Context: an optimization exercise on an open-source flow, tuned for a short achievable clock period and few clock cycles. The choices shown serve that exercise and are no tape-out recipe. Function was checked by simulation only, so behaviour that the tests miss may differ from the original. The series may have gaps, and a smaller design here may also do less where the tests do not look. No activity file was given, so power comes from the tool's default toggle rates.

--- flow/design.v ---
module zmips_mux232(
    input [31:0] a, b,
    input sel,
    output [31:0] y
    );
assign y = (sel == 0) ? a : b;
endmodule: zmips_mux232
module zmips_mux432(
    input [31:0] a, b, c, d,
    input [1:0] sel,
    output reg [31:0] y
    );
always_comb begin
    case (sel)
    2'b00: begin
        y = a;
    end
    2'b01: begin
        y = b;
    end
    2'b10: begin
        y = c;
    end
    2'b11: begin
        y = d;
    end
    endcase
end
endmodule: zmips_mux432
module zmips_n_adder #(
    parameter W = 32
  ) (
    input [W-1:0] a, b,
    output [W-1:0] sum
  );
assign sum = a + b;
endmodule: zmips_n_adder
module zmips_barrel_shift(
    input [31:0] a,
    input [4:0] shift,
    input [1:0] op,
    output reg [31:0] y,
    output reg cout
    );
always_comb begin
    case (op)
    2'b01: {cout, y} = a << shift;
    2'b10: {y, cout} = {a, 1'b0} >>> shift;
    2'b11: {y, cout} = {a, 1'b0} >> shift;
    default: {y, cout} = {a, 1'b0};
    endcase
end
endmodule: zmips_barrel_shift
module zmips_alu(
    input [31:0] a, b,
    input [3:0] op,
    input [4:0] shamt,
    input cin,
    output [31:0] y,
    output zero, cout
    );
localparam A_ADD = 6'h0;  
localparam A_SUB = 6'h1;
localparam A_AND = 6'h2;
localparam A_OR  = 6'h4;
localparam A_EOR = 6'h6;
localparam A_NOP = 6'h8;  
localparam A_SLL = 6'ha;
localparam A_SRA = 6'hc;
localparam A_SRL = 6'he;
logic [31:0] b_in;            
logic [31:0] add_rslt;        
logic [31:0] and_rslt;        
logic [31:0] or_rslt;         
logic [31:0] eor_rslt;        
logic [31:0] g0_y;            
logic [31:0] g1_y;            
logic [1:0] i_op;             
logic i_group;                
logic i_cout;
logic g0_cout, g1_cout;       
assign i_op = op[2:1];
assign i_group = op[3];
assign zero = ~|y;
assign b_in = b ^ {32{op[0]}};
assign {i_cout, add_rslt} = a + b_in + {31'b0, cin};     
assign and_rslt = a & b_in;
assign or_rslt = a | b_in;
assign eor_rslt = a ^ b_in;
zmips_mux432 ALU_I_MUX(
        .a(add_rslt),
        .b(and_rslt),
        .c(or_rslt),
        .d(eor_rslt),
        .sel(i_op),
        .y(g0_y)
    );
assign g0_cout = (i_op == 2'b00) ? i_cout : 1'b0;   
zmips_barrel_shift ALU_I_BS(.a(a), .shift(shamt), .op(i_op), .y(g1_y), .cout(g1_cout));
zmips_mux232 ALU_IO_MUX(.a(g0_y), .b(g1_y), .sel(i_group), .y(y));
assign cout = i_group ? g1_cout : g0_cout;
endmodule: zmips_alu
module zmips_regfile(
    input [4:0] addr_0, addr_1, wr_addr,
    input [31:0] wr_data, pc_val,
    input pc_wr, wr, clk,
    output [31:0] data_0, data_1
    );
logic [31:0] regfile [0:29];
logic [31:0] pc_reg;
logic [1:0] regsel_0, regsel_1;
assign regsel_0 = {&addr_0[4:1], addr_0[0]};
assign regsel_1 = {&addr_1[4:1], addr_1[0]};
logic [31:0] rf_0, rf_1;
assign rf_0 = (wr && wr_addr == addr_0) ? wr_data : regfile[addr_0];
assign rf_1 = (wr && wr_addr == addr_1) ? wr_data : regfile[addr_1];
zmips_mux432 MUX_D0(
    .a(rf_0),
    .b(rf_0),
    .c(pc_reg),
    .d(pc_val),
    .sel(regsel_0),
    .y(data_0)
);
zmips_mux432 MUX_D1(
    .a(rf_1),
    .b(rf_1),
    .c(pc_reg),
    .d(pc_val),
    .sel(regsel_1),
    .y(data_1)
);
always_ff @(posedge clk) begin
    if (wr && ((&wr_addr[4:1]) == 1'b0)) begin
        regfile[wr_addr] <= wr_data;
    end
end
always_ff @(posedge clk) begin
    if (pc_wr) begin
        pc_reg <= pc_val;
    end
end
endmodule: zmips_regfile
module zmips(
    input [31:0] i_data,
    output [31:0] i_addr, d_addr, d_data_o,
    input [31:0] d_data_i,
    input clk, rst,  
    output d_wr, d_rd
    );
logic hd_if_id_flush;             
logic hd_id_ex_flush;             
logic hd_if_pc_wr;                
logic hw_reg_conflict;            
logic [1:0] fw_ex_rs_src;         
logic [1:0] fw_ex_rt_src;         
logic [1:0] fw_id_jump_rs;        
logic fw_ex_z;                    
logic fw_ex_c;                    
logic fw_ex_n;                    
logic fw_mem_ldsw;                
logic [31:0] pc_next_val;         
logic [31:0] pc_inc_val;          
logic pc_src_sel;                 
logic [31:0] pc;                  
logic [31:0] if_id_pipe_pc;       
logic [31:0] if_id_pipe_ir;       
logic [31:0] d_reg_0, d_reg_1;
logic [31:0] ir_immd_se;          
logic [31:0] ir_immd_se_sh;       
logic [31:0] pc_id_temp_branch_val;    
logic [31:0] pc_id_branch_val;    
logic [31:0] pc_id_val;           
logic [31:0] ir_addr_sh;          
logic [31:0] id_pc_alu_mem;       
logic [31:0] id_pc_reg_val;       
logic id_rfmt;                    
logic id_imfmt;                   
logic id_ifmt;                    
logic id_jfmt;                    
logic id_do_branch;               
logic id_zf;                      
logic id_cf;                      
logic id_nf;                      
logic id_r_jump;                  
logic id_immd_load;               
logic [5:0] ir_r_op;              
logic [3:0] ir_i_op;
logic [1:0] ir_j_op;
logic [4:0] ir_rs;
logic [4:0] ir_rt;
logic [4:0] ir_rd;
logic [25:0] ir_immd;
logic [29:0] ir_addr;
logic [1:0] ir_cc;
logic [5:0] ir_funct;
logic [4:0] ir_shamt;
logic [31:0] id_ex_pipe_reg_0, id_ex_pipe_reg_1;   
logic [4:0] id_ex_pipe_rs, id_ex_pipe_rt, id_ex_pipe_rd;
logic [31:0] id_ex_pipe_immd_se;
logic [4:0] id_ex_pipe_shamt;
logic [5:0] id_ex_pipe_funct;
logic id_ex_pipe_shop;            
logic id_ex_pipe_alusrc;          
logic id_ex_pipe_memrd;           
logic id_ex_pipe_memwr;           
logic id_ex_pipe_wrreg;           
logic id_ex_pipe_wrop;            
logic id_ex_pipe_wrzf;            
logic id_ex_pipe_wrcf;            
logic id_ex_pipe_wrnf;            
logic id_ex_pipe_forcef;          
logic [31:0] ex_alu_a;            
logic [31:0] ex_alu_b;            
logic [31:0] ex_alu_pre_a;        
logic [3:0] ex_alu_op;            
logic [31:0] ex_alu_rslt;         
logic ex_zf_alu, ex_cf_alu, ex_nf_alu;    
logic ex_zf, ex_cf, ex_nf;        
logic [5:0] ex_funct;             
logic [4:0] ex_shamt;             
logic ex_alu_cin;                 
logic flag_zero;                  
logic flag_carry;                 
logic flag_negative;              
logic [31:0] ex_mem_pipe_alu_rslt;    
logic [31:0] ex_mem_pipe_data;    
logic [4:0] ex_mem_pipe_wb_reg;   
logic ex_mem_pipe_memrd;          
logic ex_mem_pipe_memwr;          
logic ex_mem_pipe_wrreg;          
logic [31:0] mem_wb_pipe_memd;    
logic [31:0] mem_wb_pipe_alud;    
logic [4:0] mem_wb_pipe_wb_reg;   
logic mem_wb_pipe_memrd;          
logic mem_wb_pipe_wrreg;          
logic [4:0] wb_addr;              
logic [31:0] wb_data;             
logic wb_wr;                      
always_ff @(posedge clk) begin
    if (rst) begin
        pc <= 32'b0;
    end
    else if (hd_if_pc_wr == 1'b1) begin
        pc <= pc_next_val;
    end
end
zmips_n_adder #(.W(32)) ADD_PC_IF(.a(pc), .b(32'h4), .sum(pc_inc_val));
zmips_mux232 MUX_PC_IF(.a(pc_inc_val), .b(pc_id_val), .sel(pc_src_sel), .y(pc_next_val));
assign i_addr = pc;
always_ff @(posedge clk) begin
    if (rst) begin
        if_id_pipe_pc <= 32'b0;
    end
    else if (hd_if_pc_wr == 1'b1) begin
        if_id_pipe_pc <= pc_next_val;
    end
    if (rst || hd_if_id_flush == 1'b1) begin
        if_id_pipe_ir <= 32'b0;
    end
    else if (hd_if_pc_wr) begin  
        if_id_pipe_ir <= i_data;
    end
end
assign ir_r_op = if_id_pipe_ir[31:26];  
assign ir_i_op = if_id_pipe_ir[31:28];
assign ir_j_op = if_id_pipe_ir[31:30];
assign ir_cc = if_id_pipe_ir[27:26];
assign ir_rs = if_id_pipe_ir[25:21];
assign ir_rt = if_id_pipe_ir[20:16];
assign ir_rd = if_id_pipe_ir[15:11];
assign ir_funct = if_id_pipe_ir[5:0];
assign ir_immd = if_id_pipe_ir[25:0];
assign ir_addr = if_id_pipe_ir[29:0];
assign ir_shamt = if_id_pipe_ir[10:6];
assign ir_immd_se = {{6{ir_immd[25]}}, ir_immd};
assign ir_immd_se_sh = {ir_immd_se[29:0], 2'b00};
zmips_n_adder #(.W(32)) ADD_PC_ID(.a(if_id_pipe_pc), .b(ir_immd_se_sh), .sum(pc_id_temp_branch_val));
assign id_zf = fw_ex_z ? ex_zf : flag_zero;
assign id_cf = fw_ex_c ? ex_cf : flag_carry;
assign id_nf = fw_ex_n ? ex_nf : flag_negative;
always_comb begin
    id_do_branch = 1'b0;
    case (ir_cc)
    2'b00: id_do_branch = id_zf ~^ ir_i_op[1];
    2'b01: id_do_branch = id_cf ~^ ir_i_op[1];
    2'b10: id_do_branch = id_nf ~^ ir_i_op[1];
    2'b11: id_do_branch = 1'b1;
    endcase
end
zmips_mux232 MUX_PC_BRANCH(.a(if_id_pipe_pc), .b(pc_id_temp_branch_val), .sel(id_do_branch), .y(pc_id_branch_val));
assign ir_addr_sh = {ir_addr[29:0], 2'b00};
always_comb begin
    id_rfmt  = 1'b0;
    id_imfmt = 1'b0;
    id_ifmt  = 1'b0;
    id_jfmt  = 1'b0;
    casex (ir_j_op)
    2'b00: id_rfmt  = 1'b1;
    2'b01: id_imfmt = 1'b1;
    2'b10: id_ifmt  = 1'b1;
    2'b11: id_jfmt  = 1'b1;
    endcase
end
assign id_r_jump = (&ir_funct) & id_rfmt;
assign pc_src_sel = id_r_jump | id_jfmt | id_ifmt;
zmips_mux232 MUX_PC_ALUMEM(
        .a(ex_mem_pipe_alu_rslt),    
        .b(d_data_i),                
        .sel(ex_mem_pipe_memrd),
        .y(id_pc_alu_mem)
    );
zmips_mux432 MUX_PC_REG(
        .a(d_reg_0),             
        .b(ex_alu_rslt),         
        .c(id_pc_alu_mem),       
        .d(wb_data),             
        .sel(fw_id_jump_rs),
        .y(id_pc_reg_val)
    );
zmips_mux432 MUX_PC_ID(
        .a(id_pc_reg_val),       
        .b(32'h0),               
        .c(pc_id_branch_val),    
        .d(ir_addr_sh),          
        .sel(ir_j_op),           
        .y(pc_id_val)            
    );
zmips_regfile RF0(
        .addr_0(ir_rs), 
        .addr_1(ir_rt), 
        .wr_addr(wb_addr), 
        .wr_data(wb_data), 
        .wr(wb_wr),
        .clk(clk), 
        .data_0(d_reg_0), 
        .data_1(d_reg_1),
        .pc_val(pc),             
        .pc_wr(id_jfmt)          
    );
assign id_immd_load = id_imfmt & ir_i_op[2];
always_ff @(posedge clk) begin
    id_ex_pipe_reg_0 <= d_reg_0;         
    id_ex_pipe_reg_1 <= d_reg_1;
    id_ex_pipe_rs <= ir_rs;              
    id_ex_pipe_rt <= ir_rt;              
    id_ex_pipe_rd <= ir_rd & {5{!id_immd_load}};  
    id_ex_pipe_immd_se <= ir_immd_se;    
    id_ex_pipe_shop <= ir_r_op[0];       
    id_ex_pipe_shamt <= ir_shamt;
    id_ex_pipe_funct <= ir_funct;
    if (rst || hd_id_ex_flush == 1'b1 || (id_rfmt|id_imfmt) == 1'b0) begin  
        id_ex_pipe_alusrc <= 1'b0;
        id_ex_pipe_memrd <= 1'b0;
        id_ex_pipe_memwr <= 1'b0; 
        id_ex_pipe_wrreg <= 1'b0;
        id_ex_pipe_wrop <= 1'b0;
        id_ex_pipe_wrzf <= 1'b0;
        id_ex_pipe_wrcf <= 1'b0;
        id_ex_pipe_wrnf <= 1'b0;
        id_ex_pipe_forcef <= 1'b0;
    end
    else begin                                     
        id_ex_pipe_alusrc <= id_immd_load;               
        id_ex_pipe_memrd <= ir_r_op[3] & ir_r_op[2];     
        id_ex_pipe_memwr <= ir_r_op[3] & !ir_r_op[2];    
        id_ex_pipe_wrreg <= (id_rfmt | id_imfmt) & ir_r_op[2] & ~((&ir_rd[4:1]) & ~id_immd_load);
        id_ex_pipe_wrop <= (id_rfmt | id_imfmt) & ir_r_op[2];
        id_ex_pipe_wrzf <= id_rfmt & ir_funct[2] & ~id_r_jump;        
        id_ex_pipe_wrcf <= id_rfmt & ir_funct[1] & ~id_r_jump;        
        id_ex_pipe_wrnf <= id_rfmt & ir_funct[0] & ~id_r_jump;        
        id_ex_pipe_forcef <= id_rfmt & ir_r_op[1] & ~id_r_jump;       
    end
end
assign ex_funct = id_ex_pipe_funct;
assign ex_shamt = id_ex_pipe_shamt;
assign ex_alu_op = {id_ex_pipe_shop, ex_funct[5:3] & {3{!id_ex_pipe_alusrc}}};  
zmips_mux432 ALU_A_MUX(
        .a(id_ex_pipe_reg_0),
        .b(wb_data),
        .c(ex_mem_pipe_alu_rslt),
        .d(32'b0),  
        .sel(fw_ex_rs_src),
        .y(ex_alu_pre_a)
    );
zmips_mux232 ALU_SRC_MUX(.a(ex_alu_pre_a), .b(id_ex_pipe_immd_se), .sel(id_ex_pipe_alusrc), .y(ex_alu_a));
zmips_mux432 ALU_B_MUX(
        .a(id_ex_pipe_reg_1),
        .b(wb_data),
        .c(ex_mem_pipe_alu_rslt),
        .d(32'b0),  
        .sel(fw_ex_rt_src),
        .y(ex_alu_b)
    );
assign ex_alu_cin = (!id_ex_pipe_wrop) | flag_carry;
zmips_alu ALU0(
        .a(ex_alu_a),
        .b(ex_alu_b),
        .op(ex_alu_op),
        .y(ex_alu_rslt),
        .shamt(ex_shamt),
        .cin(ex_alu_cin),
        .zero(ex_zf_alu),
        .cout(ex_cf_alu)
    );
assign ex_nf_alu = ex_alu_rslt[31];
assign ex_zf = (id_ex_pipe_forcef == 1'b1) ? id_ex_pipe_wrzf : ex_zf_alu; 
assign ex_cf = (id_ex_pipe_forcef == 1'b1) ? id_ex_pipe_wrcf : ex_cf_alu; 
assign ex_nf = (id_ex_pipe_forcef == 1'b1) ? id_ex_pipe_wrnf : ex_nf_alu; 
always_ff @(posedge clk) begin
    if (rst) begin
        flag_zero <= 1'b0;
        flag_carry <= 1'b0;
        flag_negative <= 1'b0;
    end
    else begin
    if (id_ex_pipe_wrzf == 1'b1 || id_ex_pipe_forcef == 1'b1) begin
        flag_zero <= ex_zf;
    end
    if (id_ex_pipe_wrcf == 1'b1 || id_ex_pipe_forcef == 1'b1) begin
        flag_carry <= ex_cf;
    end
    if (id_ex_pipe_wrnf == 1'b1 || id_ex_pipe_forcef == 1'b1) begin
        flag_negative <= ex_nf;
    end
    end
end
always_ff @(posedge clk) begin
    ex_mem_pipe_alu_rslt <= ex_alu_rslt;     
    ex_mem_pipe_data <= ex_alu_b;            
    ex_mem_pipe_wb_reg <= id_ex_pipe_rd;     
    ex_mem_pipe_memrd <= id_ex_pipe_memrd & ~rst;
    ex_mem_pipe_memwr <= id_ex_pipe_memwr & ~rst;
    ex_mem_pipe_wrreg <= id_ex_pipe_wrreg & ~rst;
end
assign d_addr = ex_mem_pipe_alu_rslt;
assign d_wr = ex_mem_pipe_memwr;
assign d_rd = ex_mem_pipe_memrd;
zmips_mux232 MUX_DATA_O(.a(ex_mem_pipe_data), .b(mem_wb_pipe_memd), .sel(fw_mem_ldsw), .y(d_data_o));
always_ff @(posedge clk) begin
    mem_wb_pipe_memd <= d_data_i;                
    mem_wb_pipe_alud <= ex_mem_pipe_alu_rslt;    
    mem_wb_pipe_memrd <= ex_mem_pipe_memrd & ~rst;      
    mem_wb_pipe_wrreg <= ex_mem_pipe_wrreg & ~rst;      
    mem_wb_pipe_wb_reg <= ex_mem_pipe_wb_reg;    
end
zmips_mux232 WB_MUX(.a(mem_wb_pipe_alud), .b(mem_wb_pipe_memd), .sel(mem_wb_pipe_memrd), .y(wb_data));
assign wb_addr = mem_wb_pipe_wb_reg;
assign wb_wr = mem_wb_pipe_wrreg;
always_comb begin
    hw_reg_conflict = 1'b0;
    if (id_ex_pipe_memrd == 1'b1 &&
        ((id_ex_pipe_rd == ir_rs) || ((id_ex_pipe_rd == ir_rt) && id_r_jump == 1'b0))) begin
        hw_reg_conflict = 1'b1;
    end
end
always_comb begin
    hd_id_ex_flush = hw_reg_conflict;
    hd_if_pc_wr = (~hw_reg_conflict) | rst;                  
    hd_if_id_flush = (~hw_reg_conflict) & ((~(id_rfmt|id_imfmt)) | id_r_jump);
end
assign fw_ex_z = id_ex_pipe_wrzf | id_ex_pipe_forcef;
assign fw_ex_c = id_ex_pipe_wrcf | id_ex_pipe_forcef;
assign fw_ex_n = id_ex_pipe_wrnf | id_ex_pipe_forcef;
always_comb begin
    fw_ex_rs_src = 2'b00;            
    fw_ex_rt_src = 2'b00;
    fw_mem_ldsw = 1'b0;              
    fw_id_jump_rs = 2'b00;
    if (ex_mem_pipe_wrreg == 1'b1 && (ex_mem_pipe_wb_reg == id_ex_pipe_rs)) begin
        fw_ex_rs_src = 2'b10;
    end
    else if (mem_wb_pipe_wrreg == 1'b1 && (mem_wb_pipe_wb_reg == id_ex_pipe_rs)) begin
        fw_ex_rs_src = 2'b01;
    end
    if (ex_mem_pipe_wrreg == 1'b1 && (ex_mem_pipe_wb_reg == id_ex_pipe_rt)) begin
        fw_ex_rt_src = 2'b10;
    end
    else if (mem_wb_pipe_wrreg == 1'b1 && (mem_wb_pipe_wb_reg == id_ex_pipe_rt)) begin
        fw_ex_rt_src = 2'b01;
    end
    if (mem_wb_pipe_wb_reg == ex_mem_pipe_wb_reg && mem_wb_pipe_memrd == 1'b1 && ex_mem_pipe_wrreg == 1'b1) begin
        fw_mem_ldsw = 1'b1;
    end
    if (id_r_jump == 1'b1 && id_ex_pipe_wrreg == 1'b1 && (id_ex_pipe_rd == ir_rs)) begin
        fw_id_jump_rs = 2'b01;  
    end
    else if (id_r_jump == 1'b1 && ex_mem_pipe_wrreg == 1'b1 && (ex_mem_pipe_wb_reg == ir_rs)) begin
        fw_id_jump_rs = 2'b10;  
    end
    else if (id_r_jump == 1'b1 && mem_wb_pipe_wrreg == 1'b1 && (mem_wb_pipe_wb_reg == ir_rs)) begin
        fw_id_jump_rs = 2'b11;  
    end
end
endmodule
--- flow/run.sh ---
#!/bin/bash
# synth_recipe.tcl (not shown) runs the flow's synth.tcl, then flattens the netlist and writes it again
# the make line also repeats each setting of config.mk as NAME=value (left out here)
make -C /OpenROAD-flow-scripts/flow DESIGN_CONFIG=/design/flow/config.mk WORK_HOME=/design/flow/orfs CLKGATE_MAP_FILE= SYNTH_SCRIPT=/design/flow/synth_recipe.tcl finish
--- flow/config.mk ---
export PLATFORM = sky130hd
export DESIGN_NAME = zmips
export DESIGN_NICKNAME = zmips
export VERILOG_FILES = /design/flow/design.v
export SDC_FILE = /design/flow/constraint.sdc
export NUM_CORES = 4
export LEC_CHECK = 0
export CAP_MARGIN = 20
export CORE_MARGIN = 2
export CORE_UTILIZATION = 40
export SLEW_MARGIN = 20
--- flow/constraint.sdc ---
create_clock -name core_clock -period 9.0 [get_ports {clk}]
set_input_delay 1.8000 -clock core_clock [delete_from_list [all_inputs] [get_ports {clk}]]
set_output_delay 1.8000 -clock core_clock [all_outputs]
set_load 0.01 [all_outputs]
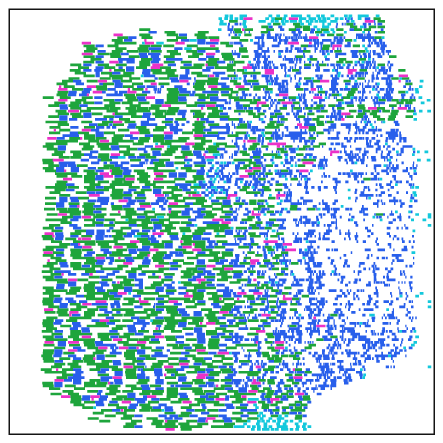
**Above:** run 1 (cells colored by class).
(1 px per um)
Key: magenta = clock drivers and dummy loads [cells 244, share of their area 5.8%]; green = flip-flops [cells 1317, share of their area 47%]; cyan = other buffers and delay cells [cells 353, share of their area 4.1%]; blue = all other logic [cells 3508, share of their area 43%]
total core area: 174400 um^2
final core utilization: 45.64%

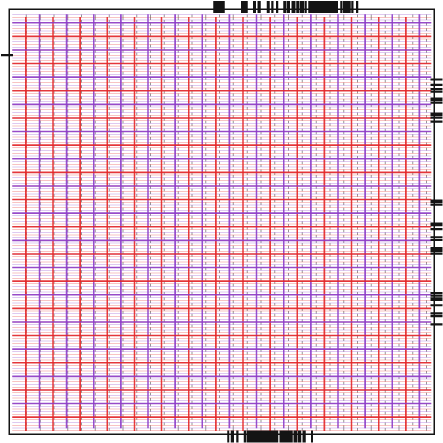
**Above:** run 1 (power grid).
(1 px per um) Pins as bars on the die edge. Tap cells in gray.
Key: purple = VDD; red = VSS
30 straps on met5. 154 met1 rails follow the rows. The core has 153 rows. 2325 tap cells. 164 signal pins sit on the boundary.
Die Wd: 423.5 um
worst vdd rail ir drop: 169.1 uV
Die Ht: 423.5 um

==> results.sh, run 1 <==
export IMPL_cts_setup_buffers=0
export IMPL_rsz0062_at_grt="no"
export IMPL_final_nets=5487
export IMPL_syn_area_per_cell_um2=13.48
export IMPL_grt_overflow=0
export IMPL_grt_max_degree=96
export IMPL_layout_drive_gt1_share_pct=22.91
export IMPL_cts_tree="built"
export IMPL_grt_pass1_vias=49650
export IMPL_power_frac_comb_pct=23.4
export IMPL_synth_area_um2=70370
export IMPL_max_slew_worst_pin_slew_ps=1331
export IMPL_finalSetupViolations=0
export IMPL_relSlewSlack_pct=11.26
export IMPL_seqPwrFrac_pct=44.3
export IMPL_slew_violations=0
export IMPL_portBuffers=163
export IMPL_ys_warn_count=4
export IMPL_synth_seq_cells=1317
export IMPL_p_leak_nw=25.84
export IMPL_synth_nets=5385
export IMPL_worst_path_max_fanout=16
export IMPL_start_util_pct=40.35
export IMPL_top_register="RF0.regfile"
export IMPL_whs_ps=399.8
export IMPL_pre_cts_slack_ps=794.6
export IMPL_drc=0
export IMPL_cp_start_kind="register"
export IMPL_insertion_delay_ps=790
export IMPL_synth_ff_type="edfxtp_1"
export IMPL_die_area_um2=179300
export IMPL_finalClockSkew_ps=29.42
export IMPL_fmax_mhz=118.0
export IMPL_status="finished clean"
export IMPL_dp_hpwl_um=190400
export IMPL_area_growth_pct=13.09
export IMPL_worstReg2RegStart="mem_wb_pipe_wb_reg[2]"
export IMPL_cts_resized=0
export IMPL_hold_class="reg2reg"
export IMPL_grtUsageTotal_pct=30.98
export IMPL_power_switching_mw=5.604
export IMPL_grt_pass1_wl_um=391300
export IMPL_setup_ws_ps=527.6
export IMPL_switching_share_pct=31.90
export IMPL_total_power_mw=17.57
export IMPL_clockPowerShare_pct=32.4
export IMPL_synthCells=5219
export IMPL_rr_endpoint="pc[5]"
export IMPL_viasPerCell=6.536
export IMPL_period_share_pct=94.14
export IMPL_cts_hold_buf=0
export IMPL_crit_end="pc[5]"
export IMPL_ys_top_cells_by_area="edfxtp_1 42%, mux4_2 19%, dfxtp_1 9.2%, mux2i_1 3.5%, o21ai_0 2.3%"
export IMPL_async_flop_share_pct=0
export IMPL_worstPathRequired_ps=9670
export IMPL_tns_ps=0
export IMPL_netlist_top_cells_count="992 x edfxtp_1, 582 x mux4_2, 429 x nand2_1"
export IMPL_end_kind="register"
export IMPL_largest_reg_flops=960
export IMPL_vias=50660
export IMPL_cts_made_buffers=141
export IMPL_synth_most_common_cell="edfxtp_1"
Testbench counts for the RTL of run 1, summed over its fixed seeds: cycles 52,144.
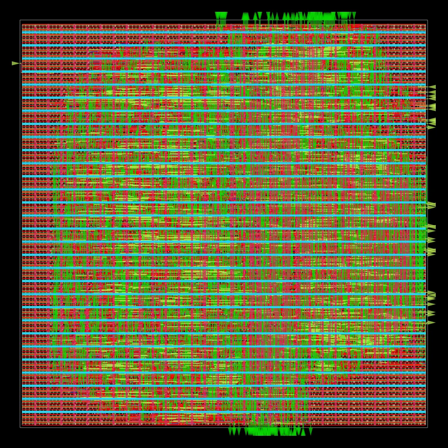
**Above:** run 1 (the whole layout, all layers).
Routed WL: 281500 um
Final Cell Area: 79590 um^2

## run 1: per-stage QoR
stage                     cell area (um^2)  cells
final                                79590   7751
after floorplan                      70380   5219
after detailed placement             75150   7503
after CTS                            79560   7747
after global placement               75140   7502
after global routing                 79580   7748
## run 1: routing by layer
layer | GRT usage [%] | part of all wire [%] | up-vias | wire length [um]
met5 | 0 | 0 | - | 0
met4 | 20.37 | 8.0 | 0 | 22450
met3 | 5.853 | 8.6 | 706 | 24130
met2 | 48.80 | 46 | 3001 | 129800
met1 | 39.13 | 37 | 26000 | 105100
li1 | - | - | 20960 | -
## run 1: worst max-delay path: stages, from the launching register on
cell and delay (ps):
dfxtp_1 750, xor2_1 150, nor4_1 280, and3_2 590
mux2i_1 150, o21ai_0 560, xnor2_1 190, ha_1 410
o21ai_0 190, or3_1 400, a21boi_0 290, o21ai_0 150
a31o_2 320, o21ai_0 590, a41o_1 330, a311oi_1 130
o211ai_1 210, and3_1 510, inv_1 110, nor4b_1 490
and4_4 440, o211a_1 610, nor4_4 150, o2bb2a_1 330
## run 1: power groups by stage
stage	logic [mW]	registers [mW]	clock network, mW
CTS	4.00	7.75	5.74
finish	4.10	7.77	5.69
detailed placement	3.99	7.88	0
global route	4.30	7.77	5.99
global placement	3.97	7.88	0
floorplan	2.29	7.66	0
## run 1: worst min-delay path by stage
stage / depth (start not counted) / slack, ps / to / start
floorplan: 0 / 350 / id_ex_pipe_immd_se[16] / if_id_pipe_ir[16]
global placement: 0 / 390 / id_ex_pipe_immd_se[10] / if_id_pipe_ir[10]
detailed placement: 0 / 390 / id_ex_pipe_immd_se[10] / if_id_pipe_ir[10]
CTS: 0 / 400 / id_ex_pipe_immd_se[10] / if_id_pipe_ir[10]
global route: 0 / 420 / id_ex_pipe_immd_se[10] / if_id_pipe_ir[10]
finish: 0 / 400 / id_ex_pipe_immd_se[10] / if_id_pipe_ir[10]
## run 1: kinds of logic after synthesis
group	share of synthesized area (%)
mux	24.30
simple gates	7.250
flops	51.57
fa+ha+maj	1.810
xor+xnor	1.506
buf+inv	3.031
compound gates	10.53
## run 1: cell type report
class | instances | area [um^2]
Fill cell | 15320 | 94810
Multi-Input combinational cell | 3369 | 32240
Timing Repair Buffer | 353 | 3153
Tap cell | 2325 | 2909
Clock buffer | 187 | 3919
Sequential cell | 1317 | 36340
Clock inverter | 57 | 495.5
Inverter | 139 | 521.8
Antenna cell | 4 | 10.01
## run 1: placed cells by master (no fill, tap or decap), types with 19 or more instances in the layout
cell and count:
nand3_1 129, a22oi_1 38, nor4_1 19, o311ai_2 20, o22ai_1 50, a31oi_1 33, clkbuf_1 31, nand2b_1 37
dfxtp_1 306, a211oi_1 26, nor2_4 23, nor2b_1 20, mux4_2 582, edfxtp_1 992, a21o_1 20, mux2i_1 247
xnor2_1 72, o31ai_1 30, inv_1 134, xor2_1 49, and2_1 53, clkbuf_16 147, o211ai_1 39, o221ai_1 21
nor2_1 201, a32oi_1 40, a21oi_1 207, clkdlybuf4s50_1 162, o21ai_0 325, or3_1 20, buf_4 182, nand2_1 427
clkinv_2 21, a221oi_1 26, mux2_2 134, o21a_1 22, ha_1 97, nor3_1 81
--- run 2 (changed files replaced; the others as in run 1) ---
==> flow/design.v <==
module zmips_mux232(
    input [31:0] a, b,
    input sel,
    output [31:0] y
    );
assign y = (sel == 0) ? a : b;
endmodule: zmips_mux232
module zmips_mux432(
    input [31:0] a, b, c, d,
    input [1:0] sel,
    output reg [31:0] y
    );
always_comb begin
    case (sel)
    2'b00: begin
        y = a;
    end
    2'b01: begin
        y = b;
    end
    2'b10: begin
        y = c;
    end
    2'b11: begin
        y = d;
    end
    endcase
end
endmodule: zmips_mux432
module zmips_n_adder #(
    parameter W = 32
  ) (
    input [W-1:0] a, b,
    output [W-1:0] sum
  );
assign sum = a + b;
endmodule: zmips_n_adder
module zmips_barrel_shift(
    input [31:0] a,
    input [4:0] shift,
    input [1:0] op,
    output reg [31:0] y,
    output reg cout
    );
always_comb begin
    case (op)
    2'b01: {cout, y} = a << shift;
    2'b10: {y, cout} = {a, 1'b0} >>> shift;
    2'b11: {y, cout} = {a, 1'b0} >> shift;
    default: {y, cout} = {a, 1'b0};
    endcase
end
endmodule: zmips_barrel_shift
module zmips_alu(
    input [31:0] a, b,
    input [3:0] op,
    input [4:0] shamt,
    input cin,
    output [31:0] y,
    output zero, cout
    );
localparam A_ADD = 6'h0;  
localparam A_SUB = 6'h1;
localparam A_AND = 6'h2;
localparam A_OR  = 6'h4;
localparam A_EOR = 6'h6;
localparam A_NOP = 6'h8;  
localparam A_SLL = 6'ha;
localparam A_SRA = 6'hc;
localparam A_SRL = 6'he;
logic [31:0] b_in;            
logic [31:0] add_rslt;        
logic [31:0] and_rslt;        
logic [31:0] or_rslt;         
logic [31:0] eor_rslt;        
logic [31:0] g0_y;            
logic [31:0] g1_y;            
logic [1:0] i_op;             
logic i_group;                
logic i_cout;
logic g0_cout, g1_cout;       
assign i_op = op[2:1];
assign i_group = op[3];
assign zero = ~|y;
assign b_in = b ^ {32{op[0]}};
assign {i_cout, add_rslt} = a + b_in + {31'b0, cin};     
assign and_rslt = a & b_in;
assign or_rslt = a | b_in;
assign eor_rslt = a ^ b_in;
zmips_mux432 ALU_I_MUX(
        .a(add_rslt),
        .b(and_rslt),
        .c(or_rslt),
        .d(eor_rslt),
        .sel(i_op),
        .y(g0_y)
    );
assign g0_cout = (i_op == 2'b00) ? i_cout : 1'b0;   
zmips_barrel_shift ALU_I_BS(.a(a), .shift(shamt), .op(i_op), .y(g1_y), .cout(g1_cout));
zmips_mux232 ALU_IO_MUX(.a(g0_y), .b(g1_y), .sel(i_group), .y(y));
assign cout = i_group ? g1_cout : g0_cout;
endmodule: zmips_alu
module zmips_regfile(
    input [4:0] addr_0, addr_1, wr_addr,
    input [31:0] wr_data, pc_val,
    input pc_wr, wr, clk,
    output [31:0] data_0, data_1
    );
logic [31:0] regfile [0:29];
logic [31:0] pc_reg;
logic [1:0] regsel_0, regsel_1;
assign regsel_0 = {&addr_0[4:1], addr_0[0]};
assign regsel_1 = {&addr_1[4:1], addr_1[0]};
logic [31:0] rf_0, rf_1;
assign rf_0 = (wr && wr_addr == addr_0) ? wr_data : regfile[addr_0];
assign rf_1 = (wr && wr_addr == addr_1) ? wr_data : regfile[addr_1];
zmips_mux432 MUX_D0(
    .a(rf_0),
    .b(rf_0),
    .c(pc_reg),
    .d(pc_val),
    .sel(regsel_0),
    .y(data_0)
);
zmips_mux432 MUX_D1(
    .a(rf_1),
    .b(rf_1),
    .c(pc_reg),
    .d(pc_val),
    .sel(regsel_1),
    .y(data_1)
);
always_ff @(posedge clk) begin
    if (wr && ((&wr_addr[4:1]) == 1'b0)) begin
        regfile[wr_addr] <= wr_data;
    end
end
always_ff @(posedge clk) begin
    if (pc_wr) begin
        pc_reg <= pc_val;
    end
end
endmodule: zmips_regfile
module zmips(
    input [31:0] i_data,
    output [31:0] i_addr, d_addr, d_data_o,
    input [31:0] d_data_i,
    input clk, rst,  
    output d_wr, d_rd
    );
localparam K = 8;    
logic [31:0] pc;
logic        d_valid;
logic [31:0] d_ir;
logic [31:0] d_pc4;
logic        d_fdone;       
logic        d_pred;        
logic        e_valid;
logic [31:0] e_a, e_b;
logic        e_fa, e_fb;    
logic        e_fbl;         
logic        e_shop;        
logic [5:0]  e_funct;
logic [4:0]  e_shamt;
logic        e_cinc;        
logic        e_wr, e_ld, e_st;
logic [4:0]  e_rd;
logic        e_wz, e_wc, e_wn, e_force;
logic        e_li;
logic        e_br, e_pred, e_bset;
logic [1:0]  e_cc;
logic [31:0] e_target, e_pc4;
logic        m_wr, m_ld, m_st, m_rd_v;
logic [4:0]  m_rd;
logic [31:0] m_res, m_data;
logic        flag_z, flag_c, flag_n;
logic [31:0] rf [0:29];
logic [31:0] r30;
assign i_addr = pc;
logic [31:0] pc4;
assign pc4 = pc + 32'd4;
logic f_jpl, f_br, f_bpred, f_jmp30, f_small, f_redirect;
assign f_jpl   = i_data[31:30] == 2'b11;
assign f_br    = i_data[31:30] == 2'b10;
assign f_bpred = f_br & ((i_data[27:26] == 2'b11) | i_data[25]);
assign f_jmp30 = (i_data[31:30] == 2'b00) & (&i_data[5:0]) & (i_data[25:21] == 5'd30);
assign f_small = (&i_data[25:K-1]) | ~(|i_data[25:K-1]);
logic [K:0]     f_lo;
logic [29-K:0]  f_hi, pc4_hi_p1, pc4_hi_m1;
assign f_lo      = {1'b0, pc4[K+1:2]} + {1'b0, i_data[K-1:0]};
assign pc4_hi_p1 = pc4[31:K+2] + 1'b1;
assign pc4_hi_m1 = pc4[31:K+2] - 1'b1;
always_comb begin
    case ({i_data[K-1], f_lo[K]})
    2'b01:   f_hi = pc4_hi_p1;
    2'b10:   f_hi = pc4_hi_m1;
    default: f_hi = pc4[31:K+2];
    endcase
end
logic d_is_jpl;
logic [31:0] f_target;
logic f_take_br, f_take_jmp;
assign f_take_br  = f_bpred & f_small;
assign f_take_jmp = f_jmp30 & ~(d_valid & d_is_jpl);
assign f_redirect = f_jpl | f_take_br | f_take_jmp;
always_comb begin
    if (f_jpl)          f_target = {i_data[29:0], 2'b00};
    else if (f_take_br) f_target = {f_hi, f_lo[K-1:0], pc4[1:0]};
    else                f_target = r30;
end
logic [4:0] d_rs, d_rt, d_rdf;
assign d_rs = d_ir[25:21];
assign d_rt = d_ir[20:16];
assign d_rdf = d_ir[15:11];
logic d_rfmt, d_li, d_brf, d_jmp;
assign d_rfmt   = d_ir[31:30] == 2'b00;
assign d_li     = d_ir[31:30] == 2'b01;
assign d_brf    = d_ir[31:30] == 2'b10;
assign d_is_jpl = d_ir[31:30] == 2'b11;
assign d_jmp    = d_rfmt & (&d_ir[5:0]);
logic d_b3, d_b2, d_b1, d_b0;
assign {d_b3, d_b2, d_b1, d_b0} = d_ir[29:26];
logic d_wen, d_ld, d_st;
logic [4:0] d_wrd;
assign d_ld  = d_rfmt & d_b3 & d_b2;
assign d_st  = d_rfmt & d_b3 & ~d_b2;
assign d_wrd = d_li ? 5'd0 : d_rdf;
assign d_wen  = d_li ? d_ir[28] : (d_rfmt & d_b2 & ~(&d_rdf[4:1]));
logic d_usea, d_useb;
assign d_usea = d_rfmt;
assign d_useb = d_rfmt & ~d_b0 & ~d_jmp;    
logic [31:0] wb_val;
logic [31:0] d_rsv, d_rtv, d_av, d_bv;
assign wb_val = m_ld ? d_data_i : m_res;
always_comb begin
    if (d_rs == 5'd31)      d_rsv = d_pc4;
    else if (d_rs == 5'd30) d_rsv = r30;
    else if (m_wr && m_rd == d_rs) d_rsv = wb_val;
    else                    d_rsv = rf[d_rs];
end
always_comb begin
    if (d_rt == 5'd31)      d_rtv = d_pc4;
    else if (d_rt == 5'd30) d_rtv = r30;
    else if (m_wr && m_rd == d_rt) d_rtv = wb_val;
    else                    d_rtv = rf[d_rt];
end
assign d_av = d_li ? {{6{d_ir[25]}}, d_ir[25:0]} : d_rsv;
assign d_bv = d_rtv;
logic e_hit_rs, e_hit_rt;
assign e_hit_rs = e_valid & e_wr & (e_rd == d_rs);
assign e_hit_rt = e_valid & e_wr & (e_rd == d_rt);
logic stall;
assign stall = d_valid & (
        (e_ld & ((d_usea & e_hit_rs) | (d_useb & e_hit_rt))) |
        (d_jmp & ~d_fdone & e_hit_rs & ~e_li));
logic [31:0] d_target;
assign d_target = d_pc4 + {d_ir[25] ? 4'hf : 4'h0, d_ir[25:0], 2'b00};
logic [31:0] d_jval;
assign d_jval = (e_hit_rs & e_li) ? e_a : d_rsv;
logic e_redirect;
logic [31:0] e_rtarget;
logic d_redirect;
assign d_redirect = d_valid & ~d_fdone & ((d_brf & d_pred) | d_jmp) & ~stall;
always_ff @(posedge clk) begin
    if (rst)              pc <= 32'b0;
    else if (e_redirect)  pc <= e_rtarget;
    else if (stall)       pc <= pc;
    else if (d_redirect)  pc <= d_brf ? d_target : d_jval;
    else if (f_redirect)  pc <= f_target;
    else                  pc <= pc4;
end
always_ff @(posedge clk) begin
    if (rst || e_redirect || (d_redirect && !stall)) begin
        d_valid <= 1'b0;
    end else if (!stall) begin
        d_valid <= 1'b1;
    end
    if (!stall) begin
        d_ir    <= i_data;
        d_pc4   <= pc4;
        d_fdone <= f_redirect;
        d_pred  <= f_bpred;
    end
end
always_ff @(posedge clk) begin
    if (d_valid && d_is_jpl && !e_redirect && !rst)
        r30 <= d_pc4;
end
always_ff @(posedge clk) begin
    if (rst || e_redirect || stall || !d_valid) begin
        e_valid <= 1'b0;
    end else begin
        e_valid <= 1'b1;
    end
    e_a      <= d_av;
    e_b      <= d_bv;
    e_fa     <= e_hit_rs & ~e_ld & d_rfmt;
    e_fb     <= e_hit_rt & ~e_ld;
    e_fbl    <= e_hit_rt & e_ld;
    e_shop   <= d_li | d_b0;
    e_funct  <= d_li ? 6'b0 : d_ir[5:0];
    e_shamt  <= d_ir[10:6];
    e_cinc   <= d_b2;
    e_wr     <= d_wen;
    e_ld     <= d_ld;
    e_st     <= d_st;
    e_rd     <= d_wrd;
    e_wz     <= d_rfmt & ~d_jmp & (d_b1 | d_ir[2]);
    e_wc     <= d_rfmt & ~d_jmp & (d_b1 | d_ir[1]);
    e_wn     <= d_rfmt & ~d_jmp & (d_b1 | d_ir[0]);
    e_force  <= d_b1;
    e_li     <= d_li;
    e_br     <= d_brf;
    e_pred   <= d_pred;
    e_bset   <= d_ir[29];
    e_cc     <= d_ir[27:26];
    e_target <= d_target;
    e_pc4    <= d_pc4;
end
logic [31:0] ea, eb, ebi;
assign ea  = e_fa ? m_res : e_a;
assign eb  = e_fb ? m_res : e_b;
assign ebi = eb ^ {32{e_funct[3]}};
logic ecin;
assign ecin = ~e_cinc | flag_c;
logic [32:0] e_sum;
assign e_sum = {1'b0, ea} + {1'b0, ebi} + {32'b0, ecin};
logic [31:0] e_g0;
always_comb begin
    case (e_funct[5:4])
    2'b00: e_g0 = e_sum[31:0];
    2'b01: e_g0 = ea & ebi;
    2'b10: e_g0 = ea | ebi;
    default: e_g0 = ea ^ ebi;
    endcase
end
logic [31:0] e_g1;
logic e_g1c;
always_comb begin
    case (e_funct[5:4])
    2'b00:   {e_g1c, e_g1} = {1'b0, ea};
    2'b01:   {e_g1c, e_g1} = {1'b0, ea} << e_shamt;
    default: {e_g1, e_g1c} = {ea, 1'b0} >> e_shamt;
    endcase
end
logic [31:0] e_y;
logic e_co;
assign e_y  = e_shop ? e_g1 : e_g0;
assign e_co = e_shop ? e_g1c : ((e_funct[5:4] == 2'b00) & e_sum[32]);
always_ff @(posedge clk) begin
    if (rst) begin
        flag_z <= 1'b0;
        flag_c <= 1'b0;
        flag_n <= 1'b0;
    end else if (e_valid) begin
        if (e_wz) flag_z <= e_force ? e_funct[2] : ~|e_y;
        if (e_wc) flag_c <= e_force ? e_funct[1] : e_co;
        if (e_wn) flag_n <= e_force ? e_funct[0] : e_y[31];
    end
end
logic e_flag, e_taken;
always_comb begin
    case (e_cc)
    2'b00: e_flag = flag_z;
    2'b01: e_flag = flag_c;
    default: e_flag = flag_n;
    endcase
end
assign e_taken    = (e_cc == 2'b11) | (e_flag == e_bset);
assign e_redirect = e_valid & e_br & (e_taken ^ e_pred);
assign e_rtarget  = e_taken ? e_target : e_pc4;
always_ff @(posedge clk) begin
    m_res  <= e_y;
    m_data <= e_fbl ? d_data_i : eb;
    m_rd   <= e_rd;
    if (rst || !e_valid) begin
        m_wr <= 1'b0;
        m_ld <= 1'b0;
        m_st <= 1'b0;
    end else begin
        m_wr <= e_wr;
        m_ld <= e_ld;
        m_st <= e_st;
    end
end
assign d_addr   = m_res;
assign d_data_o = m_data;
assign d_wr     = m_st;
assign d_rd     = m_ld;
always_ff @(posedge clk) begin
    if (m_wr) rf[m_rd] <= wb_val;
end
endmodule
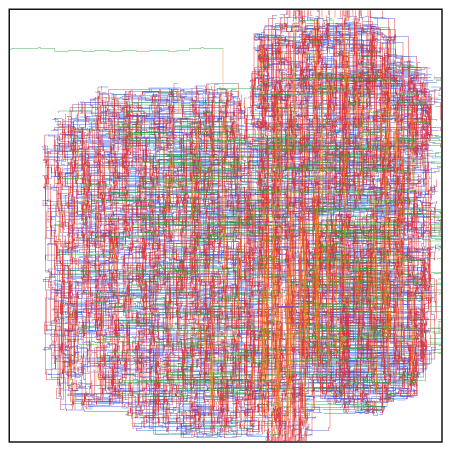
**Above:** run 2 (signal wires by layer).
(1 px per um)
Key: green = met3 [wire length 25.8 mm]; blue = met1 [wire length 102 mm]; orange = met4 [wire length 14700 um]; purple = met5 [wire length 41.4 um]; red = met2 [wire length 123 mm]
DR WL/cell: 34.18 um
Routed WL: 266000 um
Global Route Usage Sum: 28.09%

==> results.sh, run 2 <==
export IMPL_fmax_mhz=148.5
export IMPL_cts_tree="built"
export IMPL_status="finished clean"
export IMPL_tns_ps=0
export IMPL_ys_top_cells_by_area="edfxtp_1 44%, mux4_2 21%, dfxtp_1 7.6%, mux2i_1 4.4%, nand2_1 1.9%"
export IMPL_cpPeakStageDelay_ps=700
export IMPL_largest_reg_flops=960
export IMPL_ir_drop_uv=215.6
export IMPL_period_share_pct=74.80
export IMPL_grt_pass1_wl_um=372500
export IMPL_die_height_um=431.2
export IMPL_cp_start_kind="input pin"
export IMPL_cts_hold_buf=0
export IMPL_netlist_top_cells_count="1058 x edfxtp_1, 673 x mux4_2, 373 x nand2_1"
export IMPL_portBuffers=163
export IMPL_seqPwrFrac_pct=44.3
export IMPL_top_register="rf"
export IMPL_synth_most_common_cell="edfxtp_1"
export IMPL_relSlewSlack_pct=11.94
export IMPL_max_slew_worst_pin_slew_ps=1284
export IMPL_chipWidth_um=431.2
export IMPL_worstPathRequired_ps=9630
export IMPL_min_to="e_pred"
export IMPL_whs_ps=395.2
export IMPL_syn_area_per_cell_um2=13.92
export IMPL_crit_family="compound AO/OA/AOI/OAI gates"
export IMPL_cts_setup_buffers=0
export IMPL_power_switching_mw=5.005
export IMPL_synth_ff_type="edfxtp_1"
export IMPL_synthCells=5243
export IMPL_hold_path_depth=0
export IMPL_layout_drive_gt1_share_pct=23.27
export IMPL_placed_area_um2=77360
export IMPL_total_power_mw=16.84
export IMPL_crit_chain="clkdlybuf4s50_1 -> ha_1 -> inv_1 -> fa_1 -> nor2b_1 -> o21ai_0 -> nand2b_1 -> nand3_1 -> nand2_1 -> a21o_1 -> a21oi_1 -> ha_1 -> buf_4 -> ha_1 -> inv_1 -> a311oi_1 -> o21ai_0 -> a221oi_1 -> a211oi_1 -> o41ai_1 -> a211oi_1 -> xnor2_1 -> a22oi_1 -> a21oi_1"
export IMPL_drc=0
export IMPL_hp_start="d_pred"
export IMPL_hold_class="reg2reg"
export IMPL_dp_hpwl_um=172800
export IMPL_end_kind="register"
export IMPL_rsz0062_at_grt="no"
export IMPL_worst_path_max_fanout=33
export IMPL_worstReg2RegStart="pc[2]"
export IMPL_cts_resized=0
export IMPL_finalClockSkew_ps=35.19
export IMPL_core_um2=181100
export IMPL_ys_warn_count=1
export IMPL_fin_area_um2=82260
export IMPL_die_area_um2=185900
export IMPL_clockPowerShare_pct=36.3
export IMPL_synth_seq_cells=1336
export IMPL_switching_share_pct=29.72
export IMPL_area_growth_pct=12.68
export IMPL_crit_slowest_cell="a211oi_1"
export IMPL_dp_cells=7510
export IMPL_vias=50560
export IMPL_crit_buf_inv=4
export IMPL_fillers=15940
export IMPL_start_util_pct=40.30
export IMPL_layout_common_cells="1058 x edfxtp_1, 673 x mux4_2, 372 x nand2_1"
export IMPL_final_common_cell="edfxtp_1"
export IMPL_finalSetupViolations=0
export IMPL_async_flop_share_pct=0
export IMPL_viasPerCell=6.498
export IMPL_p_leak_nw=27.72
export IMPL_grt_overflow=0
export IMPL_grt_pass1_vias=48790
Testbench counts for the RTL of run 2, summed over its fixed seeds: cycles 48,446.
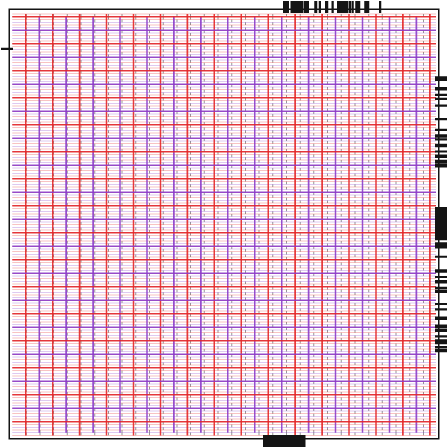
**Above:** run 2 (power grid).
Pins as bars on the die edge. Tap cells in gray.
Key: red = VSS; purple = VDD
31 straps on met4. The core has 156 rows. 157 met1 rails follow the rows.

[run 2: cell count changes after synthesis, moves of 55 or more]
cell and change:
mux2i_1 +75, edfxtp_1 +66, mux4_2 +91, nand2_1 -56
nand3_1 -74, a21oi_1 +55
[run 2: worst max path at each step]
stage               depth (start not counted)  endpoint       from  slack (ps)
floorplan                                  26    pc[30]  i_data[0]        2080
global placement                           23    pc[30]  i_data[0]        1530
detailed placement                         23    pc[30]  i_data[0]        1530
CTS                                        23    pc[30]  i_data[0]        2330
global route                               23    pc[30]  i_data[0]        1770
finish                                     24    pc[30]  i_data[0]        2270
[run 2: routing by layer]
layer | track usage [%] | vias to the layer above | share of wire (%)
li1 | - | 20950 | -
met1 | 37.10 | 26120 | 38
met2 | 44.20 | 2910 | 46
met3 | 5.822 | 583 | 9.7
met4 | 13.81 | 6 | 5.5
met5 | 0 | - | 0.015
[run 2: kinds of logic after synthesis]
logic type | Yosys count | synth area share [%]
buffers and inverters | 574 | 3.164
AO/OA/AOI/OAI | 979 | 8.548
XOR/XNOR | 158 | 1.896
multiplexers | 1125 | 27.28
flip-flops | 1336 | 51.15
AND/OR/NAND/NOR | 957 | 5.970
adder cells (fa/ha/maj) | 114 | 1.995
[run 2: worst register-to-register path: cells and delay by family (launching register included)]
family	cells	cell delay, ps
buf+inv	2	570
flops	1	540
xor+xnor	2	360
compound gates	11	2570
simple gates	4	460
fa+ha+maj	4	1690
[run 2: stage by stage]
| stage | util, % | worst slack, ps |
|---|---|---|
| after floorplan | - | 2079 |
| after global placement | 42.71 | 1531 |
| after detailed placement | 42.71 | 1534 |
| after CTS | 45.41 | 2331 |
| after global routing | 45.41 | 1770 |
| final | 45.41 | 2268 |
[run 2: power groups by stage]
stage                     Clock, mW  Sequential (mW)  Combinational (mW)
after detailed placement          0             7.58                3.17
after CTS                      6.19             7.45                3.18
after floorplan                   0             7.39                2.00
after global placement            0             7.58                3.15
after global routing           6.43             7.47                3.43
final                          6.12             7.47                3.25
[run 2: final cells by class]
class	count	area [um^2]	area share, %
antenna	1	2.502	0.003042
clock buffer	185	4020	4.887
clock inverter	86	864.6	1.051
inverter	173	649.4	0.7895
multi-input combinational	3333	33630	40.88
sequential	1336	37400	45.46
tap	2370	2965	3.605
timing repair buffer	298	2728	3.316
==> run 3, diff against run 2 <==
--- a/flow/design.v
+++ b/flow/design.v
@@ -28,12 +28,37 @@
 end
 endmodule: zmips_mux432
 module zmips_n_adder #(
-    parameter W = 32
+    parameter W = 32,
+    parameter L = 5      
   ) (
     input [W-1:0] a, b,
-    output [W-1:0] sum
+    input cin,
+    output [W-1:0] sum,
+    output cout
   );
-assign sum = a + b;
+logic [W-1:0] p0, g0;
+logic [W-1:0] gg [0:L];
+logic [W-1:0] pp [0:L];
+assign p0 = a ^ b;
+assign g0 = a & b;
+assign gg[0] = {g0[W-1:1], g0[0] | (p0[0] & cin)};
+assign pp[0] = p0;
+genvar l, i;
+generate
+for (l = 0; l < L; l = l + 1) begin : lvl
+    for (i = 0; i < W; i = i + 1) begin : bit_
+        if (i >= (1 << l)) begin : op
+            assign gg[l+1][i] = gg[l][i] | (pp[l][i] & gg[l][i - (1 << l)]);
+            assign pp[l+1][i] = pp[l][i] & pp[l][i - (1 << l)];
+        end else begin : pass
+            assign gg[l+1][i] = gg[l][i];
+            assign pp[l+1][i] = pp[l][i];
+        end
+    end
+end
+endgenerate
+assign sum  = p0 ^ {gg[L][W-2:0], cin};
+assign cout = gg[L][W-1];
 endmodule: zmips_n_adder
 module zmips_barrel_shift(
     input [31:0] a,
@@ -156,10 +181,10 @@
 logic        d_fdone;       
 logic        d_pred;        
 logic        e_valid;
-logic [31:0] e_a, e_b;
-logic        e_fa, e_fb;    
+logic [31:0] e_a, e_b, e_bx;   
 logic        e_fbl;         
-logic        e_shop;        
+logic        e_s_add, e_s_and, e_s_or, e_s_xor, e_s_sh;  
+logic        e_shl, e_shr;  
 logic [5:0]  e_funct;
 logic [4:0]  e_shamt;
 logic        e_cinc;        
@@ -185,27 +210,19 @@
 assign f_bpred = f_br & ((i_data[27:26] == 2'b11) | i_data[25]);
 assign f_jmp30 = (i_data[31:30] == 2'b00) & (&i_data[5:0]) & (i_data[25:21] == 5'd30);
 assign f_small = (&i_data[25:K-1]) | ~(|i_data[25:K-1]);
-logic [K:0]     f_lo;
-logic [29-K:0]  f_hi, pc4_hi_p1, pc4_hi_m1;
-assign f_lo      = {1'b0, pc4[K+1:2]} + {1'b0, i_data[K-1:0]};
-assign pc4_hi_p1 = pc4[31:K+2] + 1'b1;
-assign pc4_hi_m1 = pc4[31:K+2] - 1'b1;
-always_comb begin
-    case ({i_data[K-1], f_lo[K]})
-    2'b01:   f_hi = pc4_hi_p1;
-    2'b10:   f_hi = pc4_hi_m1;
-    default: f_hi = pc4[31:K+2];
-    endcase
-end
+logic [K:0] f_lo;
+logic f_same_hi;
+zmips_n_adder #(.W(K), .L(3)) ADDF(.a(pc4[K+1:2]), .b(i_data[K-1:0]), .cin(1'b0), .sum(f_lo[K-1:0]), .cout(f_lo[K]));
+assign f_same_hi = f_lo[K] == i_data[K-1];
 logic d_is_jpl;
 logic [31:0] f_target;
 logic f_take_br, f_take_jmp;
-assign f_take_br  = f_bpred & f_small;
+assign f_take_br  = f_bpred & f_small & f_same_hi;
 assign f_take_jmp = f_jmp30 & ~(d_valid & d_is_jpl);
 assign f_redirect = f_jpl | f_take_br | f_take_jmp;
 always_comb begin
     if (f_jpl)          f_target = {i_data[29:0], 2'b00};
-    else if (f_take_br) f_target = {f_hi, f_lo[K-1:0], pc4[1:0]};
+    else if (f_take_br) f_target = {pc4[31:K+2], f_lo[K-1:0], pc4[1:0]};
     else                f_target = r30;
 end
 logic [4:0] d_rs, d_rt, d_rdf;
@@ -261,13 +278,19 @@
 logic [31:0] e_rtarget;
 logic d_redirect;
 assign d_redirect = d_valid & ~d_fdone & ((d_brf & d_pred) | d_jmp) & ~stall;
+logic [31:0] pc_slow;
+logic f_go;
+always_comb begin
+    if (e_redirect)       pc_slow = e_rtarget;
+    else if (stall)       pc_slow = pc;
+    else if (d_redirect)  pc_slow = d_brf ? d_target : d_jval;
+    else                  pc_slow = pc4;
+end
+assign f_go = f_redirect & ~(e_redirect | stall | d_redirect);
 always_ff @(posedge clk) begin
-    if (rst)              pc <= 32'b0;
-    else if (e_redirect)  pc <= e_rtarget;
-    else if (stall)       pc <= pc;
-    else if (d_redirect)  pc <= d_brf ? d_target : d_jval;
-    else if (f_redirect)  pc <= f_target;
-    else                  pc <= pc4;
+    if (rst)        pc <= 32'b0;
+    else if (f_go)  pc <= f_target;
+    else            pc <= pc_slow;
 end
 always_ff @(posedge clk) begin
     if (rst || e_redirect || (d_redirect && !stall)) begin
@@ -292,12 +315,17 @@
     end else begin
         e_valid <= 1'b1;
     end
-    e_a      <= d_av;
-    e_b      <= d_bv;
-    e_fa     <= e_hit_rs & ~e_ld & d_rfmt;
-    e_fb     <= e_hit_rt & ~e_ld;
+    e_a      <= (e_hit_rs & ~e_ld & d_rfmt) ? e_y : d_av;
+    e_b      <= (e_hit_rt & ~e_ld) ? e_y : d_bv;
+    e_bx     <= ((e_hit_rt & ~e_ld) ? e_y : d_bv) ^ {32{d_ir[3]}};
     e_fbl    <= e_hit_rt & e_ld;
-    e_shop   <= d_li | d_b0;
+    e_s_add  <= ~d_li & ~d_b0 & (d_ir[5:4] == 2'b00);
+    e_s_and  <= ~d_li & ~d_b0 & (d_ir[5:4] == 2'b01);
+    e_s_or   <= ~d_li & ~d_b0 & (d_ir[5:4] == 2'b10);
+    e_s_xor  <= ~d_li & ~d_b0 & (d_ir[5:4] == 2'b11);
+    e_s_sh   <= d_li | d_b0;
+    e_shl    <= ~d_li & (d_ir[5:4] == 2'b01);
+    e_shr    <= ~d_li & d_ir[5];
     e_funct  <= d_li ? 6'b0 : d_ir[5:0];
     e_shamt  <= d_ir[10:6];
     e_cinc   <= d_b2;
@@ -317,43 +345,42 @@
     e_target <= d_target;
     e_pc4    <= d_pc4;
 end
-logic [31:0] ea, eb, ebi;
-assign ea  = e_fa ? m_res : e_a;
-assign eb  = e_fb ? m_res : e_b;
-assign ebi = eb ^ {32{e_funct[3]}};
 logic ecin;
 assign ecin = ~e_cinc | flag_c;
-logic [32:0] e_sum;
-assign e_sum = {1'b0, ea} + {1'b0, ebi} + {32'b0, ecin};
-logic [31:0] e_g0;
-always_comb begin
-    case (e_funct[5:4])
-    2'b00: e_g0 = e_sum[31:0];
-    2'b01: e_g0 = ea & ebi;
-    2'b10: e_g0 = ea | ebi;
-    default: e_g0 = ea ^ ebi;
-    endcase
-end
+logic [31:0] e_sum;
+logic e_sum_c;
+zmips_n_adder #(.W(32)) ADD0(.a(e_a), .b(e_bx), .cin(ecin), .sum(e_sum), .cout(e_sum_c));
+logic [31:0] e_and, e_or, e_xor;
+assign e_and = e_a & e_bx;
+assign e_or  = e_a | e_bx;
+assign e_xor = e_a ^ e_bx;
+logic e_sum_z;
+assign e_sum_z = &(~(e_xor ^ {e_or[30:0], ecin}));
+logic [32:0] e_shl_v, e_shr_v;
+assign e_shl_v = {1'b0, e_a} << e_shamt;
+assign e_shr_v = {e_a, 1'b0} >> e_shamt;
 logic [31:0] e_g1;
 logic e_g1c;
 always_comb begin
-    case (e_funct[5:4])
-    2'b00:   {e_g1c, e_g1} = {1'b0, ea};
-    2'b01:   {e_g1c, e_g1} = {1'b0, ea} << e_shamt;
-    default: {e_g1, e_g1c} = {ea, 1'b0} >> e_shamt;
-    endcase
+    if (e_shl)      {e_g1c, e_g1} = e_shl_v;
+    else if (e_shr) {e_g1, e_g1c} = e_shr_v;
+    else            {e_g1c, e_g1} = {1'b0, e_a};
 end
 logic [31:0] e_y;
-logic e_co;
-assign e_y  = e_shop ? e_g1 : e_g0;
-assign e_co = e_shop ? e_g1c : ((e_funct[5:4] == 2'b00) & e_sum[32]);
+logic e_co, e_zero;
+assign e_y = ({32{e_s_add}} & e_sum) | ({32{e_s_and}} & e_and) |
+             ({32{e_s_or}}  & e_or)  | ({32{e_s_xor}} & e_xor) |
+             ({32{e_s_sh}}  & e_g1);
+assign e_co = (e_s_add & e_sum_c) | (e_s_sh & e_g1c);
+assign e_zero = (e_s_add & e_sum_z) | (e_s_and & ~|e_and) | (e_s_or & ~|e_or) |
+                (e_s_xor & ~|e_xor) | (e_s_sh & ~|e_g1);
 always_ff @(posedge clk) begin
     if (rst) begin
         flag_z <= 1'b0;
         flag_c <= 1'b0;
         flag_n <= 1'b0;
     end else if (e_valid) begin
-        if (e_wz) flag_z <= e_force ? e_funct[2] : ~|e_y;
+        if (e_wz) flag_z <= e_force ? e_funct[2] : e_zero;
         if (e_wc) flag_c <= e_force ? e_funct[1] : e_co;
         if (e_wn) flag_n <= e_force ? e_funct[0] : e_y[31];
     end
@@ -371,7 +398,7 @@
 assign e_rtarget  = e_taken ? e_target : e_pc4;
 always_ff @(posedge clk) begin
     m_res  <= e_y;
-    m_data <= e_fbl ? d_data_i : eb;
+    m_data <= e_fbl ? d_data_i : e_b;
     m_rd   <= e_rd;
     if (rst || !e_valid) begin
         m_wr <= 1'b0;
--- a/flow/config.mk
+++ b/flow/config.mk
@@ -5,7 +5,9 @@
 export SDC_FILE = /design/flow/constraint.sdc
 export NUM_CORES = 4
 export LEC_CHECK = 0
+export ABC_CLOCK_PERIOD_IN_PS = 3000
 export CAP_MARGIN = 20
 export CORE_MARGIN = 2
 export CORE_UTILIZATION = 40
+export SETUP_SLACK_MARGIN = 5
 export SLEW_MARGIN = 20
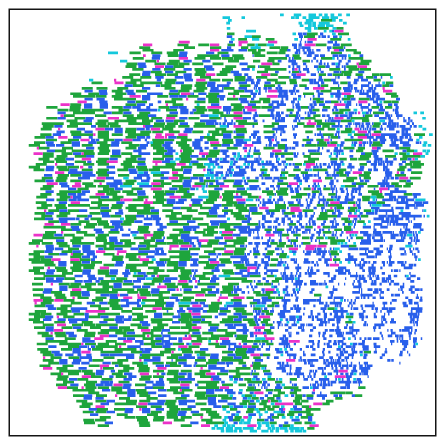
**Above:** run 3 (cells colored by class).
(1 px per um)
Key: magenta = clock drivers and dummy loads [cells 281, share of their area 6.3%]; green = flip-flops [cells 1369, share of their area 48%]; cyan = other buffers and delay cells [cells 354, share of their area 4.6%]; blue = all other logic [cells 3185, share of their area 41%]
Seq/total area: 46.57%
Final Cell Area: 81730 um^2

==> results.sh, run 3 <==
export IMPL_syn_area_per_cell_um2=14.37
export IMPL_cts_hold_buf=0
export IMPL_largest_reg_flops=960
export IMPL_hold_class="reg2reg"
export IMPL_tns_ps=0
export IMPL_fmax_mhz=244.0
export IMPL_core_um2=176100
export IMPL_grt_pass1_vias=48880
export IMPL_wl_per_cell_um=37.70
export IMPL_yosys_area_share_simple_pct=5.821
export IMPL_insertion_delay_ps=820
export IMPL_power_density_nw_per_um2=210.7
export IMPL_dp_hpwl_um=181200
export IMPL_final_min_clock_period_ps=4099
export IMPL_pre_cts_slack_ps=3191
export IMPL_synth_top_family_by_area="multiplexers"
export IMPL_drt_pass1_iterations=8
export IMPL_drc=0
export IMPL_slew_violations=0
export IMPL_ys_top_cells_by_area="edfxtp_1 45%, mux4_2 20%, dfxtp_1 8.8%, mux2_2 2.6%, mux2i_1 2.6%"
export IMPL_grt_max_degree=92
export IMPL_ys_warn_count=7
export IMPL_layout_common_cells="1058 x edfxtp_1, 619 x mux4_2, 304 x nand2_1"
export IMPL_drt_wl_total_um=284200
export IMPL_viasPerCell=6.675
export IMPL_seqPwrFrac_pct=44.1
export IMPL_max_slew_worst_pin_slew_ps=1165
export IMPL_finalClockSkew_ps=77.41
export IMPL_rows=154
export IMPL_drtAntennaViolNets=0
export IMPL_chipWidth_um=425.1
export IMPL_utilization_pct=46.41
export IMPL_area_growth_pct=15.21
export IMPL_cp_start_kind="register"
export IMPL_clockPowerShare_pct=35.9
export IMPL_synth_seq_cells=1369
export IMPL_cts_tree="built"
export IMPL_worstPathRequired_ps=9670
export IMPL_portBuffers=163
export IMPL_synth_nets=5107
export IMPL_top_register="rf"
export IMPL_p_leak_nw=27.92
export IMPL_synth_ff_type="edfxtp_1"
export IMPL_final_nets=5234
export IMPL_layout_drive_gt1_share_pct=26.59
export IMPL_power_switching_mw=5.214
export IMPL_netlist_top_cells_count="1058 x edfxtp_1, 619 x mux4_2, 311 x dfxtp_1"
export IMPL_antenna_found_initial=9
export IMPL_synth_edf_count=1058
export IMPL_muxShareOfSynthArea_pct=24.99
export IMPL_num_io_pins=164
export IMPL_start_util_pct=40.28
export IMPL_die_area_um2=180700
export IMPL_setup_ws_ps=4901
export IMPL_grt_pass1_wl_um=393200
export IMPL_worst_path_max_fanout=42
export IMPL_netlist_area_leader_share_pct=44.79
export IMPL_synth_most_common_cell="edfxtp_1"
export IMPL_power_frac_comb_pct=20.0
export IMPL_synth_fa_ha_area_share_pct=1.912
export IMPL_rsz0062_at_grt="yes"
export IMPL_total_power_mw=17.22
export IMPL_grtUsageTotal_pct=31.12
export IMPL_synth_compound_area_share_pct=8.450
export IMPL_cts_made_buffers=152
export IMPL_end_kind="register"
export IMPL_switching_share_pct=30.28
export IMPL_async_flop_share_pct=0
export IMPL_final_common_cell="edfxtp_1"
export IMPL_synth_area_um2=70940
export IMPL_synthCells=4935
export IMPL_grt_overflow=0
export IMPL_vias=50310
export IMPL_period_share_pct=45.54
export IMPL_yosys_cell_types_count=94
export IMPL_h_tree_depth=4
export IMPL_status="finished clean"
export IMPL_synth_xor_area_share_pct=2.037
export IMPL_relSlewSlack_pct=22.32
export IMPL_placed_area_um2=75430
export IMPL_finalSetupViolations=0
Testbench counts for the RTL of run 3, summed over its fixed seeds: cycles 48,500.
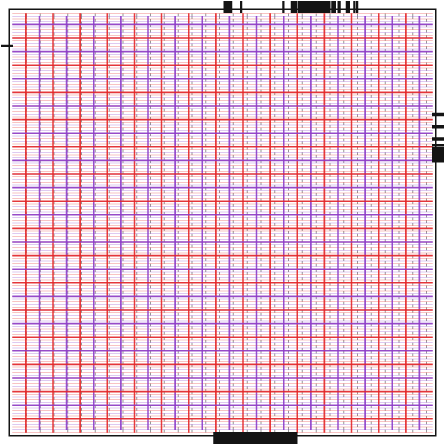
**Above:** run 3 (power grid).
(1 px per um) Pins as bars on the die edge. Tap cells in gray.
Key: purple = VDD; red = VSS
2340 tap cells. 30 straps on met4. 155 met1 rails follow the rows. The core has 154 rows. 30 straps on met5.
worst vdd rail ir drop: 141.2 uV
Die Ht: 425.1 um

==> run 3: cell types whose count changed after synthesis, sizes merged, moves of 52 or more <==
cell    change
mux4       -56
o21ai      -79
nand2      -66
mux2i     -143
xor2       +55
clkbuf     -52
==> run 3: kinds of logic (layout without fill, tap and decap cells) <==
group	after synthesis	in the layout
other	0	8
adder cells (fa/ha/maj)	106	106
AND/OR/NAND/NOR	891	892
AO/OA/AOI/OAI	902	905
XOR/XNOR	165	165
flip-flops	1369	1369
buffers and inverters	528	778
multiplexers	974	974
==> run 3: critical path: stages (launching register included) <==
cell and delay, ps:
dfxtp_4 500, buf_16 350, mux4_2 560, mux4_2 480, mux2i_1 440, o21ai_0 160
o211ai_1 730, o21ai_1 350, xor2_1 360
==> run 3: path summary, 6_finish.rpt <==
path	start	end	slack [ps]	cells past startpoint
setup / recovery	register	e_bx[0]	4900	8
hold / removal	e_rd[3]	m_rd[3]	410	0
setup reg to reg	register	e_bx[0]	4900	8
hold reg to reg	e_rd[3]	m_rd[3]	410	0
==> run 3: routing by layer <==
metal,wire length (um),global-route usage (%)
met1,102600,39.24
met2,131000,48.57
met3,27760,6.831
met4,22870,20.06
met5,8,0
==> run 3: cell type report <==
| cell class | count | area (um^2) |
|---|---|---|
| fill | 15380 | 94390 |
| multi-input combinational | 3042 | 31650 |
| clock inverter | 84 | 824.5 |
| clock buffer | 197 | 4106 |
| antenna | 8 | 20.02 |
| sequential | 1369 | 38060 |
| timing repair buffer | 354 | 3590 |
| timing repair inverter | 1 | 5.005 |
| tap | 2340 | 2928 |
| inverter | 142 | 541.8 |
==> run 3: power groups by stage <==
stage / sequential (mW) / clock, mW / combinational (mW)
CTS: 7.58 / 6.24 / 3.26
finish: 7.59 / 6.18 / 3.44
floorplan: 7.56 / 0 / 1.87
global placement: 7.72 / 0 / 3.16
detailed placement: 7.72 / 0 / 3.17
global route: 7.60 / 6.50 / 3.56
==> run 3: metrics by stage <==
stage | cells | hold WS, ps
2_1_floorplan | 4935 | 348.4
3_3_place_gp | 7205 | 394.1
3_5_place_dp | 7205 | 395.5
4_1_cts | 7509 | 394.2
5_1_grt | 7531 | 418.4
6_report | 7537 | 406.6
==> run 3: what timing repair did <==
| action | in CTS | in global routing |
|---|---|---|
| cloned | 8 | 1 |
| endpoints found under the setup margin | 136 | 65 |
| pin swaps | 5 | 12 |
| gates resized for setup | 110 | 61 |
| setup buffers | 15 | 17 |
==> run 4, diff against run 3 <==
==> flow/config.mk (replaced) <==
export PLATFORM = sky130hd
export DESIGN_NAME = zmips
export DESIGN_NICKNAME = zmips
export VERILOG_FILES = /design/flow/design.v
export SDC_FILE = /design/flow/constraint.sdc
export NUM_CORES = 4
export LEC_CHECK = 0
export CAP_MARGIN = 20
export CORE_MARGIN = 2
export CORE_UTILIZATION = 40
export SLEW_MARGIN = 20
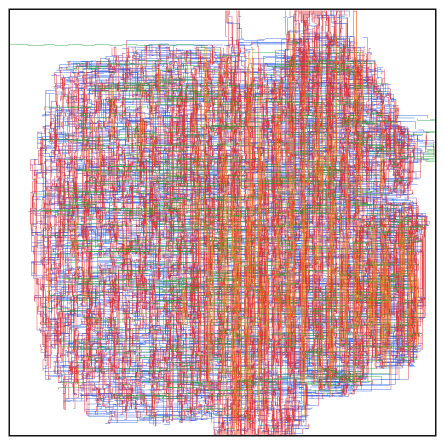
**Above:** run 4 (signal wires by layer).
(1 px per um)
Key: blue = met1 [wire length 102 mm]; green = met3 [wire length 26.2 mm]; orange = met4 [wire length 22.2 mm]; red = met2 [wire length 129 mm]
Global Route Usage Sum: 30.60%
Routed WL: 279400 um
DR WL/cell: 37.30 um
via count: 49400

==> results.sh, run 4 <==
export IMPL_chipWidth_um=425.1
export IMPL_antenna_found_initial=12
export IMPL_viasPerCell=6.595
export IMPL_start_util_pct=40.28
export IMPL_slew_violations=0
export IMPL_cts_made_buffers=151
export IMPL_async_flop_share_pct=0
export IMPL_status="finished clean"
export IMPL_layout_common_cells="1058 x edfxtp_1, 619 x mux4_2, 307 x nand2_1"
export IMPL_synth_nets=5107
export IMPL_period_share_pct=56.06
export IMPL_synth_area_um2=70940
export IMPL_worst_path_max_fanout=62
export IMPL_final_common_cell="edfxtp_1"
export IMPL_reg2reg_slack_ps=3950
export IMPL_ys_top_cells_by_area="edfxtp_1 45%, mux4_2 20%, dfxtp_1 8.8%, mux2_2 2.6%, mux2i_1 2.6%"
export IMPL_netlist_top_cells_count="1058 x edfxtp_1, 619 x mux4_2, 311 x dfxtp_1"
export IMPL_max_slew_worst_pin_slew_ps=1182
export IMPL_relSlewSlack_pct=18.94
export IMPL_ff2ff_path_depth=10
export IMPL_cts_resized=0
export IMPL_worst_ep_arrival_time_ps=5640
export IMPL_cts_tree="built"
export IMPL_numClockSinks=1369
export IMPL_num_io_pins=164
export IMPL_drtAntennaViolNets=0
export IMPL_worstPathRequired_ps=9590
export IMPL_cp_start_kind="register"
export IMPL_dp_hpwl_um=182100
export IMPL_die_area_um2=180700
export IMPL_portBuffers=163
export IMPL_synth_seq_cells=1369
export IMPL_setup_ws_ps=3954
export IMPL_drv_cap=0
export IMPL_clk_pin_slew_ps=60
export IMPL_cts_hold_buf=0
export IMPL_rr_endpoint="e_bx[16]"
export IMPL_finalSetupViolations=0
export IMPL_netlist_area_leader_share_pct=44.79
export IMPL_finalClockSkew_ps=43.14
export IMPL_grt_pass1_vias=48400
export IMPL_drt_pass1_iterations=6
export IMPL_cpPeakStageDelay_ps=950
export IMPL_final_nets=5186
export IMPL_placed_area_um2=75270
export IMPL_die_height_um=425.1
export IMPL_crit_chain="buf_4 -> mux4_2 -> mux2i_1 -> o21ai_1 -> nand2_1 -> nand4_1 -> a221oi_1 -> buf_4 -> o21ai_1 -> xor2_1"
export IMPL_synth_edf_count=1058
export IMPL_cts_setup_buffers=0
export IMPL_synth_most_common_cell="edfxtp_1"
export IMPL_clock_root_buffer="clkbuf_16"
export IMPL_largest_reg_flops=960
export IMPL_fillers=15540
export IMPL_yosys_cell_types_count=94
export IMPL_hold_class="reg2reg"
export IMPL_top_register="rf"
export IMPL_syn_area_per_cell_um2=14.37
export IMPL_fmax_mhz=198.2
export IMPL_p_leak_nw=27.56
export IMPL_crit_end="e_bx[16]"
export IMPL_dr_first_iter_drc_count=6780
export IMPL_area_growth_pct=13.54
export IMPL_insertion_delay_ps=800
export IMPL_rsz0062_at_grt="no"
export IMPL_tns_ps=0
export IMPL_final_min_clock_period_ps=5046
export IMPL_grt_max_degree=100
export IMPL_synthCells=4935
export IMPL_grt_pass1_wl_um=387300
export IMPL_power_density_nw_per_um2=215.7
export IMPL_synth_seq_area_share_pct=53.56
export IMPL_h_tree_depth=4
export IMPL_drc=0
export IMPL_pre_cts_slack_ps=3436
export IMPL_grt_overflow=0
export IMPL_end_kind="register"
export IMPL_ir_drop_uv=159.9
export IMPL_ys_warn_count=7
export IMPL_whs_ps=400.7
export IMPL_crit_start="e_shamt[1]"
export IMPL_crit_slowest_cell="dfxtp_4"
export IMPL_layout_drive_gt1_share_pct=23.89
export IMPL_synth_ff_type="edfxtp_1"
export IMPL_worstReg2RegStart="e_shamt[1]"
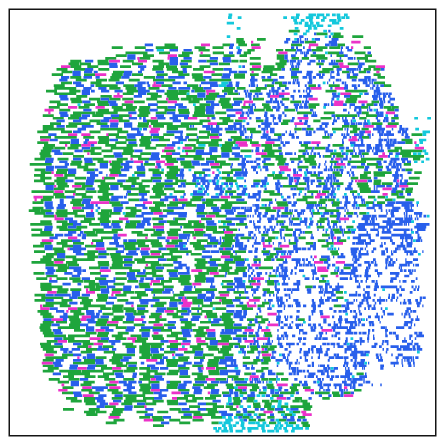
**Above:** run 4 (cells colored by class).
(1 px per um)
Key: cyan = other buffers and delay cells [cells 312, share of their area 3.6%]; green = flip-flops [cells 1369, share of their area 49%]; magenta = clock drivers and dummy loads [cells 280, share of their area 6.7%]; blue = all other logic [cells 3180, share of their area 41%]
total core area: 176100 um^2
final core utilization: 45.73%
Seq/total area: 47.24%
cell row count: 154
Final Cell Area: 80540 um^2

==> run 4: changes by cell type in the layout (fill, tap and decap cells not counted), moves of 9 or more <==
cell,delta
mux2i_2,-14
ha_1,+11
a211oi_2,-9
a21oi_1,+11
a211oi_1,+11
bufinv_16,+11
buf_6,-12
buf_16,-11
mux2i_1,+15
clkinv_2,-17
a21oi_2,-9
==> run 4: layer usage <==
layer	share of wire (%)	global-route usage, %	wire length [um]	vias up
met1	36	38.50	101500	25570
met4	7.9	20.37	22190	0
met2	46	47.99	129500	3131
met3	9.4	6.174	26190	774
met5	0	0	0	-
li1	-	-	-	19920
==> run 4: kinds of logic after synthesis <==
group	after synthesis	synth area share (%)
DFF	1369	53.56
muxes	974	24.99
AOI/OAI and AO/OA	902	8.451
and+or+nand+nor	891	5.821
buffers and inverters	528	3.223
xor gates and xnor gates	165	2.037
adders and majority gates	106	1.912
==> run 4: layout make-up <==
type,count,area (um^2),area share (%)
Antenna cell,9,22.52,0.02796
Clock buffer,204,4163,5.169
Clock inverter,76,1071,1.330
Inverter,142,533.0,0.6618
Multi-Input combinational cell,3038,30950,38.43
Sequential cell,1369,38050,47.24
Tap cell,2340,2928,3.635
Timing Repair Buffer,312,2825,3.508
==> run 4: worst min-delay path by stage <==
stage               cells past startpoint  slack [ps]       to    start
floorplan                               0         350   e_pred   d_pred
global placement                        0         390  m_rd[2]  e_rd[2]
detailed placement                      0         390  m_rd[2]  e_rd[2]
CTS                                     0         400  m_rd[2]  e_rd[2]
global route                            0         410  m_rd[2]  e_rd[2]
finish                                  0         400  m_rd[2]  e_rd[2]
==> run 4: through the flow <==
| step | cells | power (mW) |
|---|---|---|
| 6_report | 7490 | 17.37 |
| 5_1_grt | 7484 | 17.80 |
| 4_1_cts | 7480 | 17.34 |
| 3_5_place_dp | 7200 | 10.88 |
| 3_3_place_gp | 7200 | 10.89 |
| 2_1_floorplan | 4935 | 9.423 |
==> run 4: where the power goes <==
part / internal (mW) / switching [mW] / total [mW]
sequential: 7.30 / 0.296 / 7.60
clock: 3.83 / 2.68 / 6.50
combinational: 1.13 / 2.13 / 3.27
total: 12.3 / 5.11 / 17.4
==> run 4: critical path: cells and delay by family, from the launching register on <==
kind            cells  cell delay, ps
compound gates      3            1320
xor+xnor            1             270
buf+inv             2             970
flops               1             950
mux                 2             830
simple gates        2             450
==> run 5, diff against run 4 <==
--- a/flow/design.v
+++ b/flow/design.v
@@ -183,10 +183,10 @@
 logic        e_valid;
 logic [31:0] e_a, e_b, e_bx;   
 logic        e_fbl;         
-logic        e_s_add, e_s_and, e_s_or, e_s_xor, e_s_sh;  
-logic        e_shl, e_shr;  
+logic        e_s_add, e_s_and, e_s_or, e_s_xor, e_s_shl, e_s_shr;  
+logic [3:0]  e_l1, e_l2, e_r1, e_r2;    
+logic [1:0]  e_l3, e_r3;
 logic [5:0]  e_funct;
-logic [4:0]  e_shamt;
 logic        e_cinc;        
 logic        e_wr, e_ld, e_st;
 logic [4:0]  e_rd;
@@ -309,6 +309,16 @@
     if (d_valid && d_is_jpl && !e_redirect && !rst)
         r30 <= d_pc4;
 end
+logic d_shl, d_shz;
+logic [4:0] d_sha;
+logic [3:0] d_oh1, d_oh2;
+logic [1:0] d_oh3;
+assign d_shl = ~d_li & d_b0 & (d_ir[5:4] == 2'b01);
+assign d_shz = d_li | (d_ir[5:4] == 2'b00);
+assign d_sha = d_shz ? 5'd0 : d_ir[10:6];
+assign d_oh1 = 4'b0001 << d_sha[1:0];
+assign d_oh2 = 4'b0001 << d_sha[3:2];
+assign d_oh3 = 2'b01 << d_sha[4];
 always_ff @(posedge clk) begin
     if (rst || e_redirect || stall || !d_valid) begin
         e_valid <= 1'b0;
@@ -323,11 +333,15 @@
     e_s_and  <= ~d_li & ~d_b0 & (d_ir[5:4] == 2'b01);
     e_s_or   <= ~d_li & ~d_b0 & (d_ir[5:4] == 2'b10);
     e_s_xor  <= ~d_li & ~d_b0 & (d_ir[5:4] == 2'b11);
-    e_s_sh   <= d_li | d_b0;
-    e_shl    <= ~d_li & (d_ir[5:4] == 2'b01);
-    e_shr    <= ~d_li & d_ir[5];
+    e_s_shl  <= d_shl;
+    e_s_shr  <= (d_li | d_b0) & ~d_shl;
+    e_l1     <= d_shl ? d_oh1 : 4'b0;
+    e_l2     <= d_shl ? d_oh2 : 4'b0;
+    e_l3     <= d_shl ? d_oh3 : 2'b0;
+    e_r1     <= d_shl ? 4'b0 : d_oh1;
+    e_r2     <= d_shl ? 4'b0 : d_oh2;
+    e_r3     <= d_shl ? 2'b0 : d_oh3;
     e_funct  <= d_li ? 6'b0 : d_ir[5:0];
-    e_shamt  <= d_ir[10:6];
     e_cinc   <= d_b2;
     e_wr     <= d_wen;
     e_ld     <= d_ld;
@@ -356,24 +370,30 @@
 assign e_xor = e_a ^ e_bx;
 logic e_sum_z;
 assign e_sum_z = &(~(e_xor ^ {e_or[30:0], ecin}));
-logic [32:0] e_shl_v, e_shr_v;
-assign e_shl_v = {1'b0, e_a} << e_shamt;
-assign e_shr_v = {e_a, 1'b0} >> e_shamt;
-logic [31:0] e_g1;
-logic e_g1c;
+logic [32:0] e_lv0, e_lv1, e_lv2, e_lv3, e_rv0, e_rv1, e_rv2, e_rv3;
+assign e_lv0 = {1'b0, e_a};
+assign e_rv0 = {e_a, 1'b0};
 always_comb begin
-    if (e_shl)      {e_g1c, e_g1} = e_shl_v;
-    else if (e_shr) {e_g1, e_g1c} = e_shr_v;
-    else            {e_g1c, e_g1} = {1'b0, e_a};
+    e_lv1 = ({33{e_l1[0]}} & e_lv0)        | ({33{e_l1[1]}} & (e_lv0 << 1)) |
+            ({33{e_l1[2]}} & (e_lv0 << 2)) | ({33{e_l1[3]}} & (e_lv0 << 3));
+    e_lv2 = ({33{e_l2[0]}} & e_lv1)        | ({33{e_l2[1]}} & (e_lv1 << 4)) |
+            ({33{e_l2[2]}} & (e_lv1 << 8)) | ({33{e_l2[3]}} & (e_lv1 << 12));
+    e_lv3 = ({33{e_l3[0]}} & e_lv2)        | ({33{e_l3[1]}} & (e_lv2 << 16));
+    e_rv1 = ({33{e_r1[0]}} & e_rv0)        | ({33{e_r1[1]}} & (e_rv0 >> 1)) |
+            ({33{e_r1[2]}} & (e_rv0 >> 2)) | ({33{e_r1[3]}} & (e_rv0 >> 3));
+    e_rv2 = ({33{e_r2[0]}} & e_rv1)        | ({33{e_r2[1]}} & (e_rv1 >> 4)) |
+            ({33{e_r2[2]}} & (e_rv1 >> 8)) | ({33{e_r2[3]}} & (e_rv1 >> 12));
+    e_rv3 = ({33{e_r3[0]}} & e_rv2)        | ({33{e_r3[1]}} & (e_rv2 >> 16));
 end
 logic [31:0] e_y;
 logic e_co, e_zero;
 assign e_y = ({32{e_s_add}} & e_sum) | ({32{e_s_and}} & e_and) |
              ({32{e_s_or}}  & e_or)  | ({32{e_s_xor}} & e_xor) |
-             ({32{e_s_sh}}  & e_g1);
-assign e_co = (e_s_add & e_sum_c) | (e_s_sh & e_g1c);
+             ({32{e_s_shl}} & e_lv3[31:0]) | ({32{e_s_shr}} & e_rv3[32:1]);
+assign e_co = (e_s_add & e_sum_c) | (e_s_shl & e_lv3[32]) | (e_s_shr & e_rv3[0]);
 assign e_zero = (e_s_add & e_sum_z) | (e_s_and & ~|e_and) | (e_s_or & ~|e_or) |
-                (e_s_xor & ~|e_xor) | (e_s_sh & ~|e_g1);
+                (e_s_xor & ~|e_xor) | (e_s_shl & ~|e_lv3[31:0]) |
+                (e_s_shr & ~|e_rv3[32:1]);
 always_ff @(posedge clk) begin
     if (rst) begin
         flag_z <= 1'b0;
--- a/flow/config.mk
+++ b/flow/config.mk
@@ -5,7 +5,9 @@
 export SDC_FILE = /design/flow/constraint.sdc
 export NUM_CORES = 4
 export LEC_CHECK = 0
+export ABC_CLOCK_PERIOD_IN_PS = 3000
 export CAP_MARGIN = 20
 export CORE_MARGIN = 2
 export CORE_UTILIZATION = 40
+export SETUP_SLACK_MARGIN = 5
 export SLEW_MARGIN = 20
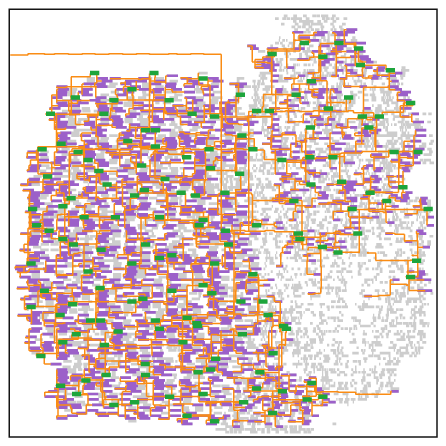
**Above:** run 5 (routed clock nets over the placement).
(1 px per um)
Key: orange = clock wires [length 17900 um]; purple = flip-flops [count 1383]; green = cells driving clock nets [count 151]
There are 152 routed clock nets. Position of the flops: spread over the die.

==> results.sh, run 5 <==
export IMPL_period_share_pct=44.89
export IMPL_insertion_delay_ps=810
export IMPL_ys_top_cells_by_area="edfxtp_1 45%, mux4_2 18%, dfxtp_1 9.1%, mux2_2 2.2%, mux2i_1 2.2%"
export IMPL_tns_ps=0
export IMPL_p_leak_nw=28.22
export IMPL_layout_common_cells="1058 x edfxtp_1, 565 x mux4_2, 353 x nand2_1"
export IMPL_slew_violations=0
export IMPL_portBuffers=163
export IMPL_worst_path_max_fanout=31
export IMPL_viasPerCell=6.647
export IMPL_fin_area_um2=81880
export IMPL_whs_ps=409.0
export IMPL_synth_seq_area_share_pct=53.69
export IMPL_synth_ff_type="edfxtp_1"
export IMPL_final_common_cell="edfxtp_1"
export IMPL_drc=0
export IMPL_core_um2=176700
export IMPL_status="finished clean"
export IMPL_max_slew_worst_pin_slew_ps=1228
export IMPL_ff2ff_path_depth=11
export IMPL_hold_path_depth=0
export IMPL_async_flop_share_pct=0
export IMPL_dp_cells=7288
export IMPL_rsz0062_at_grt="yes"
export IMPL_synth_area_um2=71290
export IMPL_worst_ep_arrival_time_ps=4690
export IMPL_netlist_top_cells_count="1058 x edfxtp_1, 565 x mux4_2, 354 x nand2_1"
export IMPL_clock_root_buffer="clkbuf_16"
export IMPL_grt_max_degree=70
export IMPL_top_register="rf"
export IMPL_cts_tree="built"
export IMPL_drv_cap=0
export IMPL_grtUsageTotal_pct=30.82
export IMPL_worstPathRequired_ps=9650
export IMPL_min_to="m_rd[3]"
export IMPL_fillers=15420
export IMPL_hp_start="e_rd[3]"
export IMPL_grt_pass1_vias=49420
export IMPL_dr_first_iter_drc_count=6950
export IMPL_synth_seq_cells=1383
export IMPL_h_tree_depth=4
export IMPL_rows=154
export IMPL_cts_made_buffers=151
export IMPL_grt_pass1_wl_um=391600
export IMPL_final_min_clock_period_ps=4040
export IMPL_layout_drive_gt1_share_pct=24.72
export IMPL_drt_pass1_iterations=9
export IMPL_area_growth_pct=14.86
export IMPL_largest_reg_flops=960
export IMPL_rr_endpoint="pc[16]"
export IMPL_hold_class="reg2reg"
export IMPL_synthCells=5052
export IMPL_netlist_area_leader_share_pct=44.57
Testbench counts for the RTL of run 5, summed over its fixed seeds: cycles 48,500.
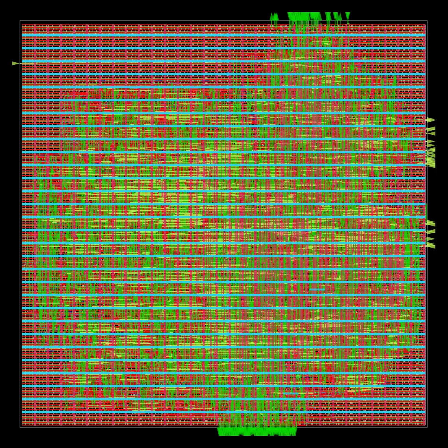
**Above:** run 5 (the whole layout, all layers).
Non-Filler Instances: 7623
Die Wd: 426.2 um
Routed WL: 283700 um

[run 5: through the flow]
step	worst slack (ps)	total power, mW
after CTS	4930	17.20
after floorplan	4948	9.440
after global routing	4924	17.70
after detailed placement	2935	10.87
after global placement	2920	10.88
final	4960	17.28
[run 5: worst max path at each step]
stage / endpoint / start / cells past startpoint
2_1_floorplan: pc[14] / i_data[0] / 12
3_5_place_dp: pc[22] / i_data[7] / 10
4_1_cts: pc[25] / d_data_i[25] / 7
3_3_place_gp: pc[22] / i_data[7] / 10
5_1_grt: pc[4] / register / 11
6_report: pc[16] / register / 11
[run 5: kinds of logic after synthesis]
family	Yosys count	share of synthesized area [%]
multiplexers	863	22.29
AO/OA/AOI/OAI	1043	10.36
flip-flops	1383	53.69
XOR/XNOR	164	2.015
buffers and inverters	546	3.414
adder cells (fa/ha/maj)	106	1.903
AND/OR/NAND/NOR	947	6.327
[run 5: critical path: stages, from the launching register on]
cell,delay [ps]
dfxtp_4,480
buf_4,190
buf_4,130
bufbuf_16,400
mux4_2,540
mux4_2,480
a211oi_2,500
o22ai_1,340
nand2_1,140
o21ai_1,210
a221oi_2,330
a211oi_1,110
[run 5: area by class of cell]
type,count,area (um^2),share of cell area (%)
repair inverters,1,5.005,0.006112
inverters,126,476.7,0.5822
multi-input cells,3124,31440,38.39
clock inverters,74,790.8,0.9657
clock buffers,199,4167,5.088
repair buffers,368,3732,4.558
diodes,8,20.02,0.02445
well taps,2340,2928,3.576
flip-flops and latches,1383,38330,46.81
[run 5: layer usage]
metal,GRT usage (%),share of wire (%),vias up
met5,0,0.0095,-
met4,20.61,8.0,4
met3,7.231,9.7,818
met2,47.38,45,3175
met1,38.88,37,26220
li1,-,-,20450
[run 5: what timing repair did]
item,in CTS,in global routing
pin swaps,6,10
endpoints found under the setup margin,135,48
hold buffers,0,0
setup buffers,34,11
gates resized for setup,101,53
gates cloned,8,0
[run 5: report_power, final]
| part | switching (mW) | internal, mW | total (mW) |
|---|---|---|---|
| sequential | 0.299 | 7.37 | 7.67 |
| combinational | 2.17 | 1.15 | 3.31 |
| clock | 2.70 | 3.60 | 6.30 |
==> run 6, diff against run 5 <==
--- a/flow/design.v
+++ b/flow/design.v
@@ -36,13 +36,12 @@
     output [W-1:0] sum,
     output cout
   );
-logic [W-1:0] p0, g0;
+logic [W-1:0] x;
 logic [W-1:0] gg [0:L];
 logic [W-1:0] pp [0:L];
-assign p0 = a ^ b;
-assign g0 = a & b;
-assign gg[0] = {g0[W-1:1], g0[0] | (p0[0] & cin)};
-assign pp[0] = p0;
+assign x     = a ^ b;
+assign gg[0] = a & b;
+assign pp[0] = a | b;
 genvar l, i;
 generate
 for (l = 0; l < L; l = l + 1) begin : lvl
@@ -57,8 +56,10 @@
     end
 end
 endgenerate
-assign sum  = p0 ^ {gg[L][W-2:0], cin};
-assign cout = gg[L][W-1];
+logic [W:0] c;
+assign c    = {gg[L] | (pp[L] & {W{cin}}), cin};
+assign sum  = x ^ c[W-1:0];
+assign cout = c[W];
 endmodule: zmips_n_adder
 module zmips_barrel_shift(
     input [31:0] a,
@@ -173,7 +174,7 @@
     input clk, rst,  
     output d_wr, d_rd
     );
-localparam K = 8;    
+localparam K = 10;   
 logic [31:0] pc;
 logic        d_valid;
 logic [31:0] d_ir;
@@ -183,7 +184,9 @@
 logic        e_valid;
 logic [31:0] e_a, e_b, e_bx;   
 logic        e_fbl;         
-logic        e_s_add, e_s_and, e_s_or, e_s_xor, e_s_shl, e_s_shr;  
+logic        e_lda, e_ldb;  
+logic        e_inv;         
+logic        e_s_add, e_s_and, e_s_or, e_s_xor, e_s_shl, e_s_shr, e_s_pass;  
 logic [3:0]  e_l1, e_l2, e_r1, e_r2;    
 logic [1:0]  e_l3, e_r3;
 logic [5:0]  e_funct;
@@ -204,20 +207,20 @@
 assign i_addr = pc;
 logic [31:0] pc4;
 assign pc4 = pc + 32'd4;
-logic f_jpl, f_br, f_bpred, f_jmp30, f_small, f_redirect;
+logic f_jpl, f_br, f_bpred, f_jmp30, f_redirect;
 assign f_jpl   = i_data[31:30] == 2'b11;
 assign f_br    = i_data[31:30] == 2'b10;
 assign f_bpred = f_br & ((i_data[27:26] == 2'b11) | i_data[25]);
 assign f_jmp30 = (i_data[31:30] == 2'b00) & (&i_data[5:0]) & (i_data[25:21] == 5'd30);
-assign f_small = (&i_data[25:K-1]) | ~(|i_data[25:K-1]);
-logic [K:0] f_lo;
-logic f_same_hi;
-zmips_n_adder #(.W(K), .L(3)) ADDF(.a(pc4[K+1:2]), .b(i_data[K-1:0]), .cin(1'b0), .sum(f_lo[K-1:0]), .cout(f_lo[K]));
-assign f_same_hi = f_lo[K] == i_data[K-1];
+logic f_fwd_ok, f_bwd_ok;
+assign f_fwd_ok = ~(|i_data[25:4]) & ~(&pc4[K+1:6]);
+assign f_bwd_ok = (&i_data[25:5]) & (|pc4[K+1:7]);
+logic [K-1:0] f_lo;
+assign f_lo = pc4[K+1:2] + i_data[K-1:0];
 logic d_is_jpl;
 logic [31:0] f_target;
 logic f_take_br, f_take_jmp;
-assign f_take_br  = f_bpred & f_small & f_same_hi;
+assign f_take_br  = f_bpred & (f_fwd_ok | f_bwd_ok);
 assign f_take_jmp = f_jmp30 & ~(d_valid & d_is_jpl);
 assign f_redirect = f_jpl | f_take_br | f_take_jmp;
 always_comb begin
@@ -266,9 +269,13 @@
 logic e_hit_rs, e_hit_rt;
 assign e_hit_rs = e_valid & e_wr & (e_rd == d_rs);
 assign e_hit_rt = e_valid & e_wr & (e_rd == d_rt);
+logic d_a_fast, d_b_fast;
+assign d_a_fast = d_b0 ? (d_ir[5:4] == 2'b00) : (d_ir[5:4] != 2'b00);
+assign d_b_fast = d_ir[5:4] != 2'b00;
 logic stall;
 assign stall = d_valid & (
-        (e_ld & ((d_usea & e_hit_rs) | (d_useb & e_hit_rt))) |
+        (e_ld & ((d_usea & e_hit_rs & (d_jmp | ~d_a_fast)) |
+                 (d_useb & e_hit_rt & ~d_b_fast))) |
         (d_jmp & ~d_fdone & e_hit_rs & ~e_li));
 logic [31:0] d_target;
 assign d_target = d_pc4 + {d_ir[25] ? 4'hf : 4'h0, d_ir[25:0], 2'b00};
@@ -329,12 +336,16 @@
     e_b      <= (e_hit_rt & ~e_ld) ? e_y : d_bv;
     e_bx     <= ((e_hit_rt & ~e_ld) ? e_y : d_bv) ^ {32{d_ir[3]}};
     e_fbl    <= e_hit_rt & e_ld;
+    e_lda    <= e_hit_rs & e_ld & d_rfmt;
+    e_ldb    <= e_hit_rt & e_ld & d_useb;
+    e_inv    <= d_ir[3];
     e_s_add  <= ~d_li & ~d_b0 & (d_ir[5:4] == 2'b00);
     e_s_and  <= ~d_li & ~d_b0 & (d_ir[5:4] == 2'b01);
     e_s_or   <= ~d_li & ~d_b0 & (d_ir[5:4] == 2'b10);
     e_s_xor  <= ~d_li & ~d_b0 & (d_ir[5:4] == 2'b11);
     e_s_shl  <= d_shl;
-    e_s_shr  <= (d_li | d_b0) & ~d_shl;
+    e_s_shr  <= ~d_li & d_b0 & d_ir[5];
+    e_s_pass <= d_li | (d_b0 & (d_ir[5:4] == 2'b00));
     e_l1     <= d_shl ? d_oh1 : 4'b0;
     e_l2     <= d_shl ? d_oh2 : 4'b0;
     e_l3     <= d_shl ? d_oh3 : 2'b0;
@@ -364,12 +375,15 @@
 logic [31:0] e_sum;
 logic e_sum_c;
 zmips_n_adder #(.W(32)) ADD0(.a(e_a), .b(e_bx), .cin(ecin), .sum(e_sum), .cout(e_sum_c));
+logic [31:0] e_la, e_lb;
+assign e_la = e_lda ? d_data_i : e_a;
+assign e_lb = e_ldb ? (d_data_i ^ {32{e_inv}}) : e_bx;
 logic [31:0] e_and, e_or, e_xor;
-assign e_and = e_a & e_bx;
-assign e_or  = e_a | e_bx;
-assign e_xor = e_a ^ e_bx;
+assign e_and = e_la & e_lb;
+assign e_or  = e_la | e_lb;
+assign e_xor = e_la ^ e_lb;
 logic e_sum_z;
-assign e_sum_z = &(~(e_xor ^ {e_or[30:0], ecin}));
+assign e_sum_z = &(~((e_a ^ e_bx) ^ {e_a[30:0] | e_bx[30:0], ecin}));
 logic [32:0] e_lv0, e_lv1, e_lv2, e_lv3, e_rv0, e_rv1, e_rv2, e_rv3;
 assign e_lv0 = {1'b0, e_a};
 assign e_rv0 = {e_a, 1'b0};
@@ -389,11 +403,12 @@
 logic e_co, e_zero;
 assign e_y = ({32{e_s_add}} & e_sum) | ({32{e_s_and}} & e_and) |
              ({32{e_s_or}}  & e_or)  | ({32{e_s_xor}} & e_xor) |
-             ({32{e_s_shl}} & e_lv3[31:0]) | ({32{e_s_shr}} & e_rv3[32:1]);
+             ({32{e_s_shl}} & e_lv3[31:0]) | ({32{e_s_shr}} & e_rv3[32:1]) |
+             ({32{e_s_pass}} & e_la);
 assign e_co = (e_s_add & e_sum_c) | (e_s_shl & e_lv3[32]) | (e_s_shr & e_rv3[0]);
 assign e_zero = (e_s_add & e_sum_z) | (e_s_and & ~|e_and) | (e_s_or & ~|e_or) |
                 (e_s_xor & ~|e_xor) | (e_s_shl & ~|e_lv3[31:0]) |
-                (e_s_shr & ~|e_rv3[32:1]);
+                (e_s_shr & ~|e_rv3[32:1]) | (e_s_pass & ~|e_la);
 always_ff @(posedge clk) begin
     if (rst) begin
         flag_z <= 1'b0;
--- a/flow/config.mk
+++ b/flow/config.mk
@@ -6,8 +6,8 @@
 export NUM_CORES = 4
 export LEC_CHECK = 0
 export ABC_CLOCK_PERIOD_IN_PS = 3000
-export CAP_MARGIN = 20
+export CAP_MARGIN = 30
 export CORE_MARGIN = 2
 export CORE_UTILIZATION = 40
 export SETUP_SLACK_MARGIN = 5
-export SLEW_MARGIN = 20
+export SLEW_MARGIN = 30
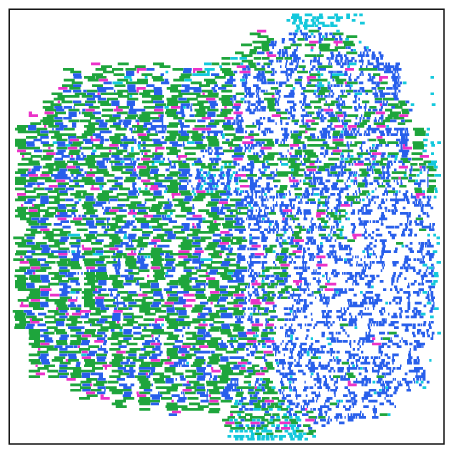
**Above:** run 6 (cells colored by class).
(1 px per um)
Key: blue = all other logic [cells 3801, share of their area 42%]; cyan = other buffers and delay cells [cells 394, share of their area 4.6%]; magenta = clock drivers and dummy loads [cells 281, share of their area 6.1%]; green = flip-flops [cells 1387, share of their area 47%]
Seq/total area: 45.25%
Final Cell Area: 84890 um^2
cell row count: 157

==> results.sh, run 6 <==
export IMPL_synth_most_common_cell="edfxtp_1"
export IMPL_final_common_cell="edfxtp_1"
export IMPL_switching_share_pct=31.36
export IMPL_fillers=16280
export IMPL_start_util_pct=40.26
export IMPL_ir_drop_uv=167.1
export IMPL_ys_warn_count=4
export IMPL_cts_hold_buf=0
export IMPL_final_nets=5981
export IMPL_final_min_clock_period_ps=4114
export IMPL_clockPowerShare_pct=35.8
export IMPL_drc=0
export IMPL_synthCells=5601
export IMPL_ys_top_cells_by_area="edfxtp_1 43%, mux4_2 16%, dfxtp_1 8.9%, ha_1 3.0%, mux2i_1 2.4%"
export IMPL_portBuffers=163
export IMPL_ff2ff_path_depth=10
export IMPL_cts_made_buffers=153
export IMPL_dr_first_iter_drc_count=8553
export IMPL_power_frac_comb_pct=20.7
export IMPL_synth_ff_type="edfxtp_1"
export IMPL_finalSetupViolations=0
export IMPL_layout_drive_gt1_share_pct=22.79
export IMPL_drt_pass1_iterations=7
export IMPL_viasPerCell=6.639
export IMPL_synth_nets=5845
export IMPL_h_tree_depth=4
export IMPL_power_switching_mw=5.562
export IMPL_status="finished clean"
export IMPL_top_register="rf"
export IMPL_dp_hpwl_um=211400
export IMPL_netlist_area_leader_share_pct=43.10
export IMPL_netlist_top_cells_count="1058 x edfxtp_1, 513 x mux4_2, 451 x nand2_1"
export IMPL_chipWidth_um=433.3
export IMPL_period_share_pct=45.71
export IMPL_max_slew_worst_pin_slew_ps=1092
export IMPL_worst_ep_arrival_time_ps=4790
export IMPL_cp_start_kind="input pin"
export IMPL_antenna_found_initial=21
export IMPL_clk_pin_slew_ps=60
export IMPL_fmax_mhz=243.1
export IMPL_synth_seq_cells=1387
export IMPL_total_power_mw=17.74
export IMPL_core_um2=183100
export IMPL_syn_area_per_cell_um2=13.16
export IMPL_grt_max_degree=95
Testbench counts for the RTL of run 6, summed over its fixed seeds: cycles 46,209.
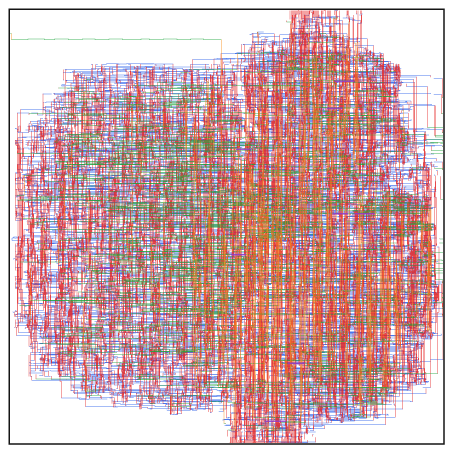
**Above:** run 6 (signal wires by layer).
(1 px per um)
Key: green = met3 [wire length 35.0 mm]; blue = met1 [wire length 116 mm]; red = met2 [wire length 142 mm]; orange = met4 [wire length 24.4 mm]; purple = met5 [wire length 151 um]
DR WL/cell: 38.09 um
via count: 55320
Global Route Usage Sum: 33.32%
Routed WL: 317400 um

[run 6: cell types whose count changed in the layout (fill, tap and decap cells not counted), sizes merged, moves of 22 or more]
| cell | change |
|---|---|
| clkdlybuf4s50 | -26 |
| buf | +27 |
| inv | +101 |
| nand3 | +29 |
| a22o | -23 |
| nor2b | -22 |
| nand2 | +96 |
| ha | +73 |
| a22oi | +35 |
| mux4 | -52 |
| a211oi | -40 |
| a21oi | +100 |
| nor2 | +68 |
[run 6: cell families (layout without fill, tap and decap cells)]
logic type | after synthesis | after routing | share of synthesized area [%]
other | 0 | 6 | 0
flip-flops | 1387 | 1387 | 52.04
AO/OA/AOI/OAI | 1169 | 1169 | 11.00
buffers and inverters | 640 | 902 | 3.553
multiplexers | 837 | 837 | 20.32
XOR/XNOR | 197 | 197 | 2.351
AND/OR/NAND/NOR | 1193 | 1193 | 7.682
adder cells (fa/ha/maj) | 178 | 178 | 3.052
[run 6: path summary, 6_finish.rpt]
check | from | slack [ps] | to
setup / recovery | d_data_i[17] | 4890 | e_bx[17]
hold / removal | e_rd[3] | 390 | m_rd[3]
setup reg to reg | d_ir[23] | 4990 | pc[31]
hold reg to reg | e_rd[3] | 390 | m_rd[3]
[run 6: critical path, delay by kind of cell]
family                   cells  cell delay (ps)
buffers and inverters        1              610
AND/OR/NAND/NOR              1              180
XOR/XNOR                     2              440
AO/OA/AOI/OAI                4             1440
adder cells (fa/ha/maj)      1              320
[run 6: metal layers]
layer	routed length, um	track usage [%]	up-vias
li1	-	-	22340
met1	116000	41.90	28330
met2	141900	50.84	3757
met3	35000	8.973	871
met4	24360	21.39	20
met5	150	0	-
[run 6: metrics by stage]
step / hold WS, ps / setup WS, ps / util, % / std cells / cell area [um^2]
after floorplan: 348.4 / 5014 / - / 5601 / 73730
after global placement: 395.8 / 3241 / 42.81 / 7990 / 78380
after detailed placement: 398.1 / 3435 / 42.84 / 7995 / 78430
after CTS: 382.0 / 4846 / 46.04 / 8307 / 84290
after global routing: 403.2 / 4867 / 46.36 / 8327 / 84870
final: 391.7 / 4886 / 46.36 / 8333 / 84890
[run 6: cell type report]
class | instances | area [um^2] | share of cell area (%)
clock inverter | 91 | 904.6 | 1.066
tap | 2464 | 3083 | 3.632
timing repair buffer | 394 | 3775 | 4.447
clock buffer | 190 | 4104 | 4.835
antenna | 6 | 15.01 | 0.01769
multi-input combinational | 3574 | 33730 | 39.73
inverter | 227 | 860.8 | 1.014
sequential | 1387 | 38410 | 45.25
[run 6: power by group through the flow]
stage                     combinational, mW  sequential, mW  clock, mW
after global routing                   3.77            7.72       6.65
after floorplan                        1.91            7.63          0
after detailed placement               3.34            7.86          0
final                                  3.66            7.72       6.35
after global placement                 3.33            7.86          0
after CTS                              3.46            7.71       6.38
[run 6: what timing repair did]
action | 4_1_cts | 5_1_grt
pin swaps | 10 | 17
setup endpoints to repair | 121 | 75
resized for setup | 123 | 97
gates cloned | 4 | 0
buffers inserted | 27 | 18
==> run 7, diff against run 6 <==
==> flow/flow/run.sh (new file) <==
#!/bin/bash
set -eo pipefail
bash standard.sh SETUP_SLACK_MARGIN=6 finish > standard.log 2>&1
==> flow/standard.sh (new file) <==
#!/bin/bash
# synth_recipe.tcl (not shown) runs the flow's synth.tcl, then flattens the netlist and writes it again
# the make line also repeats each setting of config.mk as NAME=value (left out here)
make -C /OpenROAD-flow-scripts/flow DESIGN_CONFIG=/design/flow/config.mk WORK_HOME=/design/flow/orfs CLKGATE_MAP_FILE= SYNTH_SCRIPT=/design/flow/synth_recipe.tcl "${@:-finish}"
--- a/flow/config.mk
+++ b/flow/config.mk
@@ -9,5 +9,4 @@
 export CAP_MARGIN = 30
 export CORE_MARGIN = 2
 export CORE_UTILIZATION = 40
-export SETUP_SLACK_MARGIN = 5
 export SLEW_MARGIN = 30
removed: flow/run.sh
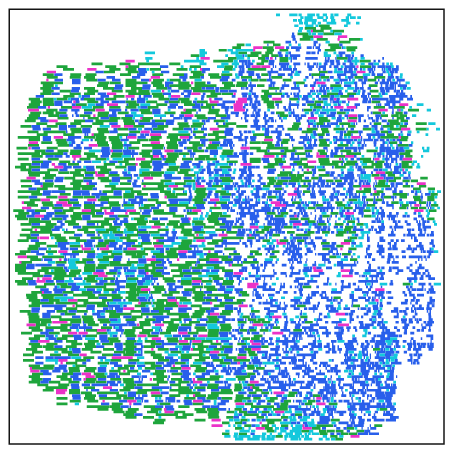
**Above:** run 7 (cells colored by class).
(1 px per um)
Key: blue = all other logic [cells 3806, share of their area 42%]; magenta = clock drivers and dummy loads [cells 280, share of their area 5.3%]; green = flip-flops [cells 1387, share of their area 41%]; cyan = other buffers and delay cells [cells 947, share of their area 11%]

==> results.sh, run 7 <==
export IMPL_status="finished clean"
export IMPL_cts_tree="built"
export IMPL_path_depth=11
export IMPL_whs_ps=427.8
export IMPL_netlist_top_cells_count="1058 x edfxtp_1, 513 x mux4_2, 451 x nand2_1"
export IMPL_worstPathRequired_ps=9710
export IMPL_rsz0062_at_grt="yes"
export IMPL_relSlewSlack_pct=13.22
export IMPL_portBuffers=163
export IMPL_synth_top_family_by_area="multiplexers"
export IMPL_cts_hold_buf=0
export IMPL_ys_top_cells_by_area="edfxtp_1 43%, mux4_2 16%, dfxtp_1 8.9%, ha_1 3.0%, mux2i_1 2.4%"
export IMPL_power_density_nw_per_um2=196.8
export IMPL_area_growth_pct=30.88
export IMPL_synth_ff_type="edfxtp_1"
export IMPL_tns_ps=0
export IMPL_worst_path_max_fanout=7
export IMPL_finalClockSkew_ps=50.52
export IMPL_period_share_pct=40.92
export IMPL_ys_warn_count=4
export IMPL_grtUsageTotal_pct=36.05
export IMPL_hold_path_depth=0
export IMPL_finalSetupViolations=0
export IMPL_synth_area_um2=73710
export IMPL_synth_xor_area_share_pct=2.351
export IMPL_setup_ws_ps=5318
export IMPL_fin_area_um2=96470
export IMPL_h_tree_depth=4
export IMPL_met3_length_um=38710
export IMPL_die_area_um2=187700
export IMPL_drtAntennaViolNets=0
export IMPL_slew_violations=0
export IMPL_numClockSinks=1387
export IMPL_async_flop_share_pct=0
export IMPL_vias=59450
export IMPL_ir_drop_uv=197.6
export IMPL_yosys_area_share_simple_pct=7.682
export IMPL_largest_reg_flops=960
export IMPL_synthCells=5601
export IMPL_cpPeakStageDelay_ps=690
export IMPL_synth_edf_count=1058
export IMPL_clk_pin_slew_ps=60
export IMPL_crit_slowest_cell="o211ai_1"
export IMPL_cts_made_buffers=153
export IMPL_layout_drive_gt1_share_pct=41.88
export IMPL_cp_start_kind="register"
export IMPL_rows=157
export IMPL_insertion_delay_ps=850
export IMPL_crit_buf_inv=3
export IMPL_end_kind="register"
export IMPL_synth_most_common_cell="edfxtp_1"
export IMPL_yosys_cell_types_count=102
export IMPL_top_register="rf"
export IMPL_reg2reg_slack_ps=5320
export IMPL_drc=0
export IMPL_worst_ep_arrival_time_ps=4390
export IMPL_dp_hpwl_um=214000
export IMPL_netlist_area_leader_share_pct=43.10
export IMPL_muxShareOfSynthArea_pct=20.32
export IMPL_grt_overflow=0
export IMPL_grt_max_degree=67
export IMPL_ff2ff_path_depth=11
export IMPL_max_slew_worst_pin_slew_ps=1288
export IMPL_synth_nets=5845
export IMPL_hold_class="reg2reg"
export IMPL_crit_family="compound AO/OA/AOI/OAI gates"
export IMPL_top_layer_used="met5"
export IMPL_dr_first_iter_drc_count=9029
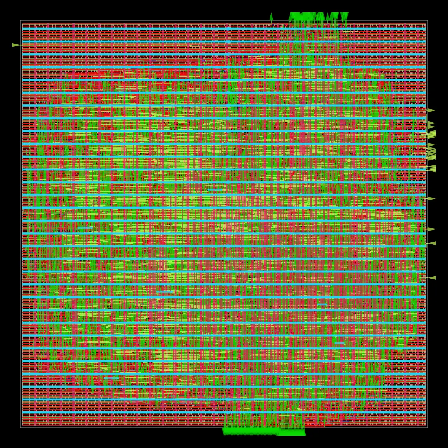
**Above:** run 7 (the whole layout, all layers).
Routed WL: 346200 um
Die Wd: 433.3 um

[run 7: cell counts after synthesis]
Identical to the previous run, type by type.
[run 7: worst max-delay path by stage]
stage             end  slack (ps)       from
6_report       pc[20]        5320   register
5_1_grt        pc[20]        5280   register
4_1_cts        pc[20]        5350   register
3_5_place_dp   pc[26]        3370  i_data[8]
3_3_place_gp   pc[26]        3430  i_data[8]
2_1_floorplan  pc[11]        5080  i_data[9]
[run 7: cells by family (layout without fill, tap and decap cells)]
group                    count (synthesis)  after routing
AO/OA/AOI/OAI                         1169           1169
XOR/XNOR                               197            197
adder cells (fa/ha/maj)                178            178
buffers and inverters                  640           1455
flip-flops                            1387           1387
multiplexers                           837            838
other                                    0              3
AND/OR/NAND/NOR                       1193           1196
[run 7: routing by layer]
metal / vias up / track usage, %
li1: 23500 / -
met1: 30360 / 44.46
met2: 4337 / 54.53
met3: 1239 / 9.345
met4: 12 / 26.98
met5: - / 0
[run 7: through the flow]
| step | cells | utilization (%) |
|---|---|---|
| final | 8887 | 52.69 |
| after global routing | 8884 | 52.69 |
| after global placement | 7980 | 43.40 |
| after CTS | 8690 | 50.88 |
| after floorplan | 5601 | - |
| after detailed placement | 7985 | 43.46 |
[run 7: worst reg2reg max path: cells and delay by family, from the launching register on]
family          cells  cell delay, ps
mux                 3            1220
flops               1             380
compound gates      5            1520
buf+inv             3             470
[run 7: what timing repair did]
action / in CTS / in global routing
cloned: 41 / 12
setup buffers: 384 / 180
resized for setup: 1765 / 354
endpoints found under the setup margin: 573 / 252
pin swaps: 261 / 186
[run 7: report_power, final]
part,total [mW],switching (mW),internal (mW),leakage [nW]
Combinational,4.96,2.97,2.00,19.7
Sequential,7.72,0.324,7.40,12.5
Clock,6.31,2.79,3.52,2.38
Total,19.0,6.08,12.9,34.6
[run 7: cell type report]
| type | instances | area (um^2) |
|---|---|---|
| Multi-Input combinational cell | 3578 | 38310 |
| Tap cell | 2464 | 3083 |
| Clock buffer | 210 | 4179 |
| Clock inverter | 70 | 759.5 |
| Inverter | 227 | 918.4 |
| Sequential cell | 1387 | 38730 |
| Timing Repair Buffer | 947 | 10480 |
| Timing Repair inverter | 1 | 5.005 |
| Fill cell | 15290 | 86610 |
| Antenna cell | 3 | 7.507 |
==> run 8, diff against run 7 <==
--- a/flow/design.v
+++ b/flow/design.v
@@ -195,6 +195,7 @@
 logic [4:0]  e_rd;
 logic        e_wz, e_wc, e_wn, e_force;
 logic        e_li;
+logic        e_jr;          
 logic        e_br, e_pred, e_bset;
 logic [1:0]  e_cc;
 logic [31:0] e_target, e_pc4;
@@ -275,22 +276,19 @@
 logic stall;
 assign stall = d_valid & (
         (e_ld & ((d_usea & e_hit_rs & (d_jmp | ~d_a_fast)) |
-                 (d_useb & e_hit_rt & ~d_b_fast))) |
-        (d_jmp & ~d_fdone & e_hit_rs & ~e_li));
+                 (d_useb & e_hit_rt & ~d_b_fast))));
 logic [31:0] d_target;
 assign d_target = d_pc4 + {d_ir[25] ? 4'hf : 4'h0, d_ir[25:0], 2'b00};
-logic [31:0] d_jval;
-assign d_jval = (e_hit_rs & e_li) ? e_a : d_rsv;
 logic e_redirect;
 logic [31:0] e_rtarget;
 logic d_redirect;
-assign d_redirect = d_valid & ~d_fdone & ((d_brf & d_pred) | d_jmp) & ~stall;
+assign d_redirect = d_valid & ~d_fdone & d_brf & d_pred & ~stall;
 logic [31:0] pc_slow;
 logic f_go;
 always_comb begin
     if (e_redirect)       pc_slow = e_rtarget;
     else if (stall)       pc_slow = pc;
-    else if (d_redirect)  pc_slow = d_brf ? d_target : d_jval;
+    else if (d_redirect)  pc_slow = d_target;
     else                  pc_slow = pc4;
 end
 assign f_go = f_redirect & ~(e_redirect | stall | d_redirect);
@@ -363,6 +361,7 @@
     e_wn     <= d_rfmt & ~d_jmp & (d_b1 | d_ir[0]);
     e_force  <= d_b1;
     e_li     <= d_li;
+    e_jr     <= d_jmp & ~d_fdone;
     e_br     <= d_brf;
     e_pred   <= d_pred;
     e_bset   <= d_ir[29];
@@ -429,8 +428,8 @@
     endcase
 end
 assign e_taken    = (e_cc == 2'b11) | (e_flag == e_bset);
-assign e_redirect = e_valid & e_br & (e_taken ^ e_pred);
-assign e_rtarget  = e_taken ? e_target : e_pc4;
+assign e_redirect = e_valid & ((e_br & (e_taken ^ e_pred)) | e_jr);
+assign e_rtarget  = e_jr ? e_a : e_taken ? e_target : e_pc4;
 always_ff @(posedge clk) begin
     m_res  <= e_y;
     m_data <= e_fbl ? d_data_i : e_b;
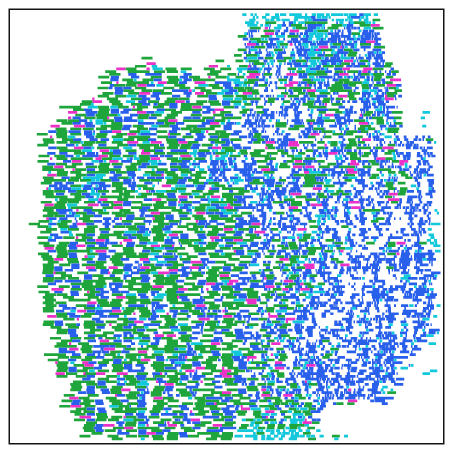
**Above:** run 8 (cells colored by class).
(1 px per um)
Key: blue = all other logic [cells 3736, share of their area 42%]; green = flip-flops [cells 1387, share of their area 42%]; magenta = clock drivers and dummy loads [cells 282, share of their area 5.7%]; cyan = other buffers and delay cells [cells 804, share of their area 10%]

==> results.sh, run 8 <==
export IMPL_antenna_found_initial=14
export IMPL_grt_pass1_vias=55640
export IMPL_multi_input_area_um2=37700
export IMPL_fillers=15090
export IMPL_worst_ep_arrival_time_ps=4330
export IMPL_drtAntennaViolNets=0
export IMPL_layout_common_cells="1058 x edfxtp_1, 543 x mux4_2, 419 x buf_4"
export IMPL_drt_pass1_iterations=9
export IMPL_ff2ff_path_depth=12
export IMPL_final_seq_area_um2=38750
export IMPL_ir_drop_uv=166.7
export IMPL_cp_start_kind="input pin"
export IMPL_crit_chain="buf_12 -> xnor2_4 -> a21oi_4 -> ha_4 -> nand2_2 -> o211ai_1 -> a221oi_2 -> o221ai_4 -> a31o_1 -> a211oi_2 -> o311ai_4 -> xor2_1"
export IMPL_crit_slowest_cell="a221oi_2"
export IMPL_cts_made_buffers=152
export IMPL_async_flop_share_pct=0
export IMPL_dp_hpwl_um=205100
export IMPL_period_share_pct=40.13
export IMPL_h_tree_depth=4
export IMPL_synth_seq_cells=1387
export IMPL_viasPerCell=6.739
export IMPL_hold_class="reg2reg"
export IMPL_ys_top_cells_by_area="edfxtp_1 43%, mux4_2 17%, dfxtp_1 8.9%, ha_1 3.0%, a22oi_1 2.2%"
export IMPL_syn_area_per_cell_um2=13.30
export IMPL_rsz0062_at_grt="yes"
export IMPL_chipWidth_um=433.0
export IMPL_rows=157
export IMPL_max_slew_worst_pin_slew_ps=1019
export IMPL_clk_pin_slew_ps=70
export IMPL_end_kind="register"
export IMPL_hold_path_depth=0
export IMPL_start_util_pct=40.25
export IMPL_grt_max_degree=59
export IMPL_drv_cap=0
export IMPL_status="finished clean"
export IMPL_final_common_cell="edfxtp_1"
export IMPL_synth_ff_type="edfxtp_1"
export IMPL_worstPathRequired_ps=9720
export IMPL_worst_path_max_fanout=3
export IMPL_vias=58470
export IMPL_p_leak_nw=33.89
export IMPL_netlist_top_cells_count="1058 x edfxtp_1, 543 x mux4_2, 426 x nand2_1"
export IMPL_relSlewSlack_pct=30.12
export IMPL_wl_per_cell_um=38.05
export IMPL_synth_most_common_cell="edfxtp_1"
export IMPL_synth_edf_count=1058
export IMPL_grt_pass1_wl_um=445700
export IMPL_slew_violations=0
export IMPL_core_um2=182900
export IMPL_die_height_um=433.0
export IMPL_grtUsageTotal_pct=34.21
export IMPL_largest_reg_flops=960
export IMPL_layout_drive_gt1_share_pct=40.51
export IMPL_die_area_um2=187500
export IMPL_ys_warn_count=4
export IMPL_synthCells=5534
Testbench counts for the RTL of run 8, summed over its fixed seeds: cycles 46,622.
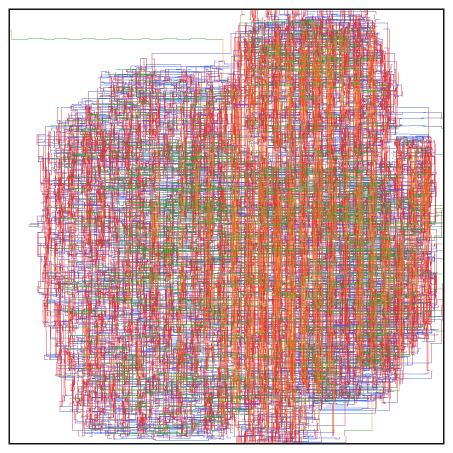
**Above:** run 8 (signal wires by layer).
(1 px per um)
Key: red = met2 [wire length 148 mm]; green = met3 [wire length 35.4 mm]; purple = met5 [wire length 61.4 um]; orange = met4 [wire length 33.2 mm]; blue = met1 [wire length 114 mm]

## run 8: final timing paths
check                    start       end  slack [ps]
setup reg to reg         e_ldb  e_bx[28]        5460
hold reg to reg       d_ir[29]    e_bset         400
setup / recovery  d_data_i[28]  e_bx[28]        5390
hold / removal        d_ir[29]    e_bset         400
## run 8: what timing repair did
action / CTS / global route
gates cloned: 39 / 15
pin swaps: 215 / 161
endpoints found under the setup margin: 705 / 294
buffers inserted: 310 / 141
resized for setup: 1759 / 299
## run 8: logic make-up (layout without fill, tap and decap cells)
family,count (synthesis),count (layout),synth area share (%)
and+or+nand+nor,1146,1150,7.279
xor gates and xnor gates,191,191,2.273
other,0,4,0
adders and majority gates,178,178,3.056
muxes,832,832,20.77
buffers and inverters,655,1325,3.532
DFF,1387,1387,52.11
AOI/OAI and AO/OA,1145,1146,10.97
## run 8: routing by layer
metal | share of wire [%] | up-vias | GRT usage [%]
met5 | 0.018 | - | 0
met4 | 10 | 10 | 27.19
met3 | 11 | 1288 | 8.105
met2 | 45 | 4472 | 52.34
met1 | 34 | 29680 | 41.54
li1 | - | 23020 | -
## run 8: report_power, final
part | switching [mW] | internal (mW) | total (mW)
logic | 2.74 | 1.81 | 4.55
clock network | 2.82 | 3.84 | 6.65
registers | 0.327 | 7.39 | 7.72
total | 5.88 | 13.0 | 18.9
## run 8: area by class of cell
cell class	count	share of cell area (%)
antenna	4	0.01054
clock inverter	95	1.307
tap	2464	3.246
timing repair inverter	2	0.01581
clock buffer	187	4.241
multi-input combinational	3497	39.70
sequential	1387	40.81
timing repair buffer	804	9.687
inverter	237	0.9895
## run 8: through the flow
step           power, mW  cell area [um^2]  utilization, %  setup WS, ps  std cells
2_1_floorplan      9.637             74520               -          5081       5534
3_3_place_gp       11.15             78890           43.14          3194       7886
3_5_place_dp       11.16             78940           43.16          3387       7886
4_1_cts            18.47             91900           50.25          5379       8517
5_1_grt            19.31             94950           51.92          5437       8673
6_report           18.93             94960           51.93          5388       8677
## run 8: critical path, delay by kind of cell
family	cells	cell delay, ps
AO/OA/AOI/OAI	7	1820
XOR/XNOR	2	300
buffers and inverters	1	120
adder cells (fa/ha/maj)	1	240
AND/OR/NAND/NOR	1	50
==> run 9: too many edits to list; what changed since run 8 <==
flow/design.v: 454 -> 480 lines; modules unchanged: 6
  zmips: edited, 285 -> 311 lines
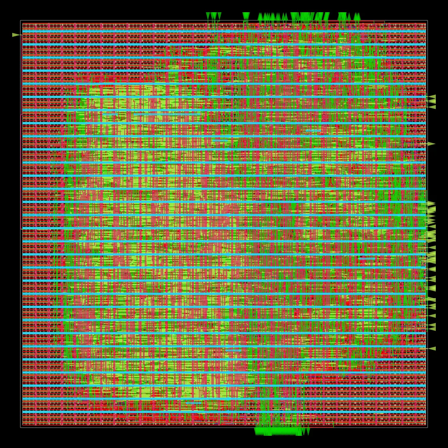
**Above:** run 9 (the whole layout, all layers).
I/O pin cnt: 164
Non-Filler Instances: 8873
Die Ht: 422.0 um

==> results.sh, run 9 <==
export IMPL_rsz0062_at_grt="yes"
export IMPL_clock_root_buffer="clkbuf_16"
export IMPL_syn_area_per_cell_um2=11.80
export IMPL_chipWidth_um=422.0
export IMPL_ir_drop_uv=220.5
export IMPL_worst_path_max_fanout=15
export IMPL_layout_common_cells="1118 x edfxtp_1, 484 x a22o_1, 462 x buf_4"
export IMPL_worstPathRequired_ps=9370
export IMPL_p_leak_nw=31.98
export IMPL_slew_violations=0
export IMPL_dr_first_iter_drc_count=12670
export IMPL_synth_seq_area_share_pct=57.17
export IMPL_async_flop_share_pct=0
export IMPL_rows=153
export IMPL_final_nets=6651
export IMPL_drtAntennaViolNets=0
export IMPL_viasPerCell=7.296
export IMPL_critical_path_class="in2reg"
export IMPL_drt_wl_total_um=370100
export IMPL_final_min_clock_period_ps=3598
export IMPL_synthCells=5921
export IMPL_dp_cells=8150
export IMPL_fmax_mhz=278.0
export IMPL_grt_overflow=0
export IMPL_drv_cap=0
export IMPL_max_slew_worst_pin_slew_ps=1377
export IMPL_final_common_cell="edfxtp_1"
export IMPL_fin_area_um2=88680
export IMPL_placed_area_um2=75380
export IMPL_cts_hold_buf=0
export IMPL_cts_tree="built"
export IMPL_ys_top_cells_by_area="edfxtp_1 48%, dfxtp_1 9.1%, a22o_1 6.1%, a221oi_1 6.1%, a22oi_1 3.1%"
export IMPL_yosysTopAreaCell="edfxtp_1"
export IMPL_grt_pass1_vias=60120
export IMPL_hold_viol_final=0
export IMPL_synth_nets=6158
export IMPL_top_register="rf"
export IMPL_cts_made_buffers=153
export IMPL_place_congestion=0.9801
export IMPL_drt_pass1_iterations=10
export IMPL_cp_start_kind="input pin"
export IMPL_fillers=15030
export IMPL_synth_edf_count=1118
export IMPL_wl_per_cell_um=41.71
export IMPL_numClockSinks=1437
export IMPL_finalSetupViolations=0
export IMPL_worst_ep_arrival_time_ps=3960
export IMPL_ys_warn_count=4
export IMPL_h_tree_depth=4
export IMPL_synth_area_um2=69900
export IMPL_core_um2=173800
export IMPL_yosys_cell_types_count=99
export IMPL_grt_pass1_wl_um=493200
export IMPL_period_share_pct=39.97
export IMPL_end_kind="register"
export IMPL_clockBufferDepth=3
export IMPL_grt_max_degree=65
export IMPL_synth_ff_type="edfxtp_1"
export IMPL_whs_ps=414.4
export IMPL_die_area_um2=178100
export IMPL_power_density_nw_per_um2=213.0
export IMPL_dp_hpwl_um=218200
export IMPL_largest_reg_flops=960
export IMPL_hold_class="reg2reg"
export IMPL_relSlewSlack_pct=6.375
export IMPL_start_util_pct=40.21
export IMPL_vias=64730
export IMPL_status="finished clean"
export IMPL_clk_pin_slew_ps=60
export IMPL_layout_drive_gt1_share_pct=28.15
export IMPL_synth_seq_cells=1437
export IMPL_netlist_area_leader_share_pct=48.03
export IMPL_drc=0
export IMPL_grtUsageTotal_pct=39.55
export IMPL_netlist_top_cells_count="1118 x edfxtp_1, 484 x a22o_1, 483 x a221oi_1"
export IMPL_antenna_found_initial=13
export IMPL_area_growth_pct=26.87
export IMPL_insertion_delay_ps=850
export IMPL_finalClockSkew_ps=42.74
export IMPL_total_power_mw=18.89
export IMPL_portBuffers=163
export IMPL_synth_most_common_cell="edfxtp_1"
export IMPL_tns_ps=0
Testbench counts for the RTL of run 9, summed over its fixed seeds: cycles 46,347.
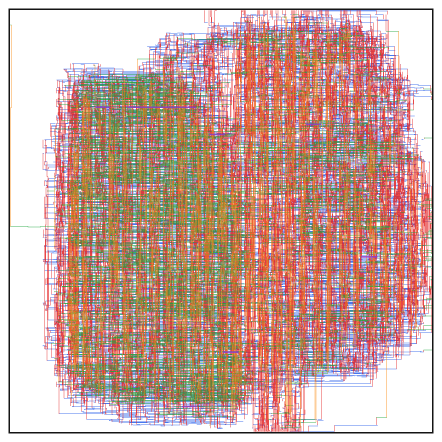
**Above:** run 9 (signal wires by layer).
(1 px per um)
Key: green = met3 [wire length 55.3 mm]; purple = met5 [wire length 151 um]; orange = met4 [wire length 39.4 mm]; blue = met1 [wire length 121 mm]; red = met2 [wire length 154 mm]

## run 9: layout make-up
type | instances | area [um^2] | area share (%)
repair inverters | 2 | 12.51 | 0.01411
repair buffers | 781 | 7649 | 8.625
multi-input cells | 3799 | 31850 | 35.92
inverters | 240 | 923.4 | 1.041
clock buffers | 192 | 4079 | 4.600
clock inverters | 90 | 930.9 | 1.050
flip-flops and latches | 1437 | 40310 | 45.45
well taps | 2325 | 2909 | 3.280
diodes | 7 | 17.52 | 0.01975
## run 9: cell families after synthesis
group | share of synthesized area [%]
fa+ha+maj | 3.093
compound gates | 22.32
buf+inv | 3.833
simple gates | 8.458
xor+xnor | 2.544
flops | 57.17
mux | 2.580
## run 9: stage by stage
step                setup WS (ps)  utilization (%)
global placement             3337            43.30
CTS                          5577            49.36
finish                       5403            51.02
global route                 5490            51.01
detailed placement           3529            43.37
floorplan                    5178                -
## run 9: power by group
part / internal, mW / total (mW) / switching (mW)
logic: 1.64 / 4.35 / 2.71
clock network: 3.62 / 6.48 / 2.86
registers: 7.72 / 8.06 / 0.337
total: 13.0 / 18.9 / 5.91
## run 9: metal layers
layer | track usage [%] | wire length, um | vias up
li1 | - | - | 24660
met1 | 46.29 | 120800 | 31350
met2 | 58.23 | 154500 | 6675
met3 | 14.69 | 55310 | 2033
met4 | 31.61 | 39380 | 14
met5 | 0.2688 | 150 | -
## run 9: worst max-delay path: stages
cell and delay, ps:
buf_8 130, mux2i_2 1060, clkinvlp_2 960
## run 9: path summary, 6_finish.rpt
kind	cells past startpoint	to	from	slack, ps
min	0	m_rd[4]	e_rd[4]	410
max reg2reg	16	e_bx[29]	e_a[10]	5550
max	3	rf[24][27]	d_data_i[27]	5400
min reg2reg	0	m_rd[4]	e_rd[4]	410
## run 9: timing repair
item | CTS | global route
setup buffers | 290 | 123
gates resized for setup | 1522 | 411
endpoints found under the setup margin | 1160 | 422
pin swaps | 210 | 216
cloned | 14 | 5

==> gallery <==
Cells colored by class.
(1 px per um)
shot_01.png
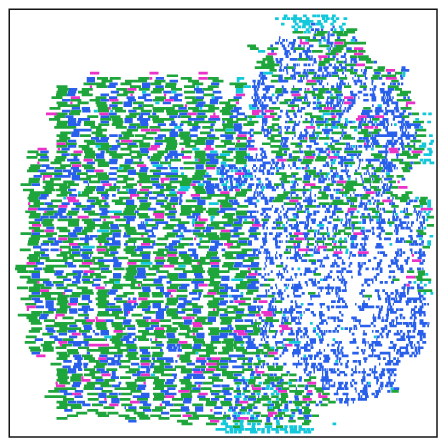
shot_02.png
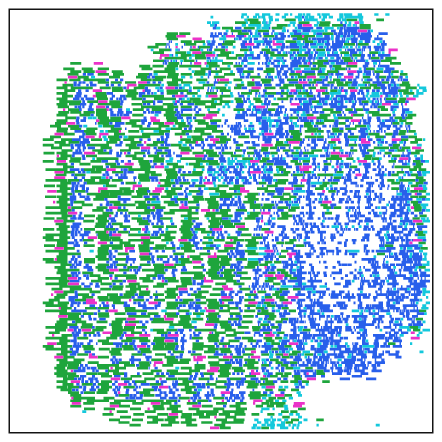
shot_02.png is run 9.
shot_01.png is run 5.

Key to shot_02.png:
Key: blue = all other logic [cells 4041, share of their area 38%]; cyan = other buffers and delay cells [cells 781, share of their area 8.9%]; magenta = clock drivers and dummy loads [cells 282, share of their area 5.8%]; green = flip-flops [cells 1437, share of their area 47%]

re-timing with driven ports:
Ports are ideal in the flow. The routed layouts listed here were re-timed in OpenROAD.
Step 1 sets driving cells, clkbuf_16 on the clock port and buf_2 on the other inputs (assumed; they add their load-dependent delay and slew).
Step 2 times the ports against the registers' clock, not the clock port: input delays grow and output delays shrink by t, the midpoint of the rising clock arrivals with the driver on.
Three values: ideal ports, drivers, drivers and shift; two values: the first two.
run	shift t [ns]	setup WS [ns]	slew at the worst register clock pin (ns)	pins driven straight from the clock port
run 1	0.863	0.528 / 0.528 / 0.528	0.07 / 0.07	1
run 2	0.858	2.268 / 2.327 / 1.469	0.07 / 0.07	1
run 3	0.863	4.901 / 4.901 / 4.159	0.07 / 0.07	1
run 4	0.870	3.954 / 3.954 / 3.195	0.07 / 0.07	1
run 5	0.866	4.960 / 4.960 / 4.126	0.07 / 0.07	1
run 6	0.891	4.886 / 4.937 / 4.047	0.07 / 0.07	1
run 7	0.911	5.318 / 5.318 / 4.614	0.07 / 0.07	1
run 8	0.895	5.388 / 5.410 / 4.515	0.07 / 0.07	1
run 9	0.921	5.403 / 5.449 / 4.528	0.07 / 0.07	1
After both steps setup and hold are still met in every run listed. For run 9, which loses most, drivers alone change the setup slack by +0.046 ns; drivers and shift together by -0.875 ns.
